What follows belongs to an exercise in optimizing a design on an open flow for small area; a production flow would make more cautious choices.
The RTL was checked by simulation tests, not by an equivalence proof against the original design.
The series may have gaps, and a smaller design here may also do less where the tests do not look.
Power figures rest on the tool's default switching activity, not on a simulated workload.

==> design.v <==
module twin_77_ad_sign_43(
  input CLK,
  input rst,
  input PSW0,
  output LED0,
  output LED1,
  output LED2,
  output trans1,
  output trans2,
  output trans3,
  output trans4,
  output trans5,
  output trans6,
  output trans7,
  output trans8,
  output trans9,
  output trans10,
  output trans11,
  output trans12,
  output trans13,
  output trans14,
  output trans15,
  output trans16,
  output trans17,
  output trans18,
  output trans19,
  output trans20,
  output trans21,
  output trans22,
  output trans23,
  output trans24,
  output trans25,
  output trans26,
  output trans27,
  output trans28,
  output trans29,
  output trans30,
  output trans31,
  output trans32,
  output trans33,
  output trans34,
  output trans35,
  output trans36,
  output trans37,
  output trans38,
  output trans39,
  output trans40,
  output trans41,
  output trans42,
  output trans43,
  output trans44,
  output trans45,
  output trans46,
  output trans47,
  output trans48,
  output trans49
);
  reg [10:0] base;
  reg        first;
  wire       wrap = base[10] & base[7] & base[6] & base[5] & base[0];  
  always @(posedge CLK) begin
    if (rst) begin
      base  <= 11'd0;
      first <= 1'b1;
    end else begin
      base <= wrap ? 11'd0 : base + 11'd1;
      if (wrap) first <= 1'b0;
    end
  end
  reg [1:0]  psw0_reg;
  reg [19:0] lfsr;
  reg [2:0]  psw0_smp_reg;
  reg        psw0_filt_reg;
  reg [6:0]  sel;
  wire smp_pulse = (lfsr == 20'h36dff);
  wire psw0_filt = (psw0_smp_reg[0] & psw0_smp_reg[1]) | (psw0_smp_reg[0] & psw0_smp_reg[2]) |
                   (psw0_smp_reg[1] & psw0_smp_reg[2]);
  always @(posedge CLK) begin
    if (rst) begin
      psw0_reg      <= 2'd0;
      lfsr          <= 20'h6dbff;
      psw0_smp_reg  <= 3'd0;
      psw0_filt_reg <= 1'b0;
      sel           <= 7'd0;
    end else begin
      psw0_reg <= {psw0_reg[0], PSW0};
      lfsr <= {lfsr[18:0], ~(lfsr[19] ^ lfsr[16]) ^ smp_pulse};
      if (smp_pulse) psw0_smp_reg <= {psw0_smp_reg[1:0], psw0_reg[1]};
      psw0_filt_reg <= psw0_filt;
      if (psw0_filt & ~psw0_filt_reg) sel <= sel + 7'd1;
    end
  end
  wire s0 = (sel == 7'd0);
  wire s1 = (sel == 7'd1);
  wire s2 = (sel == 7'd2);
  wire s3 = ~(s0 | s1 | s2);
  assign LED0 = s0;
  assign LED1 = s1 | (sel == 7'd3);
  assign LED2 = s2;
  wire [4:0] H = base[10:6];
  wire [5:0] L = base[5:0];
  wire heq0 = H == 5'd0;
  wire heq1 = H == 5'd1;
  wire heq2 = H == 5'd2;
  wire heq3 = H == 5'd3;
  wire heq4 = H == 5'd4;
  wire heq5 = H == 5'd5;
  wire heq6 = H == 5'd6;
  wire heq7 = H == 5'd7;
  wire heq8 = H == 5'd8;
  wire heq9 = H == 5'd9;
  wire heq10 = H == 5'd10;
  wire heq11 = H == 5'd11;
  wire heq12 = H == 5'd12;
  wire heq13 = H == 5'd13;
  wire heq14 = H == 5'd14;
  wire heq15 = H == 5'd15;
  wire heq16 = H == 5'd16;
  wire heq17 = H == 5'd17;
  wire heq18 = H == 5'd18;
  wire heq19 = H == 5'd19;
  wire hgt0 = H > 5'd0;
  wire hgt1 = H > 5'd1;
  wire hgt2 = H > 5'd2;
  wire hgt3 = H > 5'd3;
  wire hgt4 = H > 5'd4;
  wire hgt5 = H > 5'd5;
  wire hgt6 = H > 5'd6;
  wire hgt7 = H > 5'd7;
  wire hgt8 = H > 5'd8;
  wire hgt9 = H > 5'd9;
  wire hgt10 = H > 5'd10;
  wire hgt11 = H > 5'd11;
  wire hgt12 = H > 5'd12;
  wire hgt13 = H > 5'd13;
  wire hgt14 = H > 5'd14;
  wire hgt15 = H > 5'd15;
  wire hgt16 = H > 5'd16;
  wire hgt17 = H > 5'd17;
  wire hgt18 = H > 5'd18;
  wire hgt19 = H > 5'd19;
  wire lgt0 = L > 6'd0;
  wire lgt1 = L > 6'd1;
  wire lgt2 = L > 6'd2;
  wire lgt3 = L > 6'd3;
  wire lgt4 = L > 6'd4;
  wire lgt5 = L > 6'd5;
  wire lgt6 = L > 6'd6;
  wire lgt7 = L > 6'd7;
  wire lgt8 = L > 6'd8;
  wire lgt9 = L > 6'd9;
  wire lgt10 = L > 6'd10;
  wire lgt11 = L > 6'd11;
  wire lgt12 = L > 6'd12;
  wire lgt13 = L > 6'd13;
  wire lgt14 = L > 6'd14;
  wire lgt15 = L > 6'd15;
  wire lgt16 = L > 6'd16;
  wire lgt17 = L > 6'd17;
  wire lgt18 = L > 6'd18;
  wire lgt19 = L > 6'd19;
  wire lgt20 = L > 6'd20;
  wire lgt21 = L > 6'd21;
  wire lgt22 = L > 6'd22;
  wire lgt23 = L > 6'd23;
  wire lgt24 = L > 6'd24;
  wire lgt25 = L > 6'd25;
  wire lgt26 = L > 6'd26;
  wire lgt27 = L > 6'd27;
  wire lgt28 = L > 6'd28;
  wire lgt29 = L > 6'd29;
  wire lgt30 = L > 6'd30;
  wire lgt31 = L > 6'd31;
  wire lgt32 = L > 6'd32;
  wire lgt33 = L > 6'd33;
  wire lgt34 = L > 6'd34;
  wire lgt35 = L > 6'd35;
  wire lgt36 = L > 6'd36;
  wire lgt37 = L > 6'd37;
  wire lgt38 = L > 6'd38;
  wire lgt39 = L > 6'd39;
  wire lgt40 = L > 6'd40;
  wire lgt41 = L > 6'd41;
  wire lgt42 = L > 6'd42;
  wire lgt43 = L > 6'd43;
  wire lgt44 = L > 6'd44;
  wire lgt45 = L > 6'd45;
  wire lgt46 = L > 6'd46;
  wire lgt47 = L > 6'd47;
  wire lgt48 = L > 6'd48;
  wire lgt49 = L > 6'd49;
  wire lgt50 = L > 6'd50;
  wire lgt51 = L > 6'd51;
  wire lgt52 = L > 6'd52;
  wire lgt53 = L > 6'd53;
  wire lgt54 = L > 6'd54;
  wire lgt55 = L > 6'd55;
  wire lgt56 = L > 6'd56;
  wire lgt57 = L > 6'd57;
  wire lgt58 = L > 6'd58;
  wire lgt59 = L > 6'd59;
  wire lgt60 = L > 6'd60;
  wire lgt61 = L > 6'd61;
  wire lgt62 = L > 6'd62;
  wire fd170 = first & ~((hgt2 | (heq2 & lgt41)));  
  wire fd185 = first & ~((hgt2 | (heq2 & lgt56)));  
  wire fd197 = first & ~((hgt3 | (heq3 & lgt4)));  
  wire fd205 = first & ~((hgt3 | (heq3 & lgt12)));  
  wire fd220 = first & ~((hgt3 | (heq3 & lgt27)));  
  wire fd237 = first & ~((hgt3 | (heq3 & lgt44)));  
  wire fd264 = first & ~((hgt4 | (heq4 & lgt7)));  
  wire fd319 = first & ~((hgt4 | (heq4 & lgt62)));  
  wire fd362 = first & ~((hgt5 | (heq5 & lgt41)));  
  wire fd463 = first & ~((hgt7 | (heq7 & lgt14)));  
  wire fd624 = first & ~((hgt9 | (heq9 & lgt47)));  
  wire p1_1 = (hgt11 | (heq11 & lgt48)) & ~(hgt15 | (heq15 & lgt56));
  wire p1_2 = (hgt9 | (heq9 & lgt57)) & ~(hgt14 | (heq14 & lgt1));
  wire p1_3 = (hgt4 | (heq4 & lgt56)) & ~(hgt9 | (heq9 & lgt0));
  wire p1_4 = (hgt5 | (heq5 & lgt0)) & ~(hgt9 | (heq9 & lgt8));
  assign trans1 = (s0 ? p1_1 : s1 ? p1_2 : s2 ? p1_3 : p1_4) | fd264;
  wire p2_1 = (hgt2 | (heq2 & lgt0)) & ~(hgt6 | (heq6 & lgt8));
  wire p2_2 = (hgt0 | (heq0 & lgt54)) & ~(hgt4 | (heq4 & lgt62));
  wire p2_3 = (hgt16 | (heq16 & lgt2)) | ~(hgt0 | (heq0 & lgt40));
  wire p2_4 = (hgt13 | (heq13 & lgt41)) & ~(hgt17 | (heq17 & lgt49));
  assign trans2 = (s0 ? p2_1 : s1 ? p2_2 : s2 ? p2_3 : p2_4) | fd264;
  wire p3_1 = (hgt8 | (heq8 & lgt37)) & ~(hgt12 | (heq12 & lgt45));
  wire p3_2 = (hgt8 | (heq8 & lgt18)) & ~(hgt12 | (heq12 & lgt26));
  wire p3_3 = (hgt4 | (heq4 & lgt48)) & ~(hgt8 | (heq8 & lgt56));
  wire p3_4 = (hgt6 | (heq6 & lgt52)) & ~(hgt10 | (heq10 & lgt60));
  assign trans3 = (s0 ? p3_1 : s1 ? p3_2 : s2 ? p3_3 : p3_4) | fd264;
  wire p4_1 = (hgt11 | (heq11 & lgt4)) & ~(hgt16 | (heq16 & lgt3));
  wire p4_2 = (hgt11 | (heq11 & lgt46)) & ~(hgt16 | (heq16 & lgt45));
  wire p4_3 = (hgt9 | (heq9 & lgt8)) & ~(hgt14 | (heq14 & lgt7));
  wire p4_4 = (hgt8 | (heq8 & lgt37)) & ~(hgt13 | (heq13 & lgt36));
  assign trans4 = (s0 ? p4_1 : s1 ? p4_2 : s2 ? p4_3 : p4_4) | fd319;
  wire p5_1 = (hgt0 | (heq0 & lgt0)) & ~(hgt5 | (heq5 & lgt42));
  wire p5_2 = (hgt1 | (heq1 & lgt40)) & ~(hgt7 | (heq7 & lgt18));
  wire p5_3 = (hgt0 | (heq0 & lgt0)) & ~(hgt5 | (heq5 & lgt42));
  wire p5_4 = (hgt2 | (heq2 & lgt48)) & ~(hgt8 | (heq8 & lgt26));
  assign trans5 = (s0 ? p5_1 : s1 ? p5_2 : s2 ? p5_3 : p5_4) | fd362;
  wire p6_1 = (hgt15 | (heq15 & lgt3)) | ~(hgt0 | (heq0 & lgt32));
  wire p6_2 = (hgt17 | (heq17 & lgt39)) | ~(hgt3 | (heq3 & lgt4));
  wire p6_3 = (hgt16 | (heq16 & lgt60)) | ~(hgt2 | (heq2 & lgt25));
  wire p6_4 = (hgt0 | (heq0 & lgt29)) & ~(hgt5 | (heq5 & lgt28));
  assign trans6 = (s0 ? p6_1 : s1 ? p6_2 : s2 ? p6_3 : p6_4) | fd319;
  wire p7_1 = (hgt7 | (heq7 & lgt49)) & ~(hgt10 | (heq10 & lgt54));
  wire p7_2 = (hgt11 | (heq11 & lgt8)) & ~(hgt14 | (heq14 & lgt13));
  wire p7_3 = (hgt11 | (heq11 & lgt21)) & ~(hgt14 | (heq14 & lgt26));
  wire p7_4 = (hgt14 | (heq14 & lgt2)) & ~(hgt17 | (heq17 & lgt7));
  assign trans7 = (s0 ? p7_1 : s1 ? p7_2 : s2 ? p7_3 : p7_4) | fd197;
  wire p8_1 = (hgt1 | (heq1 & lgt19)) & ~(hgt5 | (heq5 & lgt0));
  wire p8_2 = (hgt18 | (heq18 & lgt50)) | ~(hgt2 | (heq2 & lgt61));
  wire p8_3 = (hgt13 | (heq13 & lgt39)) & ~(hgt17 | (heq17 & lgt20));
  wire p8_4 = (hgt9 | (heq9 & lgt57)) & ~(hgt13 | (heq13 & lgt38));
  assign trans8 = (s0 ? p8_1 : s1 ? p8_2 : s2 ? p8_3 : p8_4) | fd237;
  wire p9_1 = (hgt9 | (heq9 & lgt60)) & ~(hgt17 | (heq17 & lgt11));
  wire p9_2 = (hgt8 | (heq8 & lgt41)) & ~(hgt15 | (heq15 & lgt56));
  wire p9_3 = (hgt4 | (heq4 & lgt9)) & ~(hgt11 | (heq11 & lgt24));
  wire p9_4 = (hgt5 | (heq5 & lgt16)) & ~(hgt12 | (heq12 & lgt31));
  assign trans9 = (s0 ? p9_1 : s1 ? p9_2 : s2 ? p9_3 : p9_4) | fd463;
  wire p10_1 = (hgt18 | (heq18 & lgt9)) | ~(hgt3 | (heq3 & lgt38));
  wire p10_2 = (hgt17 | (heq17 & lgt47)) | ~(hgt3 | (heq3 & lgt12));
  wire p10_3 = (hgt14 | (heq14 & lgt6)) & ~(hgt19 | (heq19 & lgt5));
  wire p10_4 = (hgt11 | (heq11 & lgt14)) & ~(hgt16 | (heq16 & lgt13));
  assign trans10 = (s0 ? p10_1 : s1 ? p10_2 : s2 ? p10_3 : p10_4) | fd319;
  wire p11_1 = (hgt2 | (heq2 & lgt42)) & ~(hgt5 | (heq5 & lgt55));
  wire p11_2 = (hgt3 | (heq3 & lgt18)) & ~(hgt6 | (heq6 & lgt31));
  wire p11_3 = (hgt0 | (heq0 & lgt40)) & ~(hgt3 | (heq3 & lgt53));
  wire p11_4 = (hgt1 | (heq1 & lgt39)) & ~(hgt4 | (heq4 & lgt52));
  assign trans11 = (s0 ? p11_1 : s1 ? p11_2 : s2 ? p11_3 : p11_4) | fd205;
  wire p12_1 = (hgt10 | (heq10 & lgt58)) & ~(hgt15 | (heq15 & lgt2));
  wire p12_2 = (hgt12 | (heq12 & lgt38)) & ~(hgt16 | (heq16 & lgt46));
  wire p12_3 = (hgt11 | (heq11 & lgt0)) & ~(hgt15 | (heq15 & lgt8));
  wire p12_4 = (hgt11 | (heq11 & lgt8)) & ~(hgt15 | (heq15 & lgt16));
  assign trans12 = (s0 ? p12_1 : s1 ? p12_2 : s2 ? p12_3 : p12_4) | fd264;
  wire p13_1 = (hgt6 | (heq6 & lgt5)) & ~(hgt9 | (heq9 & lgt33));
  wire p13_2 = (hgt8 | (heq8 & lgt47)) & ~(hgt12 | (heq12 & lgt11));
  wire p13_3 = (hgt8 | (heq8 & lgt12)) & ~(hgt11 | (heq11 & lgt40));
  wire p13_4 = (hgt9 | (heq9 & lgt25)) & ~(hgt12 | (heq12 & lgt53));
  assign trans13 = (s0 ? p13_1 : s1 ? p13_2 : s2 ? p13_3 : p13_4) | fd220;
  wire p14_1 = (hgt16 | (heq16 & lgt0)) | ~(hgt1 | (heq1 & lgt29));
  wire p14_2 = (hgt0 | (heq0 & lgt0)) & ~hgt4;
  wire p14_3 = (hgt0 | (heq0 & lgt21)) & ~(hgt5 | (heq5 & lgt20));
  wire p14_4 = (hgt5 | (heq5 & lgt25)) & ~(hgt10 | (heq10 & lgt24));
  assign trans14 = (s0 ? p14_1 : s1 ? p14_2 : s2 ? p14_3 : p14_4) | fd319;
  wire p15_1 = (hgt7 | (heq7 & lgt1)) & ~(hgt10 | (heq10 & lgt29));
  wire p15_2 = (hgt4 | (heq4 & lgt54)) & ~(hgt8 | (heq8 & lgt18));
  wire p15_3 = (hgt19 | (heq19 & lgt5)) | ~hgt2;
  wire p15_4 = (hgt14 | (heq14 & lgt45)) & ~(hgt18 | (heq18 & lgt9));
  assign trans15 = (s0 ? p15_1 : s1 ? p15_2 : s2 ? p15_3 : p15_4) | fd220;
  wire p16_1 = (hgt18 | (heq18 & lgt0)) | ~(hgt1 | (heq1 & lgt43));
  wire p16_2 = (hgt16 | (heq16 & lgt38)) | ~(hgt0 | (heq0 & lgt17));
  wire p16_3 = hgt11 & ~(hgt15 | (heq15 & lgt12));
  wire p16_4 = (hgt9 | (heq9 & lgt30)) & ~(hgt12 | (heq12 & lgt43));
  assign trans16 = (s0 ? p16_1 : s1 ? p16_2 : s2 ? p16_3 : p16_4) | fd205;
  wire p17_1 = (hgt6 | (heq6 & lgt12)) & ~(hgt8 | (heq8 & lgt54));
  wire p17_2 = (hgt5 | (heq5 & lgt44)) & ~(hgt8 | (heq8 & lgt22));
  wire p17_3 = (hgt1 | (heq1 & lgt62)) & ~(hgt4 | (heq4 & lgt40));
  wire p17_4 = (hgt1 | (heq1 & lgt56)) & ~(hgt4 | (heq4 & lgt34));
  assign trans17 = (s0 ? p17_1 : s1 ? p17_2 : s2 ? p17_3 : p17_4) | fd170;
  wire p18_1 = (hgt9 | (heq9 & lgt8)) & ~(hgt12 | (heq12 & lgt36));
  wire p18_2 = (hgt9 | (heq9 & lgt45)) & ~(hgt13 | (heq13 & lgt9));
  wire p18_3 = (hgt7 | (heq7 & lgt2)) & ~(hgt10 | (heq10 & lgt30));
  wire p18_4 = (hgt7 | (heq7 & lgt17)) & ~(hgt10 | (heq10 & lgt45));
  assign trans18 = (s0 ? p18_1 : s1 ? p18_2 : s2 ? p18_3 : p18_4) | fd220;
  wire p19_1 = (hgt17 | (heq17 & lgt49)) | ~(hgt1 | (heq1 & lgt43));
  wire p19_2 = (hgt19 | (heq19 & lgt30)) | ~(hgt3 | (heq3 & lgt24));
  wire p19_3 = (hgt17 | (heq17 & lgt59)) | ~(hgt1 | (heq1 & lgt53));
  wire p19_4 = (hgt0 | (heq0 & lgt49)) & ~(hgt4 | (heq4 & lgt13));
  assign trans19 = (s0 ? p19_1 : s1 ? p19_2 : s2 ? p19_3 : p19_4) | fd220;
  wire p20_1 = (hgt11 | (heq11 & lgt34)) & ~(hgt16 | (heq16 & lgt33));
  wire p20_2 = (hgt14 | (heq14 & lgt19)) & ~(hgt19 | (heq19 & lgt18));
  wire p20_3 = (hgt13 | (heq13 & lgt52)) & ~(hgt18 | (heq18 & lgt51));
  wire p20_4 = (hgt14 | (heq14 & lgt14)) & ~(hgt19 | (heq19 & lgt13));
  assign trans20 = (s0 ? p20_1 : s1 ? p20_2 : s2 ? p20_3 : p20_4) | fd319;
  wire p21_1 = (hgt2 | (heq2 & lgt61)) & ~(hgt6 | (heq6 & lgt42));
  wire p21_2 = (hgt6 | (heq6 & lgt37)) & ~(hgt10 | (heq10 & lgt18));
  wire p21_3 = (hgt7 | (heq7 & lgt2)) & ~(hgt10 | (heq10 & lgt47));
  wire p21_4 = (hgt9 | (heq9 & lgt17)) & ~(hgt12 | (heq12 & lgt62));
  assign trans21 = (s0 ? p21_1 : s1 ? p21_2 : s2 ? p21_3 : p21_4) | fd237;
  wire p22_1 = (hgt8 | (heq8 & lgt51)) & ~(hgt12 | (heq12 & lgt32));
  wire p22_2 = (hgt6 | (heq6 & lgt38)) & ~(hgt10 | (heq10 & lgt19));
  wire p22_3 = (hgt1 | (heq1 & lgt16)) & ~(hgt4 | (heq4 & lgt61));
  wire p22_4 = (hgt16 | (heq16 & lgt23)) | ~(hgt0 | (heq0 & lgt34));
  assign trans22 = (s0 ? p22_1 : s1 ? p22_2 : s2 ? p22_3 : p22_4) | fd237;
  wire p23_1 = (hgt0 | (heq0 & lgt45)) & ~(hgt3 | (heq3 & lgt38));
  wire p23_2 = (hgt18 | (heq18 & lgt50)) | ~(hgt2 | (heq2 & lgt9));
  wire p23_3 = (hgt14 | (heq14 & lgt8)) & ~(hgt17 | (heq17 & lgt1));
  wire p23_4 = (hgt11 | (heq11 & lgt34)) & ~(hgt14 | (heq14 & lgt27));
  assign trans23 = (s0 ? p23_1 : s1 ? p23_2 : s2 ? p23_3 : p23_4) | fd185;
  wire p24_1 = (hgt8 | (heq8 & lgt0)) & ~(hgt11 | (heq11 & lgt28));
  wire p24_2 = (hgt7 | (heq7 & lgt30)) & ~(hgt10 | (heq10 & lgt58));
  wire p24_3 = (hgt3 | (heq3 & lgt47)) & ~(hgt7 | (heq7 & lgt11));
  wire p24_4 = (hgt5 | (heq5 & lgt13)) & ~(hgt8 | (heq8 & lgt41));
  assign trans24 = (s0 ? p24_1 : s1 ? p24_2 : s2 ? p24_3 : p24_4) | fd220;
  wire p25_1 = (hgt11 | (heq11 & lgt37)) & ~(hgt14 | (heq14 & lgt42));
  wire p25_2 = (hgt12 | (heq12 & lgt10)) & ~(hgt15 | (heq15 & lgt15));
  wire p25_3 = (hgt9 | (heq9 & lgt30)) & ~(hgt12 | (heq12 & lgt35));
  wire p25_4 = (hgt8 | (heq8 & lgt31)) & ~(hgt11 | (heq11 & lgt36));
  assign trans25 = (s0 ? p25_1 : s1 ? p25_2 : s2 ? p25_3 : p25_4) | fd197;
  wire p26_1 = (hgt0 | (heq0 & lgt31)) & ~(hgt3 | (heq3 & lgt59));
  wire p26_2 = (hgt2 | (heq2 & lgt13)) & ~(hgt5 | (heq5 & lgt41));
  wire p26_3 = (hgt0 | (heq0 & lgt42)) & ~(hgt4 | (heq4 & lgt6));
  wire p26_4 = (hgt1 | (heq1 & lgt44)) & ~(hgt5 | (heq5 & lgt8));
  assign trans26 = (s0 ? p26_1 : s1 ? p26_2 : s2 ? p26_3 : p26_4) | fd220;
  wire p27_1 = (hgt13 | (heq13 & lgt44)) & ~(hgt18 | (heq18 & lgt43));
  wire p27_2 = (hgt16 | (heq16 & lgt30)) | ~(hgt1 | (heq1 & lgt59));
  wire p27_3 = (hgt16 | (heq16 & lgt1)) | ~(hgt1 | (heq1 & lgt30));
  wire p27_4 = (hgt0 | (heq0 & lgt0)) & ~hgt4;
  assign trans27 = (s0 ? p27_1 : s1 ? p27_2 : s2 ? p27_3 : p27_4) | fd319;
  wire p28_1 = (hgt4 | (heq4 & lgt19)) & ~(hgt9 | (heq9 & lgt18));
  wire p28_2 = (hgt7 | (heq7 & lgt62)) & ~(hgt12 | (heq12 & lgt61));
  wire p28_3 = (hgt8 | (heq8 & lgt29)) & ~(hgt13 | (heq13 & lgt28));
  wire p28_4 = (hgt10 | (heq10 & lgt44)) & ~(hgt15 | (heq15 & lgt43));
  assign trans28 = (s0 ? p28_1 : s1 ? p28_2 : s2 ? p28_3 : p28_4) | fd319;
  wire p29_1 = (hgt6 | (heq6 & lgt57)) & ~(hgt10 | (heq10 & lgt38));
  wire p29_2 = (hgt4 | (heq4 & lgt46)) & ~(hgt8 | (heq8 & lgt27));
  wire p29_3 = (hgt18 | (heq18 & lgt61)) | ~(hgt3 | (heq3 & lgt8));
  wire p29_4 = (hgt14 | (heq14 & lgt37)) & ~(hgt18 | (heq18 & lgt18));
  assign trans29 = (s0 ? p29_1 : s1 ? p29_2 : s2 ? p29_3 : p29_4) | fd237;
  wire p30_1 = (hgt17 | (heq17 & lgt49)) | ~(hgt1 | (heq1 & lgt60));
  wire p30_2 = (hgt16 | (heq16 & lgt22)) | ~(hgt0 | (heq0 & lgt33));
  wire p30_3 = (hgt11 | (heq11 & lgt48)) & ~(hgt15 | (heq15 & lgt29));
  wire p30_4 = (hgt9 | (heq9 & lgt14)) & ~(hgt12 | (heq12 & lgt59));
  assign trans30 = (s0 ? p30_1 : s1 ? p30_2 : s2 ? p30_3 : p30_4) | fd237;
  wire p31_1 = (hgt6 | (heq6 & lgt4)) & ~(hgt8 | (heq8 & lgt61));
  wire p31_2 = (hgt5 | (heq5 & lgt37)) & ~(hgt8 | (heq8 & lgt30));
  wire p31_3 = (hgt1 | (heq1 & lgt54)) & ~(hgt4 | (heq4 & lgt47));
  wire p31_4 = (hgt1 | (heq1 & lgt49)) & ~(hgt4 | (heq4 & lgt42));
  assign trans31 = (s0 ? p31_1 : s1 ? p31_2 : s2 ? p31_3 : p31_4) | fd185;
  wire p32_1 = (hgt8 | (heq8 & lgt22)) & ~(hgt13 | (heq13 & lgt21));
  wire p32_2 = (hgt8 | (heq8 & lgt60)) & ~(hgt13 | (heq13 & lgt59));
  wire p32_3 = (hgt6 | (heq6 & lgt16)) & ~(hgt11 | (heq11 & lgt15));
  wire p32_4 = (hgt6 | (heq6 & lgt32)) & ~(hgt11 | (heq11 & lgt31));
  assign trans32 = (s0 ? p32_1 : s1 ? p32_2 : s2 ? p32_3 : p32_4) | fd319;
  wire p33_1 = (hgt18 | (heq18 & lgt10)) | ~(hgt1 | (heq1 & lgt18));
  wire p33_2 = (hgt0 | (heq0 & lgt21)) & ~hgt2;
  wire p33_3 = (hgt18 | (heq18 & lgt20)) | ~(hgt1 | (heq1 & lgt28));
  wire p33_4 = (hgt1 | (heq1 & lgt10)) & ~(hgt3 | (heq3 & lgt52));
  assign trans33 = (s0 ? p33_1 : s1 ? p33_2 : s2 ? p33_3 : p33_4) | fd170;
  wire p34_1 = (hgt11 | (heq11 & lgt34)) & ~(hgt16 | (heq16 & lgt33));
  wire p34_2 = (hgt14 | (heq14 & lgt19)) & ~(hgt19 | (heq19 & lgt18));
  wire p34_3 = (hgt13 | (heq13 & lgt52)) & ~(hgt18 | (heq18 & lgt51));
  wire p34_4 = (hgt14 | (heq14 & lgt14)) & ~(hgt19 | (heq19 & lgt13));
  assign trans34 = (s0 ? p34_1 : s1 ? p34_2 : s2 ? p34_3 : p34_4) | fd319;
  wire p35_1 = (hgt2 | (heq2 & lgt47)) & ~(hgt6 | (heq6 & lgt55));
  wire p35_2 = (hgt6 | (heq6 & lgt24)) & ~(hgt10 | (heq10 & lgt32));
  wire p35_3 = (hgt6 | (heq6 & lgt52)) & ~(hgt10 | (heq10 & lgt60));
  wire p35_4 = (hgt9 | (heq9 & lgt4)) & ~(hgt13 | (heq13 & lgt12));
  assign trans35 = (s0 ? p35_1 : s1 ? p35_2 : s2 ? p35_3 : p35_4) | fd264;
  wire p36_1 = (hgt0 | (heq0 & lgt20)) & ~(hgt5 | (heq5 & lgt62));
  wire p36_2 = (hgt17 | (heq17 & lgt52)) | ~(hgt3 | (heq3 & lgt60));
  wire p36_3 = (hgt12 | (heq12 & lgt40)) & ~(hgt18 | (heq18 & lgt18));
  wire p36_4 = (hgt8 | (heq8 & lgt59)) & ~(hgt14 | (heq14 & lgt37));
  assign trans36 = (s0 ? p36_1 : s1 ? p36_2 : s2 ? p36_3 : p36_4) | fd362;
  wire p37_1 = (hgt11 | (heq11 & lgt32)) & ~(hgt15 | (heq15 & lgt40));
  wire p37_2 = (hgt10 | (heq10 & lgt13)) & ~(hgt14 | (heq14 & lgt21));
  wire p37_3 = (hgt5 | (heq5 & lgt45)) & ~(hgt9 | (heq9 & lgt53));
  wire p37_4 = (hgt6 | (heq6 & lgt52)) & ~(hgt10 | (heq10 & lgt60));
  assign trans37 = (s0 ? p37_1 : s1 ? p37_2 : s2 ? p37_3 : p37_4) | fd264;
  wire p38_1 = (hgt18 | (heq18 & lgt51)) | ~(hgt2 | (heq2 & lgt62));
  wire p38_2 = (hgt18 | (heq18 & lgt24)) | ~(hgt2 | (heq2 & lgt35));
  wire p38_3 = (hgt14 | (heq14 & lgt48)) & ~(hgt18 | (heq18 & lgt29));
  wire p38_4 = (hgt11 | (heq11 & lgt55)) & ~(hgt15 | (heq15 & lgt36));
  assign trans38 = (s0 ? p38_1 : s1 ? p38_2 : s2 ? p38_3 : p38_4) | fd237;
  wire p39_1 = (hgt2 | (heq2 & lgt47)) & ~(hgt5 | (heq5 & lgt52));
  wire p39_2 = (hgt3 | (heq3 & lgt22)) & ~(hgt6 | (heq6 & lgt27));
  wire p39_3 = (hgt0 | (heq0 & lgt45)) & ~(hgt3 | (heq3 & lgt50));
  wire p39_4 = (hgt1 | (heq1 & lgt43)) & ~(hgt4 | (heq4 & lgt48));
  assign trans39 = (s0 ? p39_1 : s1 ? p39_2 : s2 ? p39_3 : p39_4) | fd197;
  wire p40_1 = (hgt11 | (heq11 & lgt16)) & ~(hgt14 | (heq14 & lgt44));
  wire p40_2 = (hgt12 | (heq12 & lgt59)) & ~(hgt16 | (heq16 & lgt23));
  wire p40_3 = (hgt11 | (heq11 & lgt22)) & ~(hgt14 | (heq14 & lgt50));
  wire p40_4 = (hgt11 | (heq11 & lgt29)) & ~(hgt14 | (heq14 & lgt57));
  assign trans40 = (s0 ? p40_1 : s1 ? p40_2 : s2 ? p40_3 : p40_4) | fd220;
  wire p41_1 = (hgt6 | (heq6 & lgt12)) & ~(hgt9 | (heq9 & lgt25));
  wire p41_2 = (hgt8 | (heq8 & lgt55)) & ~(hgt12 | (heq12 & lgt4));
  wire p41_3 = (hgt8 | (heq8 & lgt19)) & ~(hgt11 | (heq11 & lgt32));
  wire p41_4 = (hgt9 | (heq9 & lgt33)) & ~(hgt12 | (heq12 & lgt46));
  assign trans41 = (s0 ? p41_1 : s1 ? p41_2 : s2 ? p41_3 : p41_4) | fd205;
  wire p42_1 = (hgt16 | (heq16 & lgt28)) | ~(hgt1 | (heq1 & lgt2));
  wire p42_2 = (hgt0 | (heq0 & lgt28)) & ~(hgt4 | (heq4 & lgt36));
  wire p42_3 = (hgt0 | (heq0 & lgt49)) & ~(hgt4 | (heq4 & lgt57));
  wire p42_4 = (hgt5 | (heq5 & lgt53)) & ~(hgt9 | (heq9 & lgt61));
  assign trans42 = (s0 ? p42_1 : s1 ? p42_2 : s2 ? p42_3 : p42_4) | fd264;
  wire p43_1 = (hgt8 | (heq8 & lgt60)) & ~(hgt18 | (heq18 & lgt44));
  wire p43_2 = (hgt7 | (heq7 & lgt5)) & ~(hgt16 | (heq16 & lgt53));
  wire p43_3 = (hgt2 | (heq2 & lgt4)) & ~(hgt11 | (heq11 & lgt52));
  wire p43_4 = (hgt2 | (heq2 & lgt12)) & ~(hgt11 | (heq11 & lgt60));
  assign trans43 = (s0 ? p43_1 : s1 ? p43_2 : s2 ? p43_3 : p43_4) | fd624;
  wire p44_1 = (hgt2 | (heq2 & lgt29)) & ~(hgt5 | (heq5 & lgt42));
  wire p44_2 = (hgt1 | (heq1 & lgt19)) & ~(hgt4 | (heq4 & lgt32));
  wire p44_3 = (hgt16 | (heq16 & lgt31)) | ~(hgt0 | (heq0 & lgt10));
  wire p44_4 = (hgt14 | (heq14 & lgt6)) & ~(hgt17 | (heq17 & lgt19));
  assign trans44 = (s0 ? p44_1 : s1 ? p44_2 : s2 ? p44_3 : p44_4) | fd205;
  wire p45_1 = (hgt8 | (heq8 & lgt51)) & ~(hgt12 | (heq12 & lgt32));
  wire p45_2 = (hgt8 | (heq8 & lgt31)) & ~(hgt12 | (heq12 & lgt12));
  wire p45_3 = (hgt4 | (heq4 & lgt62)) & ~(hgt8 | (heq8 & lgt43));
  wire p45_4 = (hgt7 | (heq7 & lgt1)) & ~(hgt10 | (heq10 & lgt46));
  assign trans45 = (s0 ? p45_1 : s1 ? p45_2 : s2 ? p45_3 : p45_4) | fd237;
  wire p46_1 = (hgt12 | (heq12 & lgt7)) & ~(hgt15 | (heq15 & lgt0));
  wire p46_2 = (hgt12 | (heq12 & lgt49)) & ~(hgt15 | (heq15 & lgt42));
  wire p46_3 = (hgt10 | (heq10 & lgt11)) & ~(hgt13 | (heq13 & lgt4));
  wire p46_4 = (hgt9 | (heq9 & lgt40)) & ~(hgt12 | (heq12 & lgt33));
  assign trans46 = (s0 ? p46_1 : s1 ? p46_2 : s2 ? p46_3 : p46_4) | fd185;
  wire p47_1 = (hgt1 | (heq1 & lgt7)) & ~(hgt4 | (heq4 & lgt35));
  wire p47_2 = (hgt2 | (heq2 & lgt46)) & ~(hgt6 | (heq6 & lgt10));
  wire p47_3 = (hgt1 | (heq1 & lgt7)) & ~(hgt4 | (heq4 & lgt35));
  wire p47_4 = (hgt3 | (heq3 & lgt54)) & ~(hgt7 | (heq7 & lgt18));
  assign trans47 = (s0 ? p47_1 : s1 ? p47_2 : s2 ? p47_3 : p47_4) | fd220;
  wire p48_1 = (hgt15 | (heq15 & lgt53)) & ~(hgt19 | (heq19 & lgt17));
  wire p48_2 = (hgt18 | (heq18 & lgt24)) | ~(hgt2 | (heq2 & lgt18));
  wire p48_3 = (hgt17 | (heq17 & lgt46)) | ~(hgt1 | (heq1 & lgt40));
  wire p48_4 = (hgt1 | (heq1 & lgt14)) & ~(hgt4 | (heq4 & lgt42));
  assign trans48 = (s0 ? p48_1 : s1 ? p48_2 : s2 ? p48_3 : p48_4) | fd220;
  wire p49_1 = (hgt7 | (heq7 & lgt37)) & ~(hgt11 | (heq11 & lgt1));
  wire p49_2 = (hgt10 | (heq10 & lgt60)) & ~(hgt14 | (heq14 & lgt24));
  wire p49_3 = (hgt11 | (heq11 & lgt9)) & ~(hgt14 | (heq14 & lgt37));
  wire p49_4 = (hgt13 | (heq13 & lgt54)) & ~(hgt17 | (heq17 & lgt18));
  assign trans49 = (s0 ? p49_1 : s1 ? p49_2 : s2 ? p49_3 : p49_4) | fd220;
endmodule
==> flow/run.sh <==
#!/bin/bash
# Standard synthesis, then an area-oriented ABC re-mapping of its combinational logic (the
# registers stay exactly as the standard synthesis made them), then the standard layout steps.
set -euo pipefail
W=$(pwd)
R=$W/orfs/results/$FLOW_PLATFORM/twin_77_ad_sign_43/base
LIB=$FLOW_HOME/platforms/$FLOW_PLATFORM/lib/sky130_fd_sc_hd__tt_025C_1v80.lib

bash standard.sh synth > $W/log_1_standard_synth.txt 2>&1

cp $R/1_2_yosys.v $W/std_1_2_yosys.v
sed -e "s#{LIB}#$LIB#g" -e "s#{IN}#$W/std_1_2_yosys.v#g" -e "s#{TOP}#$FLOW_TOP#g" \
    -e "s#{SCRIPT}#$W/flow/area.script#g" -e "s#{OUT}#$W/reabc.v#g" -e "s#{OUTDIR}#$W#g" \
    flow/reabc.ys > $W/reabc_run.ys
yosys -s $W/reabc_run.ys > $W/log_2_reabc.txt 2>&1

cp $W/reabc.v $R/1_2_yosys.v
rm -f $R/1_synth.odb
touch $R/1_2_yosys.v

export BUFFER_PORTS_ARGS="-buffer_cell sky130_fd_sc_hd__buf_1"
export CTS_ARGS="-sink_clustering_enable -repair_clock_nets -dont_use_dummy_load"
bash standard.sh finish > $W/log_3_layout.txt 2>&1
==> flow/area.script <==
strash
&get -n
&st
&deepsyn -T 60
&dch -f
&nf -R 1000
&put
==> flow/reabc.ys <==
# Re-map the combinational logic of the standard synthesis netlist with an area-oriented
# ABC script. Flip-flop cells are kept as they are (same instances, names and cell types).
read_liberty -ignore_miss_func {LIB}
read_verilog {IN}
hierarchy -top {TOP}
setattr -mod -set keep_hierarchy 1 sky130_fd_sc_hd__df* sky130_fd_sc_hd__sdf* sky130_fd_sc_hd__edf*
flatten
rename -hide w:*.*
opt -purge
tee -o {OUTDIR}/reabc_before.txt stat -liberty {LIB}
abc -script {SCRIPT} -liberty {LIB} -dont_use *probe* -dont_use *lpflow*
setundef -zero
splitnets
opt_clean -purge
hilomap -singleton -hicell sky130_fd_sc_hd__conb_1 HI -locell sky130_fd_sc_hd__conb_1 LO
insbuf -buf sky130_fd_sc_hd__buf_4 A X
opt_clean -purge
check
blackbox sky130_fd_sc_hd__*
tee -o {OUTDIR}/reabc_after.txt stat -liberty {LIB}

write_verilog -noattr -nohex -nodec {OUT}
==> standard.sh <==
#!/bin/bash
# synth_recipe.tcl (not shown) runs the flow's synth.tcl, then flattens the netlist and writes it again
# the make line also repeats each setting of config.mk as NAME=value (left out here)
make -C /OpenROAD-flow-scripts/flow DESIGN_CONFIG=/design/flow/config.mk WORK_HOME=/design/flow/orfs CLKGATE_MAP_FILE= SYNTH_SCRIPT=/design/flow/synth_recipe.tcl "${@:-finish}"
==> config.mk <==
export PLATFORM = sky130hd
export DESIGN_NAME = twin_77_ad_sign_43
export DESIGN_NICKNAME = twin_77_ad_sign_43
export VERILOG_FILES = /design/flow/design.v
export SDC_FILE = /design/flow/constraint.sdc
export NUM_CORES = 4
export LEC_CHECK = 0
export CAP_MARGIN = 20
export CELL_PAD_IN_SITES_DETAIL_PLACEMENT = 2
export CELL_PAD_IN_SITES_GLOBAL_PLACEMENT = 4
export CORE_MARGIN = 2
export CORE_UTILIZATION = 25
export PLACE_DENSITY = 0.3
export SLEW_MARGIN = 20
==> constraint.sdc <==
create_clock -name core_clock -period 10.0 [get_ports {CLK}]
set_input_delay 2.0000 -clock core_clock [delete_from_list [all_inputs] [get_ports {CLK}]]
set_output_delay 2.0000 -clock core_clock [all_outputs]
set_load 0.01 [all_outputs]
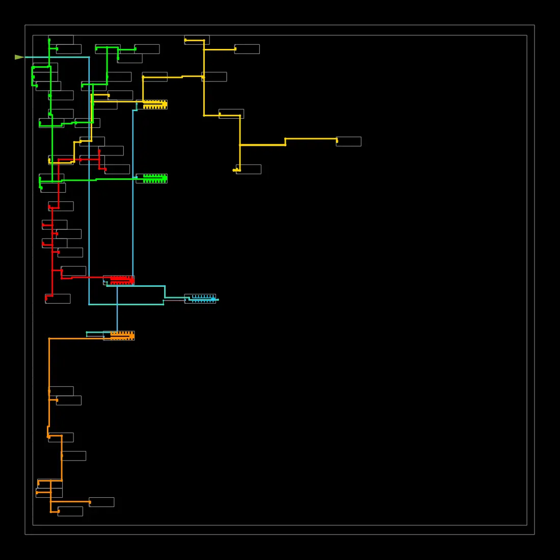
**Above:** run 1 (CTS result over the die).
H-tree levels: 2
Clock Sink Count: 45
seq_cells: 45

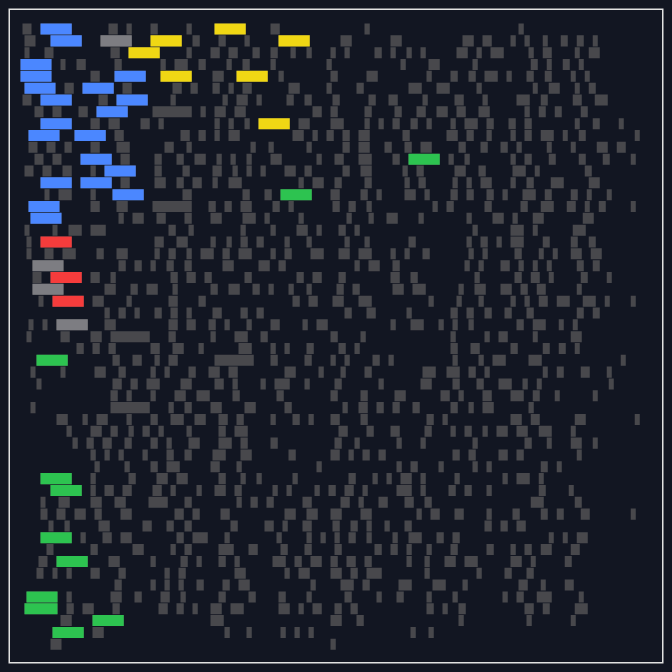
**Above:** run 1 (sequential cells coloured by netlist name).
Other sequential cells in the stronger grey, the rest of the logic in the fainter grey.
| colour | signal | flops |
|---|---|---|
| red | psw0_smp_reg | 3 |
| blue | lfsr | 20 |
| yellow | sel | 7 |
| green | base | 11 |
not coloured: 4

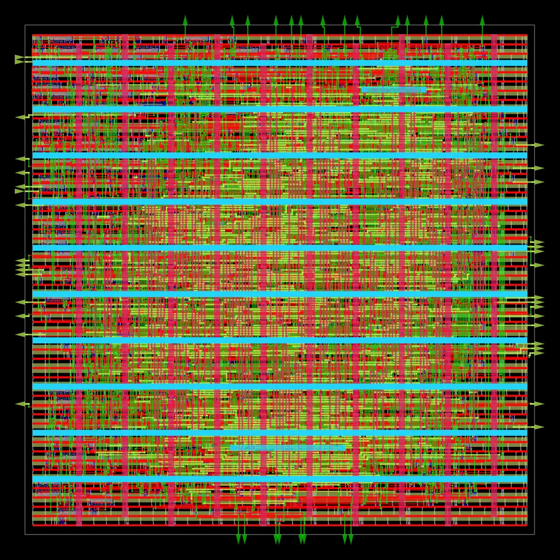
**Above:** run 1 (top view of the die).
Die H: 150 um
Finished Core Util: 30.4%
die area: 22500 um^2
Final Non-Filler Cells: 1268
FP Rows: 53

-- run 1: worst max-delay path: stages, from the launching register on --
cell,delay (ns)
dfxtp_1,0.29
buf_4,0.28
and2_0,0.54
nor2_1,1.02
nand2_1,0.48
a21oi_1,0.47
buf_4,0.34
a21oi_1,0.28
a311oi_1,0.31
o21ai_0,0.20
o311ai_0,0.18
buf_1,0.22
-- run 1: final cells by class --
cell class                      count  share of cell area [%]
Tap cell                          275                    5.40
Inverter                            8                   0.472
Clock buffer                        5                    1.96
Multi-Input combinational cell    829                    69.1
Sequential cell                    45                    14.2
Timing Repair Buffer              101                    8.72
Antenna cell                        5                   0.196
-- run 1: stage by stage --
stage | utilization [%] | total power (W) | hold WS (ns) | instance area [um^2] | std cells
2_1_floorplan | - | 0.000204 | 0.414 | 5320 | 883
3_3_place_gp | 29.7 | 0.000220 | 0.429 | 6220 | 1258
3_5_place_dp | 29.7 | 0.000221 | 0.443 | 6220 | 1258
4_1_cts | 30.3 | 0.000380 | 0.457 | 6350 | 1263
5_1_grt | 30.3 | 0.000388 | 0.470 | 6360 | 1263
6_report | 30.4 | 0.000381 | 0.457 | 6370 | 1268
-- run 1: worst max path at each step --
stage | to | startpoint | slack [ns]
floorplan | trans41 | base[8] | 4.68
global placement | trans24 | base[8] | 3.56
detailed placement | trans24 | base[8] | 3.73
CTS | trans24 | base[8] | 3.42
global route | trans46 | base[8] | 3.13
finish | trans24 | base[8] | 3.07
-- run 1: per-layer routing --
metal | vias up | share of wire, % | GRT usage [%]
met5 | - | 0.094 | 0
met4 | 4 | 9.6 | 34.6
met3 | 336 | 14 | 17.9
met2 | 970 | 39 | 63.7
met1 | 4632 | 37 | 55.7
li1 | 3595 | - | -
-- run 1: power by group through the flow --
stage | Sequential, W | Clock (W) | Combinational (W)
after floorplan | 0.000191 | 0 | 0.0000136
after global placement | 0.000191 | 0 | 0.0000290
after detailed placement | 0.000192 | 0 | 0.0000293
after CTS | 0.000188 | 0.000163 | 0.0000294
after global routing | 0.000188 | 0.000167 | 0.0000321
final | 0.000188 | 0.000161 | 0.0000322
==> results.txt, run 1 <==
- Psw: 0.000102 W
- Setup ws final: 3.07 ns
- Core region area: 21000 um^2
- Flop2flop setup slack: 6.89 ns
- Startpoint types: flip-flop
- Pwr/cell area: 59.9 nW/um^2
- Post-Place Setup Slack: 3.73 ns
- Reg2Reg Capture Point: base[6]
- Die width: 150 um
- Initial antenna violation count: 2
- Setup violations, final: 0
- Reg power frac: 49.2%
- Final min period: 6.93 ns
- GP Congestion: 1.08
- Commonest cells after routing, fill and taps aside: nand2_1 (160), nor2_1 (123), a21oi_1 (106), o21ai_0 (100), buf_1 (54)
- Combinational Power Share: 8.4%
- I/O pin total: 55
- Worst Path Required: 8.00 ns
- Kind of critical path: reg2out
- Biggest regs: lfsr: 20 flops, base: 11 flops, sel: 7 flops
- Arr. time, crit path: 4.93 ns
- Tcrit/Tclk final: 69.3%
- Setup skew after layout: 0.0182 ns
- Setup tns final: 0 ns
- Largest net degree at the start of global routing: 52
- Worst Hold Endpoint: psw0_reg[1]
- Warnings from Yosys: 1
- Sequential cell area: 902 um^2
- Reg with most FFs: lfsr
- Hold wc startpoint: psw0_reg[0]
- Via Count: 9537
- Slew HR: 21.9%
- Vias in the first global route: 9501
- Detailed Route WL: 52.0 mm
- Drt pass-1 iters: 6
- FILL cells: 2670
- Max_cap viols: 0
- CTS tree: yes
- Post-CTS sizing: 0
- RSZ-0062 raised after global routing: false
- Post-CTS setup buffers: 0
- Avg Cell Area, Syn: 6.03 um^2
- Hold depth: 1
- Global route overflow: 0
- Endpoints failing hold: 0
- CTS buffer count: 5
- Clk Latency, worst-skew pair: 0.31 ns
- F_max: 144 MHz
- Drt wl/cell: 41.0 um
- # nets final: 993
- DP Wirelength: 38.6 mm
- CTS max path bufs: 2
- Peak supply drop: 0.0574 mV
- Switching power share of the total: 26.8%
- Number of hold buffers added after cts: 0
- DRC Markers: 0
- Starting Density: 25.4%
- Layout area overhead: 19.7%
- Clock power frac: 42.3%
- Synth Cell Area: 5320 um^2
- Area of the multi-input gates: 4400 um^2
- HP Class: reg2reg
- Initial DRC Count: 1596
- Syn_nets: 886
- Tot GR Track Use: 45.6%
- Max reg flops: 20
- Outcome: complete, no violations
- Cell count after synthesis: 883
- Commonest non-fill, non-tap cell in the layout: nand2_1
- Worst-Margin Slew: 1.17 ns
- Max-slew violation count: 0
- IO Port Bufs: 54
- Proportion of layout cells with a drive suffix above 1: 5.67%
==> inputs of run 2 (changes only) <==
==> config.mk (replaced) <==
export PLATFORM = sky130hd
export DESIGN_NAME = twin_77_ad_sign_43
export DESIGN_NICKNAME = twin_77_ad_sign_43
export VERILOG_FILES = /design/flow/design.v
export SDC_FILE = /design/flow/constraint.sdc
export NUM_CORES = 4
export LEC_CHECK = 0
export CAP_MARGIN = 20
export CORE_MARGIN = 2
export CORE_UTILIZATION = 60
export SLEW_MARGIN = 20
==> results.txt, run 2 <==
- Global route overflow: 6
- DP Wirelength: 22.8 mm (-41%)
- Halt Stage: global routing
- Outcome: did not finish
- GP Congestion: 1.64 (+51%)
- I/O pin total: 55 (unchanged)
- Syn_nets: 879 (-0.79%)
- CTS buffer count: 5 (unchanged)
- Tot GR Track Use: 80.2%
- Number of hold buffers added after cts: 0 (unchanged)
- Die H: 98.1 um (-35%)
- Warnings from Yosys: 1 (unchanged)
- Post-CTS setup buffers: 0 (unchanged)
- CTS max path bufs: 2 (unchanged)
- First-pass GRT wire length: 59.0 mm
- Largest net degree at the start of global routing: 49
- Starting Density: 61.3% (+36 points)
- H-tree levels: 2 (unchanged)
- Cell count after synthesis: 876 (-0.79%)
- Avg Cell Area, Syn: 6.07 um^2 (+0.73%)
- CTS Root Cell: clkbuf_8
- Synth Cell Area: 5320 um^2 (about the same)
- Post-CTS sizing: 0 (unchanged)
- FP Rows: 34 (-36%)
- Die width: 98.1 um (-35%)
- Placed cell count: 1063 (-16%)
- Err: [ERROR GRT-0116] Global routing finished with congestion. Check the congestion regions in the DRC Viewer.
- IO Port Bufs: 54 (unchanged)
- Vias in the first global route: 9683
==> run 2: layer usage <==
metal	track usage, %	overflow
met1	81.4	0
met2	90.0	3
met3	74.3	0
met4	73.6	3
met5	46.7	0
==> run 2: worst max path at each step <==
stage | endpoint | slack [ns] | cells after the start
2_1_floorplan | trans43 | 4.68 | 11
3_3_place_gp | trans23 | 4.28 | 12
3_5_place_dp | trans6 | 4.23 | 10
4_1_cts | trans23 | 3.91 | 12
==> run 2: metrics by stage <==
step / utilization, % / hold slack [ns] / setup WS [ns] / instance area [um^2]
floorplan: - / 0.414 / 4.68 / 5320
global placement: 67.3 / 0.431 / 4.28 / 5840
detailed placement: 67.3 / 0.433 / 4.23 / 5840
CTS: 68.1 / 0.408 / 3.91 / 5910
==> run 2: power by group through the flow <==
| stage | clock network, W | registers (W) | logic, W |
|---|---|---|---|
| floorplan | 0 | 0.000190 | 0.0000138 |
| global placement | 0 | 0.000192 | 0.0000231 |
| detailed placement | 0 | 0.000192 | 0.0000230 |
| CTS | 0.000109 | 0.000188 | 0.0000231 |
==> inputs of run 3 (changes only) <==
--- a/flow/run.sh
+++ b/flow/run.sh
@@ -19,5 +19,8 @@
 touch $R/1_2_yosys.v
 
 export BUFFER_PORTS_ARGS="-buffer_cell sky130_fd_sc_hd__buf_1"
-export CTS_ARGS="-sink_clustering_enable -repair_clock_nets -dont_use_dummy_load"
+CTS_ARGS="-sink_clustering_enable -repair_clock_nets -dont_use_dummy_load"
+CBL=$(sed -n "s/^export CTS_BUF_LIST = //p" config.mk)
+if [[ -n "$CBL" ]]; then CTS_ARGS="$CTS_ARGS -buf_list {$CBL}"; fi
+export CTS_ARGS
 bash standard.sh finish > $W/log_3_layout.txt 2>&1
--- a/config.mk
+++ b/config.mk
@@ -5,7 +5,12 @@
 export SDC_FILE = /design/flow/constraint.sdc
 export NUM_CORES = 4
 export LEC_CHECK = 0
-export CAP_MARGIN = 20
+export CAP_MARGIN = 0
+export CELL_PAD_IN_SITES_DETAIL_PLACEMENT = 2
+export CELL_PAD_IN_SITES_GLOBAL_PLACEMENT = 4
 export CORE_MARGIN = 2
-export CORE_UTILIZATION = 60
-export SLEW_MARGIN = 20
+export CORE_UTILIZATION = 25
+export CTS_BUF_LIST = sky130_fd_sc_hd__clkbuf_8
+export GPL_TIMING_DRIVEN = 0
+export PLACE_DENSITY = 0.3
+export SLEW_MARGIN = 0
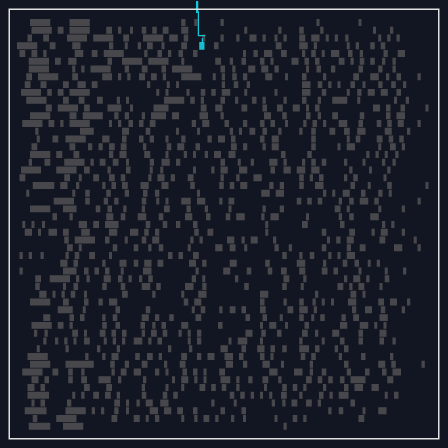
**Above:** run 3 (port wiring).
| colour | port | bits | direction | end cells | buffers | wire |
|---|---|---|---|---|---|---|
| cyan | trans8 | 1 | output | 1 | 1 | 13.2 um |

==> results.txt, run 3 <==
- Outcome: complete, but fails checks
- SO Viols: max-capacitance violations, max-slew violations
- Slew HR: -1.52%
- Sequential cell area: 906 um^2
- FILL cells: 2668
- Crit-path max cell delay: 1.33 ns
- Leakage power: 1.80 nW
- DP Wirelength: 37.8 mm (+66%)
- IO Port Bufs: 54 (unchanged)
- Worst Path Required: 8.00 ns
- Post-CTS sizing: 0 (unchanged)
- Final min period: 7.85 ns
- Largest net degree at the start of global routing: 44
- Warnings from Yosys: 1 (unchanged)
- I/O pin total: 55 (unchanged)
- Max Fanout on Critical Path: 32
- First-pass GRT wire length: 69.9 mm
- Proportion of layout cells with a drive suffix above 1: 3.04%
- Reg with most FFs: lfsr
- Global route overflow: 0
- # nets final: 958
- Tcrit/Tclk final: 78.5%
- Die area: 22500 um^2
- Cell count after synthesis: 883 (+0.80%)
- Number of hold buffers added after cts: 0 (unchanged)
- Syn_nets: 886 (+0.80%)
- Initial DRC Count: 1410
- DR vias/cell: 7.43
- ANT nets after route: 0
- GP Congestion: 1.07 (-35%)
- Flop2flop setup slack: 5.22 ns
- Die H: 150 um (+53%)
- Avg Cell Area, Syn: 6.03 um^2 (-0.72%)
- Total power: 0.000322 W
- Vias in the first global route: 9134
- CTS Root Cell: clkbuf_8
- CP Depth: 8
- Die width: 150 um (+53%)
- Bufs and invs on worst path: 1
- Starting Density: 25.4% (-36 points)
- CTS buffer count: 5 (unchanged)
- FP Rows: 53 (+56%)
- F_max: 127 MHz
- Max_cap viols: 3
- Post-CTS setup buffers: 0 (unchanged)
- Clk Latency, worst-skew pair: 0.31 ns
- CTS max path bufs: 2 (unchanged)
- Synth Cell Area: 5320 um^2 (about the same)
- Kind of critical path: reg2out
- Crit path top cell by count: nand2_1
- H-tree levels: 2 (unchanged)
- Drt wl/cell: 41.1 um
- Max-slew violation count: 47
- Slowest-stage cell, CP: dfxtp_1
- Tot GR Track Use: 44.2%
- Detailed Route WL: 50.6 mm
- Setup skew after layout: 0.0334 ns
- Crit path from: base[4]
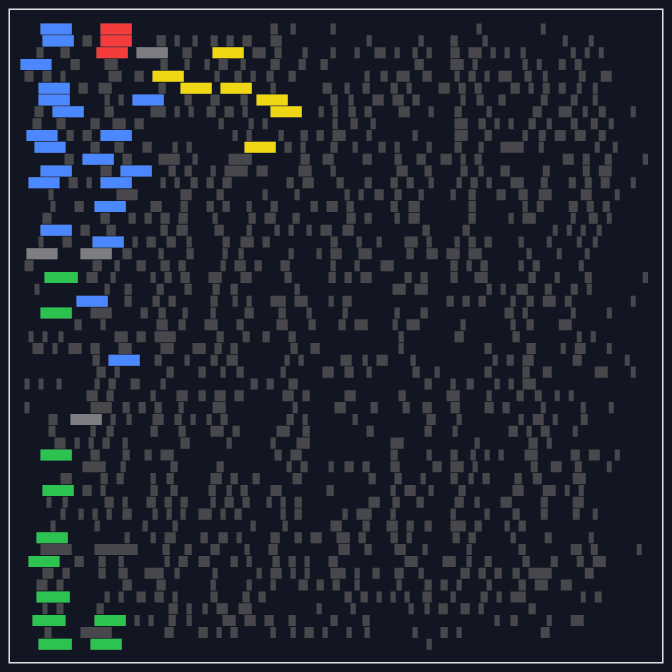
**Above:** run 3 (sequential cells coloured by netlist name).
Other sequential cells in the stronger grey, the rest of the logic in the fainter grey.
| colour | signal | flops |
|---|---|---|
| red | psw0_smp_reg | 3 |
| blue | lfsr | 20 |
| green | base | 11 |
| yellow | sel | 7 |

run 3: layout make-up:
cell class,count,area share [%]
Antenna cell,2,0.0816
Tap cell,275,5.61
Timing Repair Buffer,65,6.02
Clock buffer,5,1.12
Inverter,8,0.489
Sequential cell,45,14.8
Buffer,1,0.122
Multi-Input combinational cell,829,71.8
run 3: power breakdown:
group	internal (W)	total (W)	switching (W)
clock	0.0000451	0.000102	0.0000573
sequential	0.000184	0.000189	0.00000566
combinational	0.00000599	0.0000306	0.0000246
run 3: worst min-delay path by stage:
stage	startpoint	end	slack, ns	cells past startpoint
global placement	psw0_reg[0]	psw0_reg[1]	0.43	1
detailed placement	psw0_reg[0]	psw0_reg[1]	0.44	1
finish	lfsr[6]	lfsr[7]	0.43	1
global route	lfsr[6]	lfsr[7]	0.45	1
floorplan	psw0_reg[0]	psw0_reg[1]	0.41	1
CTS	lfsr[6]	lfsr[7]	0.44	1
run 3: per-layer routing:
| layer | share of wire, % | track usage, % | up-vias | wire length (um) |
|---|---|---|---|---|
| met4 | 8.3 | 29.4 | 4 | 4190 |
| met1 | 38 | 54.9 | 4488 | 19100 |
| met5 | 0.057 | 0 | - | 29 |
| li1 | - | - | 3545 | - |
| met2 | 40 | 64.0 | 853 | 20400 |
| met3 | 13 | 15.5 | 250 | 6820 |
run 3: through the flow:
stage               hold slack (ns)  cell area [um^2]  std cells  worst slack, ns  util, %
finish                        0.431              6140       1230             2.15     29.3
global route                  0.448              6130       1228             2.16     29.3
CTS                           0.437              6120       1227             2.50     29.2
detailed placement            0.438              6050       1222             2.85     28.9
global placement              0.432              5870       1212             1.22     28.0
floorplan                     0.414              5320        883             4.68        -
**Run 3: the metal 2 layer**

Cells faint in the background.
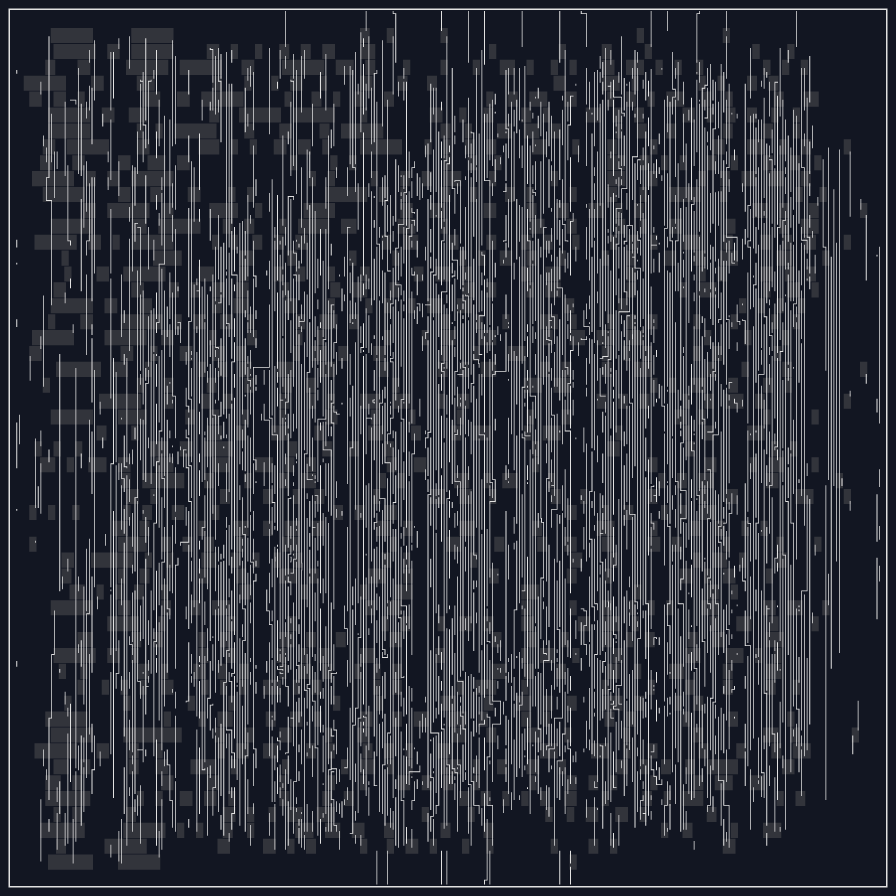

==> inputs of run 4 (changes only) <==
--- a/config.mk
+++ b/config.mk
@@ -5,7 +5,7 @@
 export SDC_FILE = /design/flow/constraint.sdc
 export NUM_CORES = 4
 export LEC_CHECK = 0
-export CAP_MARGIN = 0
+export CAP_MARGIN = 20
 export CELL_PAD_IN_SITES_DETAIL_PLACEMENT = 2
 export CELL_PAD_IN_SITES_GLOBAL_PLACEMENT = 4
 export CORE_MARGIN = 2
@@ -13,4 +13,4 @@
 export CTS_BUF_LIST = sky130_fd_sc_hd__clkbuf_8
 export GPL_TIMING_DRIVEN = 0
 export PLACE_DENSITY = 0.3
-export SLEW_MARGIN = 0
+export SLEW_MARGIN = 20
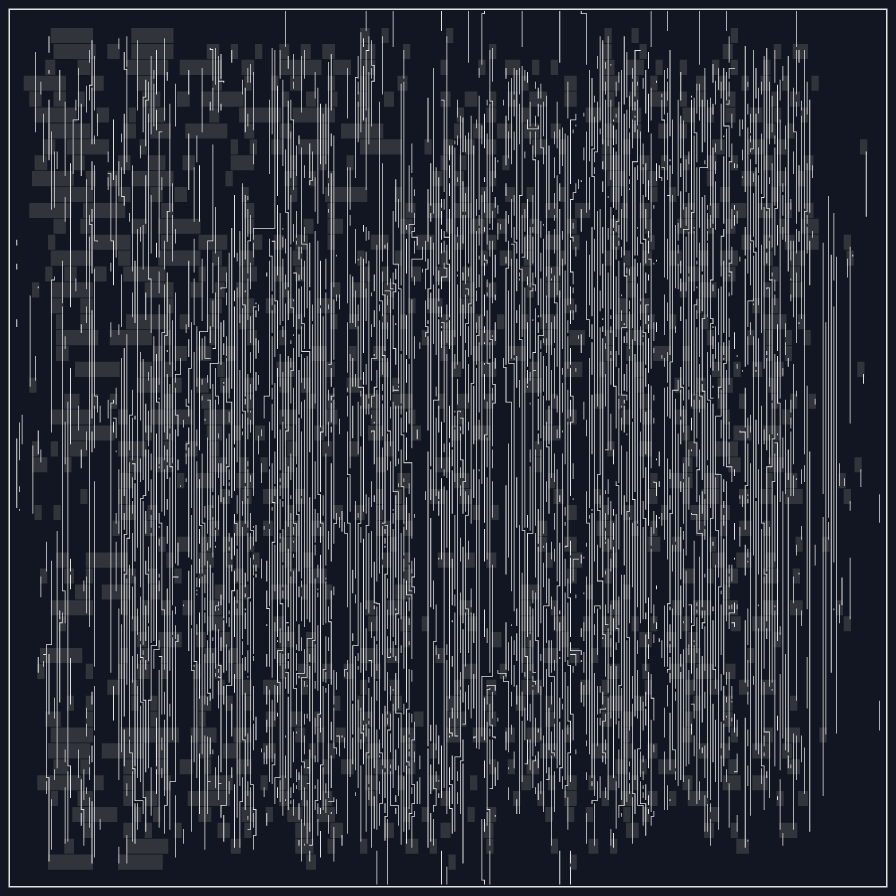
**Above:** run 4 (the metal 2 layer).
Cells faint in the background.
nets with wire on the layer: 888
longest straight run: 81.4 um

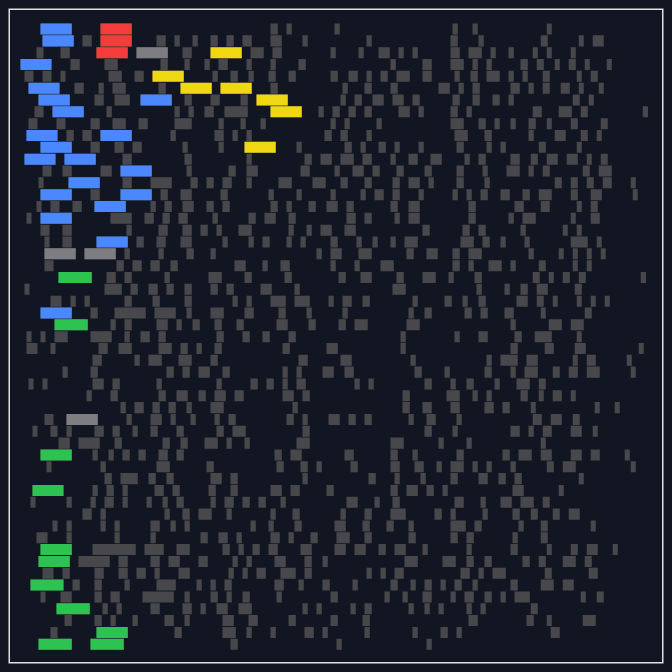
**Above:** run 4 (sequential cells coloured by netlist name).
Other sequential cells in the stronger grey, the rest of the logic in the fainter grey.
| colour | signal | flops |
|---|---|---|
| yellow | sel | 7 |
| red | psw0_smp_reg | 3 |
| green | base | 11 |
| blue | lfsr | 20 |
not coloured: 4

==> results.txt, run 4 <==
- Warnings from Yosys: 1 (unchanged)
- Commonest non-fill, non-tap cell in the layout: nand2_1
- Max Fanout on Critical Path: 22 (-31%)
- RSZ-0062 raised after global routing: false
- Final Non-Filler Cells: 1233 (+0.24%)
- ANT nets after route: 0 (unchanged)
- IO Port Bufs: 54 (unchanged)
- CTS buffer count: 5 (unchanged)
- Detailed Route WL: 50.4 mm (-0.29%)
- Commonest cells after routing, fill and taps aside: nand2_1 (159), nor2_1 (116), a21oi_1 (103), o21ai_0 (98), buf_1 (53)
- # nets final: 961 (+0.31%)
- Peak supply drop: 0.0692 mV
- Startpoint types: flip-flop
- Layout area overhead: 16.5%
- F_max: 133 MHz (+4.4%)
- Drt pass-1 iters: 5
- Critical path cell sequence: nor2_2 > nand2_1 > clkinv_1 > nand2_1 > o2111ai_1 > a21oi_1 > o21ai_0 > nand2_1 > buf_1
- H-tree levels: 2 (unchanged)
- Biggest regs: lfsr: 20 flops, base: 11 flops, sel: 7 flops
- Vias in the first global route: 9160 (+0.28%)
- Cell count after synthesis: 883 (unchanged)
- DR vias/cell: 7.36 (-0.94%)
- Max reg flops: 20
- Die H: 150 um (unchanged)
- Number of hold buffers added after cts: 0 (unchanged)
- Worst Path Required: 8.00 ns (about the same)
- I/O pin total: 55 (unchanged)
- Tcrit/Tclk final: 75.3% (-3.3 points)
- Reg with most FFs: lfsr
- CTS max path bufs: 2 (unchanged)
- DRC Markers: 0
- Clock Sink Count: 45
- Slowest-stage cell, CP: clkinv_1
- Initial DRC Count: 1666 (+18%)
- Pwr/cell area: 51.9 nW/um^2
- Initial antenna violation count: 2
- Setup violations, final: 0
- Setup skew after layout: 0.0280 ns (-0.00531 ns)
- Drt wl/cell: 40.9 um (-0.53%)
- Via Count: 9076
- Endpoints failing hold: 0
- Leakage power: 1.82 nW (+1.2%)
- DP Wirelength: 37.9 mm (+0.17%)
- Post-CTS sizing: 0 (unchanged)
- First-pass GRT wire length: 70.5 mm (+0.85%)
- HP Class: reg2reg
- FILL cells: 2700 (+1.2%)
- FP Rows: 53 (unchanged)
- Slew HR: 13.1% (+15 points)
- Kind of critical path: reg2out
- CTS Root Cell: clkbuf_8
- CP Capture Type: output port
- Top cell family by delay on the critical path: simple AND/OR/NAND/NOR gates
- GP Congestion: 1.07 (unchanged)
- Arr. time, crit path: 5.53 ns
- CTS tree: yes
- Starting Density: 25.4% (unchanged)
- Post-CTS setup buffers: 0 (unchanged)
- Global route overflow: 0 (unchanged)
- Die width: 150 um (unchanged)
- Hold WS: 0.449 ns (+0.0177 ns)
- Die area: 22500 um^2 (unchanged)
- Largest net degree at the start of global routing: 35 (-20%)
- Tot GR Track Use: 44.5% (+0.32 points)
- Bufs and invs on worst path: 2 (+1)
- Max_cap viols: 0 (-3)
- Setup tns final: 0 ns
- Clk pin slew, worst setup/hold paths: 0.09 ns
- Proportion of layout cells with a drive suffix above 1: 4.39% (+1.4 points)
- Outcome: complete, no violations
- Synth Cell Area: 5320 um^2 (unchanged)
- Core region area: 21000 um^2
- Final min period: 7.53 ns (-0.330 ns)
- Avg Cell Area, Syn: 6.03 um^2 (unchanged)
- Crit path top cell by count: nand2_1
- Clk Latency, worst-skew pair: 0.31 ns (about the same)
- Syn_nets: 886 (unchanged)
- Max-slew violation count: 0 (-100%)
- Placed cell count: 1226 (+0.33%)
- Crit-path max cell delay: 1.22 ns (-0.11 ns)
- Worst-Margin Slew: 1.30 ns
[run 4: cell types whose count changed in the layout (fill, tap and decap cells not counted), sizes merged]
cell,change
buf,+3
[run 4: report_power, final]
group,switching [W],internal [W]
sequential,0.00000557,0.000184
clock,0.0000564,0.0000451
combinational,0.0000247,0.00000600
total,0.0000866,0.000235
[run 4: path summary, 6_finish.rpt]
path | startpoint | end | slack (ns) | depth (start not counted)
setup / recovery | sel[0] | trans2 | 2.47 | 9
hold / removal | lfsr[7] | lfsr[8] | 0.45 | 1
setup reg to reg | base[4] | base[7] | 5.64 | 5
hold reg to reg | lfsr[7] | lfsr[8] | 0.45 | 1
[run 4: metal layers]
layer	global-route usage (%)	vias to the layer above	wire, um
met5	1.36	-	0
met4	31.6	0	4500
met3	15.4	250	6620
met2	62.9	831	20100
met1	55.9	4445	19200
li1	-	3550	-
[run 4: worst reg2reg max path: stages (launching register included)]
cell and delay [ns]:
dfxtp_2 0.84, and2_0 1.10, nand2_1 0.58, nor2_1 0.95, nor2_1 0.37, nor4b_1 0.39
[run 4: layout make-up]
| class | count | area, um^2 | share of cell area (%) |
|---|---|---|---|
| plain buffers | 1 | 7.51 | 0.121 |
| diodes | 2 | 5.00 | 0.0808 |
| flip-flops and latches | 45 | 908 | 14.7 |
| multi-input cells | 829 | 4440 | 71.7 |
| well taps | 275 | 344 | 5.55 |
| clock buffers | 5 | 68.8 | 1.11 |
| inverters | 8 | 30.0 | 0.485 |
| repair buffers | 68 | 393 | 6.34 |
[run 4: metrics by stage]
step	total power, W	worst slack [ns]	utilization (%)	area, um^2
4_1_cts	0.000324	2.85	29.5	6190
2_1_floorplan	0.000204	4.68	-	5320
3_5_place_dp	0.000222	3.21	29.2	6120
6_report	0.000321	2.47	29.6	6200
5_1_grt	0.000334	2.56	29.6	6190
3_3_place_gp	0.000221	1.22	28.0	5870
**Run 4: top view of the die**

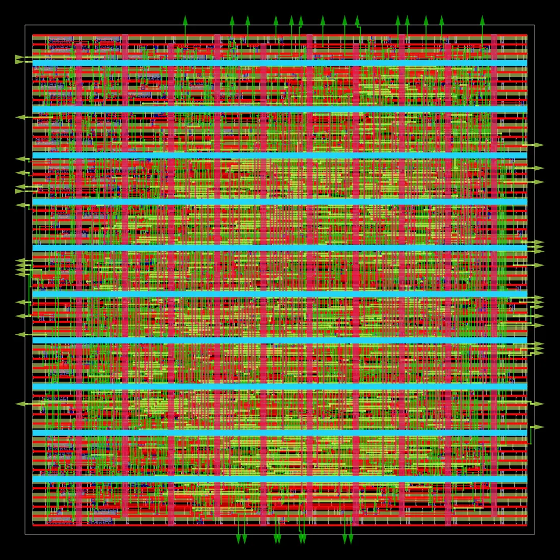

==> inputs of run 5 (changes only) <==
--- a/config.mk
+++ b/config.mk
@@ -5,7 +5,7 @@
 export SDC_FILE = /design/flow/constraint.sdc
 export NUM_CORES = 4
 export LEC_CHECK = 0
-export CAP_MARGIN = 20
+export CAP_MARGIN = 10
 export CELL_PAD_IN_SITES_DETAIL_PLACEMENT = 2
 export CELL_PAD_IN_SITES_GLOBAL_PLACEMENT = 4
 export CORE_MARGIN = 2
@@ -13,4 +13,4 @@
 export CTS_BUF_LIST = sky130_fd_sc_hd__clkbuf_8
 export GPL_TIMING_DRIVEN = 0
 export PLACE_DENSITY = 0.3
-export SLEW_MARGIN = 20
+export SLEW_MARGIN = 10
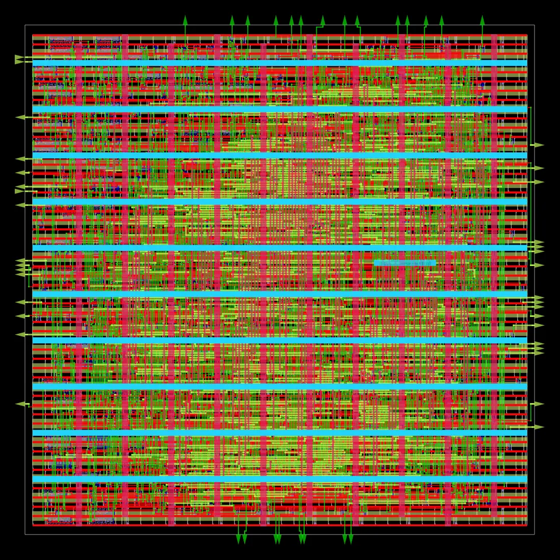
**Above:** run 5 (top view of the die).
Finished Cell Area: 6150 um^2
Finished Core Util: 29.4%
I/O pin total: 55
Final Non-Filler Cells: 1230

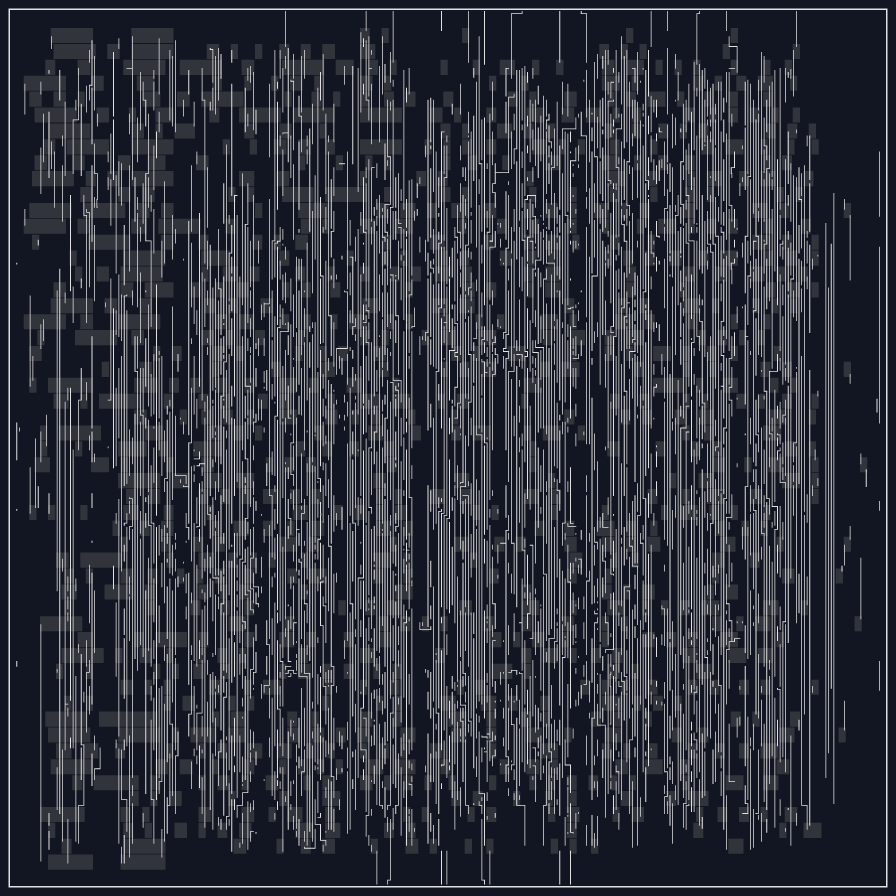
**Above:** run 5 (the metal 2 layer).
Cells faint in the background.
wire length on this layer: 20.3 mm
longest straight run: 104 um
main direction: vertical
share of all routed wire: 40%
nets with wire on the layer: 892

==> results.txt, run 5 <==
- Detailed Route WL: 50.1 mm (-0.56%)
- Synth Cell Area: 5320 um^2 (unchanged)
- Hold depth: 1 (unchanged)
- Number of hold buffers added after cts: 0 (unchanged)
- CTS buffer count: 5 (unchanged)
- DP Wirelength: 37.6 mm (-0.79%)
- Arr. time, crit path: 5.57 ns (+0.04 ns)
- Max_cap viols: 0 (unchanged)
- Commonest cells after routing, fill and taps aside: nand2_1 (160), nor2_1 (117), a21oi_1 (104), o21ai_0 (99), buf_1 (53)
- Tot GR Track Use: 44.0% (-0.58 points)
- First-pass GRT wire length: 69.5 mm (-1.4%)
- Slowest-stage cell, CP: clkinv_1
- Core region area: 21000 um^2 (unchanged)
- Avg Cell Area, Syn: 6.03 um^2 (unchanged)
- FP Rows: 53 (unchanged)
- Drt wl/cell: 40.8 um (-0.31%)
- Cell count after synthesis: 883 (unchanged)
- Die H: 150 um (unchanged)
- Clock power frac: 32.0% (+0.4 points)
- Proportion of layout cells with a drive suffix above 1: 3.67% (-0.72 points)
- Psw: 0.0000893 W (+3.0%)
- Post-CTS sizing: 0 (unchanged)
- F_max: 132 MHz (-0.66%)
- Largest net degree at the start of global routing: 41 (+17%)
- Initial DRC Count: 1426 (-14%)
- Tcrit/Tclk final: 75.7% (+0.50 points)
- Via Count: 9142 (+0.73%)
- Starting Density: 25.4% (unchanged)
- Reg power frac: 58.4% (-0.5 points)
- Placed cell count: 1224 (-0.16%)
- # nets final: 959 (-0.21%)
- CTS max path bufs: 2 (unchanged)
- DR vias/cell: 7.43 (+0.97%)
- Setup skew after layout: 0.0345 ns (+0.00643 ns)
- CTS Root Cell: clkbuf_8
- FILL cells: 2669 (-1.1%)
- Peak supply drop: 0.0630 mV (-8.9%)
- Clk pin slew, worst setup/hold paths: 0.10 ns (about the same)
- IO Port Bufs: 54 (unchanged)
- Slew HR: 4.15% (-9.0 points)
- Worst Hold Endpoint: lfsr[18]
- Crit-path max cell delay: 1.26 ns (+0.04 ns)
- Flop2flop setup slack: 5.58 ns (-0.06 ns)
- CTS tree: yes
- Hold wc startpoint: lfsr[17]
- Setup tns final: 0 ns (unchanged)
- Commonest non-fill, non-tap cell in the layout: nand2_1
- Leakage power: 1.81 nW (-0.75%)
- Final min period: 7.57 ns (+0.0497 ns)
- Warnings from Yosys: 1 (unchanged)
- Drt pass-1 iters: 6 (+1)
- Reg2reg start: base[4]
- Sequential cell area: 907 um^2 (-0.14%)
- Switching power share of the total: 27.5% (+0.58 points)
- Hold WS: 0.445 ns (-0.00338 ns)
- Post-CTS setup buffers: 0 (unchanged)
- Die width: 150 um (unchanged)
- Startpoint types: flip-flop
- Endpoints failing hold: 0 (unchanged)
- Crit path top cell by count: nand2_1
- Bufs and invs on worst path: 2 (unchanged)
- Pwr/cell area: 52.7 nW/um^2 (+1.6%)
- Area of the multi-input gates: 4420 um^2 (-0.48%)
- Clk Latency, worst-skew pair: 0.32 ns (about the same)
- DRC Markers: 0 (unchanged)
- Layout area overhead: 15.6%
- Worst Path Required: 8.00 ns (about the same)
- H-tree levels: 2 (unchanged)
- CP Capture Type: output port
- Combinational Power Share: 9.6% (about the same)
- Max reg flops: 20 (unchanged)
- Internal: 0.000235 W (about the same)
- GP Congestion: 1.07 (unchanged)
- Max-slew violation count: 0 (unchanged)
- Setup violations, final: 0 (unchanged)
- Outcome: complete, no violations
- Clock Sink Count: 45 (unchanged)
- Total power: 0.000324 W (+0.84%)
- Vias in the first global route: 9121 (-0.43%)
- Initial antenna violation count: 4 (+2)
- Reg with most FFs: lfsr
- Kind of critical path: reg2out
- Worst-Margin Slew: 1.42 ns (+0.121 ns)
- Max Fanout on Critical Path: 22 (unchanged)
- Syn_nets: 886 (unchanged)
- Biggest regs: lfsr: 20 flops, base: 11 flops, sel: 7 flops
- ANT nets after route: 0 (unchanged)
- HP Class: reg2reg
- Global route overflow: 0 (unchanged)
- Critical path cell sequence: nor2_2 > nand2_1 > clkinv_1 > nand2_1 > o2111ai_1 > a21oi_1 > o21ai_0 > nand2_1 > buf_1
## run 5: worst reg2reg max path: stages (launching register included)
cell,delay (ns)
dfxtp_2,0.81
and2_0,1.08
nand2_1,0.58
nor2_1,1.02
nor2_1,0.43
nor4b_1,0.39
## run 5: worst max path at each step
stage	start	to	cells after the start	slack, ns
2_1_floorplan	base[8]	trans41	10	4.68
3_3_place_gp	base[8]	trans16	10	1.22
3_5_place_dp	sel[0]	trans2	9	3.13
4_1_cts	sel[0]	trans2	9	2.78
5_1_grt	sel[0]	trans2	9	2.57
6_report	sel[0]	trans2	9	2.43
## run 5: per-layer routing
layer	up-vias	wire, um	GRT usage (%)
li1	3539	-	-
met1	4421	18600	54.8
met2	921	20300	63.9
met3	259	7020	15.0
met4	2	4220	29.1
met5	-	16	0
## run 5: stage by stage
stage               util (%)  area, um^2  setup WS (ns)
CTS                     29.3        6140           2.78
detailed placement      29.0        6080           3.13
global placement        28.0        5870           1.22
global route            29.3        6150           2.57
floorplan                  -        5320           4.68
finish                  29.4        6150           2.43
## run 5: power groups by stage
stage          registers [W]  logic [W]  clock network, W
2_1_floorplan       0.000191  0.0000136                 0
3_3_place_gp        0.000193  0.0000280                 0
3_5_place_dp        0.000193  0.0000282                 0
4_1_cts             0.000189  0.0000284          0.000107
5_1_grt             0.000190  0.0000313          0.000115
6_report            0.000189  0.0000310          0.000104
## run 5: final cells by class
class                   count  share of cell area, %
diodes                      1                 0.0407
flip-flops and latches     45                   14.7
inverters                   8                  0.488
clock buffers               5                   1.12
multi-input cells         829                   71.8
repair buffers             66                   6.06
plain buffers               1                  0.122
well taps                 275                   5.59
==> inputs of run 6 (changes only) <==
--- a/flow/run.sh
+++ b/flow/run.sh
@@ -19,8 +19,11 @@
 touch $R/1_2_yosys.v
 
 export BUFFER_PORTS_ARGS="-buffer_cell sky130_fd_sc_hd__buf_1"
+# the standard CTS options (as cts.tcl builds them from config.mk), without dummy loads
+cfg() { sed -n "s/^export $1 = //p" config.mk; }
 CTS_ARGS="-sink_clustering_enable -repair_clock_nets -dont_use_dummy_load"
-CBL=$(sed -n "s/^export CTS_BUF_LIST = //p" config.mk)
-if [[ -n "$CBL" ]]; then CTS_ARGS="$CTS_ARGS -buf_list {$CBL}"; fi
+if [[ -n "$(cfg CTS_BUF_LIST)" ]]; then CTS_ARGS="$CTS_ARGS -buf_list {$(cfg CTS_BUF_LIST)}"; fi
+if [[ -n "$(cfg CTS_CLUSTER_SIZE)" ]]; then CTS_ARGS="$CTS_ARGS -sink_clustering_size $(cfg CTS_CLUSTER_SIZE)"; fi
+if [[ -n "$(cfg CTS_CLUSTER_DIAMETER)" ]]; then CTS_ARGS="$CTS_ARGS -sink_clustering_max_diameter $(cfg CTS_CLUSTER_DIAMETER)"; fi
 export CTS_ARGS
 bash standard.sh finish > $W/log_3_layout.txt 2>&1
--- a/config.mk
+++ b/config.mk
@@ -9,8 +9,10 @@
 export CELL_PAD_IN_SITES_DETAIL_PLACEMENT = 2
 export CELL_PAD_IN_SITES_GLOBAL_PLACEMENT = 4
 export CORE_MARGIN = 2
-export CORE_UTILIZATION = 25
+export CORE_UTILIZATION = 35
 export CTS_BUF_LIST = sky130_fd_sc_hd__clkbuf_8
+export CTS_CLUSTER_DIAMETER = 500
+export CTS_CLUSTER_SIZE = 50
 export GPL_TIMING_DRIVEN = 0
-export PLACE_DENSITY = 0.3
+export PLACE_DENSITY = 0.4
 export SLEW_MARGIN = 10
==> results.txt, run 6 <==
- Avg Cell Area, Syn: 6.03 um^2 (unchanged)
- FP Rows: 45 (-15%)
- Die H: 127 um (-15%)
- Outcome: did not finish
- Starting Density: 35.4% (+10 points)
- Die width: 127 um (-15%)
- Err: [ERROR GPL-0301] Utilization 101.222 % exceeds 100%.
- Warnings from Yosys: 1 (unchanged)
- Cell count after synthesis: 883 (unchanged)
- Halt Stage: global placement without I/O
- Syn_nets: 886 (unchanged)
- Synth Cell Area: 5320 um^2 (unchanged)
==> inputs of run 7 (changes only) <==
--- a/config.mk
+++ b/config.mk
@@ -9,10 +9,10 @@
 export CELL_PAD_IN_SITES_DETAIL_PLACEMENT = 2
 export CELL_PAD_IN_SITES_GLOBAL_PLACEMENT = 4
 export CORE_MARGIN = 2
-export CORE_UTILIZATION = 35
+export CORE_UTILIZATION = 25
 export CTS_BUF_LIST = sky130_fd_sc_hd__clkbuf_8
 export CTS_CLUSTER_DIAMETER = 500
 export CTS_CLUSTER_SIZE = 50
 export GPL_TIMING_DRIVEN = 0
-export PLACE_DENSITY = 0.4
+export PLACE_DENSITY = 0.3
 export SLEW_MARGIN = 10
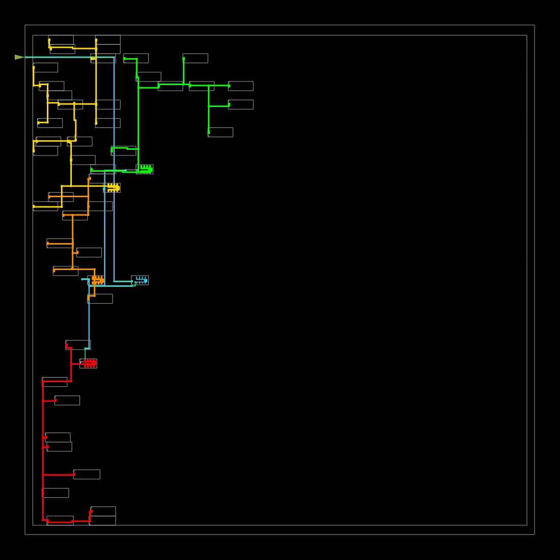
**Above:** run 7 (CTS result over the die).
CTS buffer count: 5
CTS Root Cell: clkbuf_8

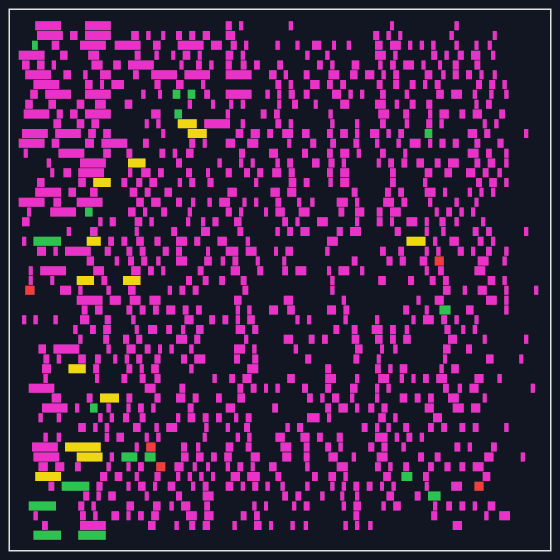
**Above:** run 7 (drive-strength map).
| colour | size | cells | share |
|---|---|---|---|
| green | drive 2 | 17 | 1.8% |
| magenta | drive 1 or less | 919 | 96% |
| red | drive 3 to 4 | 5 | 0.52% |
| yellow | drive 6 and up | 13 | 1.4% |

==> results.txt, run 7 <==
- Arr. time, crit path: 5.57 ns
- Worst Path Required: 8.00 ns
- Max reg flops: 20
- Final min period: 7.57 ns
- Max-slew violation count: 0
- CTS tree: yes
- Clk Latency, worst-skew pair: 0.32 ns
- I/O pin total: 55
- DP Wirelength: 37.6 mm
- F_max: 132 MHz
- Global route overflow: 0
- Die H: 150 um (+18%)
- DRC Markers: 0
- Tcrit/Tclk final: 75.7%
- Combinational Power Share: 9.6%
- Layout area overhead: 15.6%
- Detailed Route WL: 50.1 mm
- Switching power share of the total: 27.5%
- Proportion of layout cells with a drive suffix above 1: 3.67%
- Slew HR: 4.15%
- Die width: 150 um (+18%)
- Hold WS: 0.445 ns
- Max Fanout on Critical Path: 22
- Pwr/cell area: 52.7 nW/um^2
- Post-CTS setup buffers: 0
- GP Congestion: 1.07
- Starting Density: 25.4% (-10 points)
- Peak supply drop: 0.0630 mV
- FILL cells: 2669
- Clock power frac: 32.0%
- RSZ-0062 raised after global routing: false
- Cell count after synthesis: 883 (unchanged)
- Outcome: complete, no violations
- Area of the multi-input gates: 4420 um^2
- Avg Cell Area, Syn: 6.03 um^2 (unchanged)
- FP Rows: 53 (+18%)
- Sequential cell area: 907 um^2
- Synth Cell Area: 5320 um^2 (unchanged)
- Internal: 0.000235 W
- First-pass GRT wire length: 69.5 mm
- DR vias/cell: 7.43
- Syn_nets: 886 (unchanged)
- H-tree levels: 2
- Psw: 0.0000893 W
- Warnings from Yosys: 1 (unchanged)
- Final Non-Filler Cells: 1230
- Drt wl/cell: 40.8 um
- Startpoint types: flip-flop
- CP Capture Type: output port
- Commonest cells after routing, fill and taps aside: nand2_1 (160), nor2_1 (117), a21oi_1 (104), o21ai_0 (99), buf_1 (53)
- IO Port Bufs: 54
- ANT nets after route: 0
- Reg with most FFs: lfsr
- Vias in the first global route: 9121
- Kind of critical path: reg2out
- Finished Core Util: 29.4%
- Setup violations, final: 0
[run 7: metrics by stage]
step	cell area, um^2	power [W]	setup WS (ns)
detailed placement	6080	0.000222	3.13
global route	6150	0.000336	2.57
finish	6150	0.000324	2.43
CTS	6140	0.000325	2.78
global placement	5870	0.000221	1.22
floorplan	5320	0.000204	4.68
[run 7: area by class of cell]
cell class                 instances  share of cell area [%]
antenna                            1                  0.0407
buffer                             1                   0.122
clock buffer                       5                    1.12
inverter                           8                   0.488
multi-input combinational        829                    71.8
sequential                        45                    14.7
tap                              275                    5.59
timing repair buffer              66                    6.06
[run 7: final timing paths]
path	cells past startpoint	endpoint	startpoint	slack [ns]
setup / recovery	9	trans2	sel[0]	2.43
hold / removal	1	lfsr[18]	lfsr[17]	0.45
setup reg to reg	5	base[7]	base[4]	5.58
hold reg to reg	1	lfsr[18]	lfsr[17]	0.45
[run 7: critical path, cell delays in order (launching register included)]
cell,delay [ns]
dfxtp_1,0.86
nor2_2,0.32
nand2_1,0.93
clkinv_1,1.26
nand2_1,0.60
o2111ai_1,0.27
a21oi_1,0.53
o21ai_0,0.20
nand2_1,0.12
buf_1,0.15
[run 7: layer usage]
layer / share of wire [%] / track usage (%)
met1: 37 / 54.8
met2: 40 / 63.9
met3: 14 / 15.0
met4: 8.4 / 29.1
met5: 0.032 / 0
[run 7: power groups by stage]
| stage | logic [W] | clock network, W | registers [W] |
|---|---|---|---|
| floorplan | 0.0000136 | 0 | 0.000191 |
| global placement | 0.0000280 | 0 | 0.000193 |
| detailed placement | 0.0000282 | 0 | 0.000193 |
| CTS | 0.0000284 | 0.000107 | 0.000189 |
| global route | 0.0000313 | 0.000115 | 0.000190 |
| finish | 0.0000310 | 0.000104 | 0.000189 |
**Run 7: port wiring**

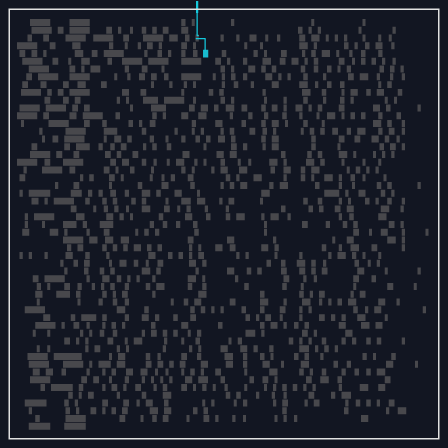

==> inputs of run 8 (changes only) <==
==> config.mk (replaced) <==
export PLATFORM = sky130hd
export DESIGN_NAME = twin_77_ad_sign_43
export DESIGN_NICKNAME = twin_77_ad_sign_43
export VERILOG_FILES = /design/flow/design.v
export SDC_FILE = /design/flow/constraint.sdc
export NUM_CORES = 4
export LEC_CHECK = 0
export CAP_MARGIN = 5
export CELL_PAD_IN_SITES_DETAIL_PLACEMENT = 2
export CELL_PAD_IN_SITES_GLOBAL_PLACEMENT = 3
export CORE_MARGIN = 2
export CORE_UTILIZATION = 30
export CTS_BUF_LIST = sky130_fd_sc_hd__clkbuf_8
export GPL_TIMING_DRIVEN = 0
export PLACE_DENSITY = 0.35
export SLEW_MARGIN = 5
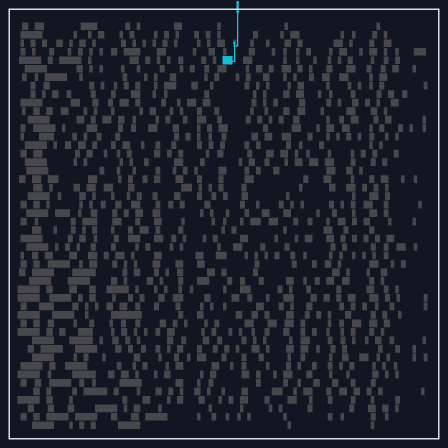
**Above:** run 8 (port wiring).
| colour | port | bits | direction | end cells | buffers | wire |
|---|---|---|---|---|---|---|
| cyan | trans8 | 1 | output | 1 | 1 | 20.9 um |

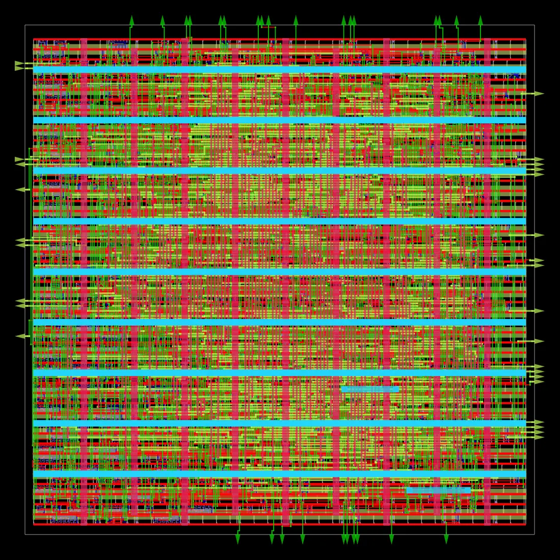
**Above:** run 8 (top view of the die).
FP Rows: 48
die area: 18800 um^2
die width: 137 um
Final Non-Filler Cells: 1170
Detailed Route WL: 47.2 mm

==> results.txt, run 8 <==
- Kind of critical path: reg2out
- Hold WS: 0.450 ns (+0.00448 ns)
- RSZ-0062 raised after global routing: false
- Max-slew violation count: 2 (+2)
- SO Viols: max-capacitance violations, max-slew violations
- Reg with most FFs: lfsr
- Max_cap viols: 1
- Post-CTS setup buffers: 0 (unchanged)
- Arr. time, crit path: 6.10 ns (+0.53 ns)
- Biggest regs: lfsr: 20 flops, base: 11 flops, sel: 7 flops
- Commonest cells after routing, fill and taps aside: nand2_1 (142), nor2_1 (125), a21oi_1 (100), o21ai_0 (100), buf_1 (54)
- Vias in the first global route: 9089 (-0.35%)
- Outcome: complete, but fails checks
- Avg Cell Area, Syn: 6.07 um^2 (+0.73%)
- Startpoint types: flip-flop
- IO Port Bufs: 54 (unchanged)
- Combinational Power Share: 8.9% (-0.7 points)
- Synth Cell Area: 5320 um^2 (about the same)
- Number of hold buffers added after cts: 0
- Syn_nets: 879 (-0.79%)
- Post-Place Setup Slack: 2.79 ns (-0.345 ns)
- Psw: 0.0000860 W (-3.6%)
- I/O pin total: 55 (unchanged)
- CTS Root Cell: clkbuf_8
- Final min period: 8.10 ns (+0.530 ns)
- H-tree levels: 2 (unchanged)
- Internal: 0.000235 W (+0.13%)
- Setup ws final: 1.90 ns (-0.530 ns)
- Peak supply drop: 0.109 mV (+73%)
- DR vias/cell: 7.83 (+5.4%)
- Switching power share of the total: 26.8% (-0.76 points)
- CP Capture Type: output port
- Drt wl/cell: 40.4 um (-0.91%)
- ANT nets after route: 0 (unchanged)
- F_max: 123 MHz (-6.5%)
- FILL cells: 2199 (-18%)
- CTS tree: yes
- Clk Latency, worst-skew pair: 0.33 ns (about the same)
- Total power: 0.000321 W (-0.91%)
- DP Wirelength: 34.2 mm (-9.1%)
- Slew HR: -5.10% (-9.3 points)
- Warnings from Yosys: 1 (unchanged)
- Max reg flops: 20 (unchanged)
- Proportion of layout cells with a drive suffix above 1: 2.44% (-1.2 points)
- Tcrit/Tclk final: 81.0% (+5.3 points)
- Starting Density: 30.7% (+5.3 points)
- Clock power frac: 32.2% (+0.2 points)
- Layout area overhead: 12.9%
- R2R depth: 5 (unchanged)
- Hold depth: 1 (unchanged)
- Global route overflow: 0 (unchanged)
- Max Fanout on Critical Path: 27 (+23%)
- GP Congestion: 1.18 (+11%)
[run 8: layout make-up]
type	instances	area, um^2	share of cell area (%)
Sequential cell	45	906	15.1
Multi-Input combinational cell	820	4390	73.0
Clock buffer	5	68.8	1.15
Buffer	1	7.51	0.125
Tap cell	225	282	4.69
Timing Repair Buffer	63	317	5.27
Inverter	10	37.5	0.625
Antenna cell	1	2.50	0.0417
[run 8: power groups by stage]
stage	Sequential (W)	Clock, W	Combinational (W)
after CTS	0.000189	0.000104	0.0000262
after detailed placement	0.000193	0	0.0000260
after floorplan	0.000190	0	0.0000138
after global placement	0.000192	0	0.0000252
final	0.000189	0.000103	0.0000286
after global routing	0.000190	0.000110	0.0000289
[run 8: final timing paths]
| path | startpoint | to | slack, ns |
|---|---|---|---|
| setup reg to reg | base[6] | base[6] | 6.06 |
| setup / recovery | sel[4] | trans6 | 1.90 |
| hold / removal | lfsr[5] | lfsr[6] | 0.45 |
| hold reg to reg | lfsr[5] | lfsr[6] | 0.45 |
[run 8: metal layers]
layer	share of wire, %	wire length (um)	up-vias	GRT usage, %
li1	-	-	3518	-
met1	35	16400	4363	59.5
met2	40	18700	950	72.1
met3	16	7350	331	20.6
met4	10	4760	4	36.9
met5	0.061	29	-	0
[run 8: worst max-delay path: stages, from the launching register on]
cell and delay, ns:
dfxtp_1 0.42, nor2_1 0.09, nand2_1 0.13, nor2_1 0.27
nand2_1 0.98, clkinv_1 1.40, a2111oi_0 1.63, o22ai_1 0.29
o221ai_1 0.26, o211ai_1 0.13, buf_1 0.17
[run 8: through the flow]
step	cell area, um^2	utilization [%]
3_3_place_gp	5800	33.5
3_5_place_dp	5910	34.1
4_1_cts	5970	34.5
2_1_floorplan	5320	-
6_report	6010	34.7
5_1_grt	6000	34.7

==> notes/layouts.md <==
Pictures saved along the way, in no particular order.

Sequential cells coloured by netlist name.
Other sequential cells in the stronger grey, the rest of the logic in the fainter grey.
panel A
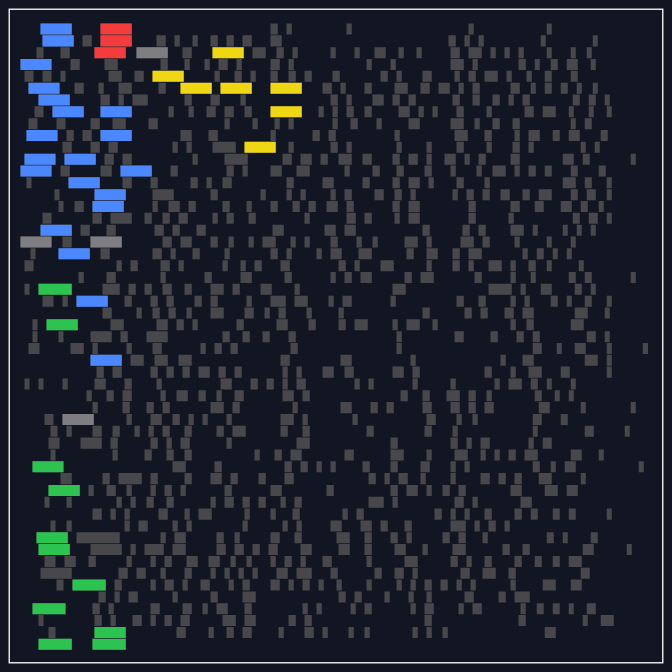
panel B
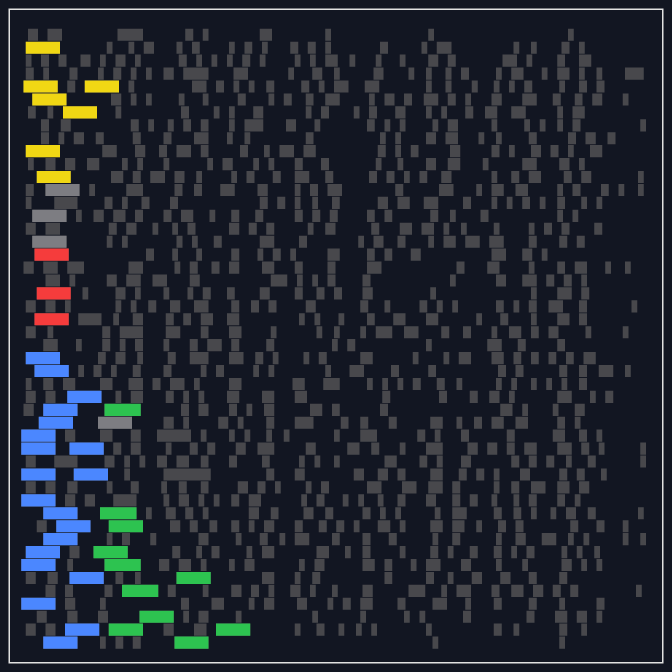
run 8 -> panel B
run 5 -> panel A

## static timing again, ports no longer ideal
The results above use ideal ports. As a check the final layouts listed here were re-extracted and re-timed, cells and wires unchanged.
Step 1, drivers: a clkbuf_16 drives CLK and a buf_2 each remaining input, both assumed.
Step 2, shift: input delay + t, output delay - t, t = (earliest + latest rising clock arrival at the registers) / 2. This alone moves slack from input paths to output paths.
Three values: ideal ports, drivers, drivers and shift; two values: the first two.
run	t (ns)	setup WS [ns]	worst register clock-pin slew, ns	worst data-port slew with drivers (ns)
run 1	0.341	3.073 / 3.027 / 3.368	0.08 / 0.08	0.03
run 3	0.332	2.145 / 2.111 / 2.443	0.10 / 0.10	0.03
run 4	0.331	2.475 / 2.440 / 2.770	0.09 / 0.09	0.03
run 5	0.334	2.425 / 2.392 / 2.726	0.10 / 0.10	0.03
run 7	0.334	2.425 / 2.392 / 2.726	0.10 / 0.10	0.03
run 8	0.338	1.895 / 1.862 / 2.199	0.11 / 0.11	0.03
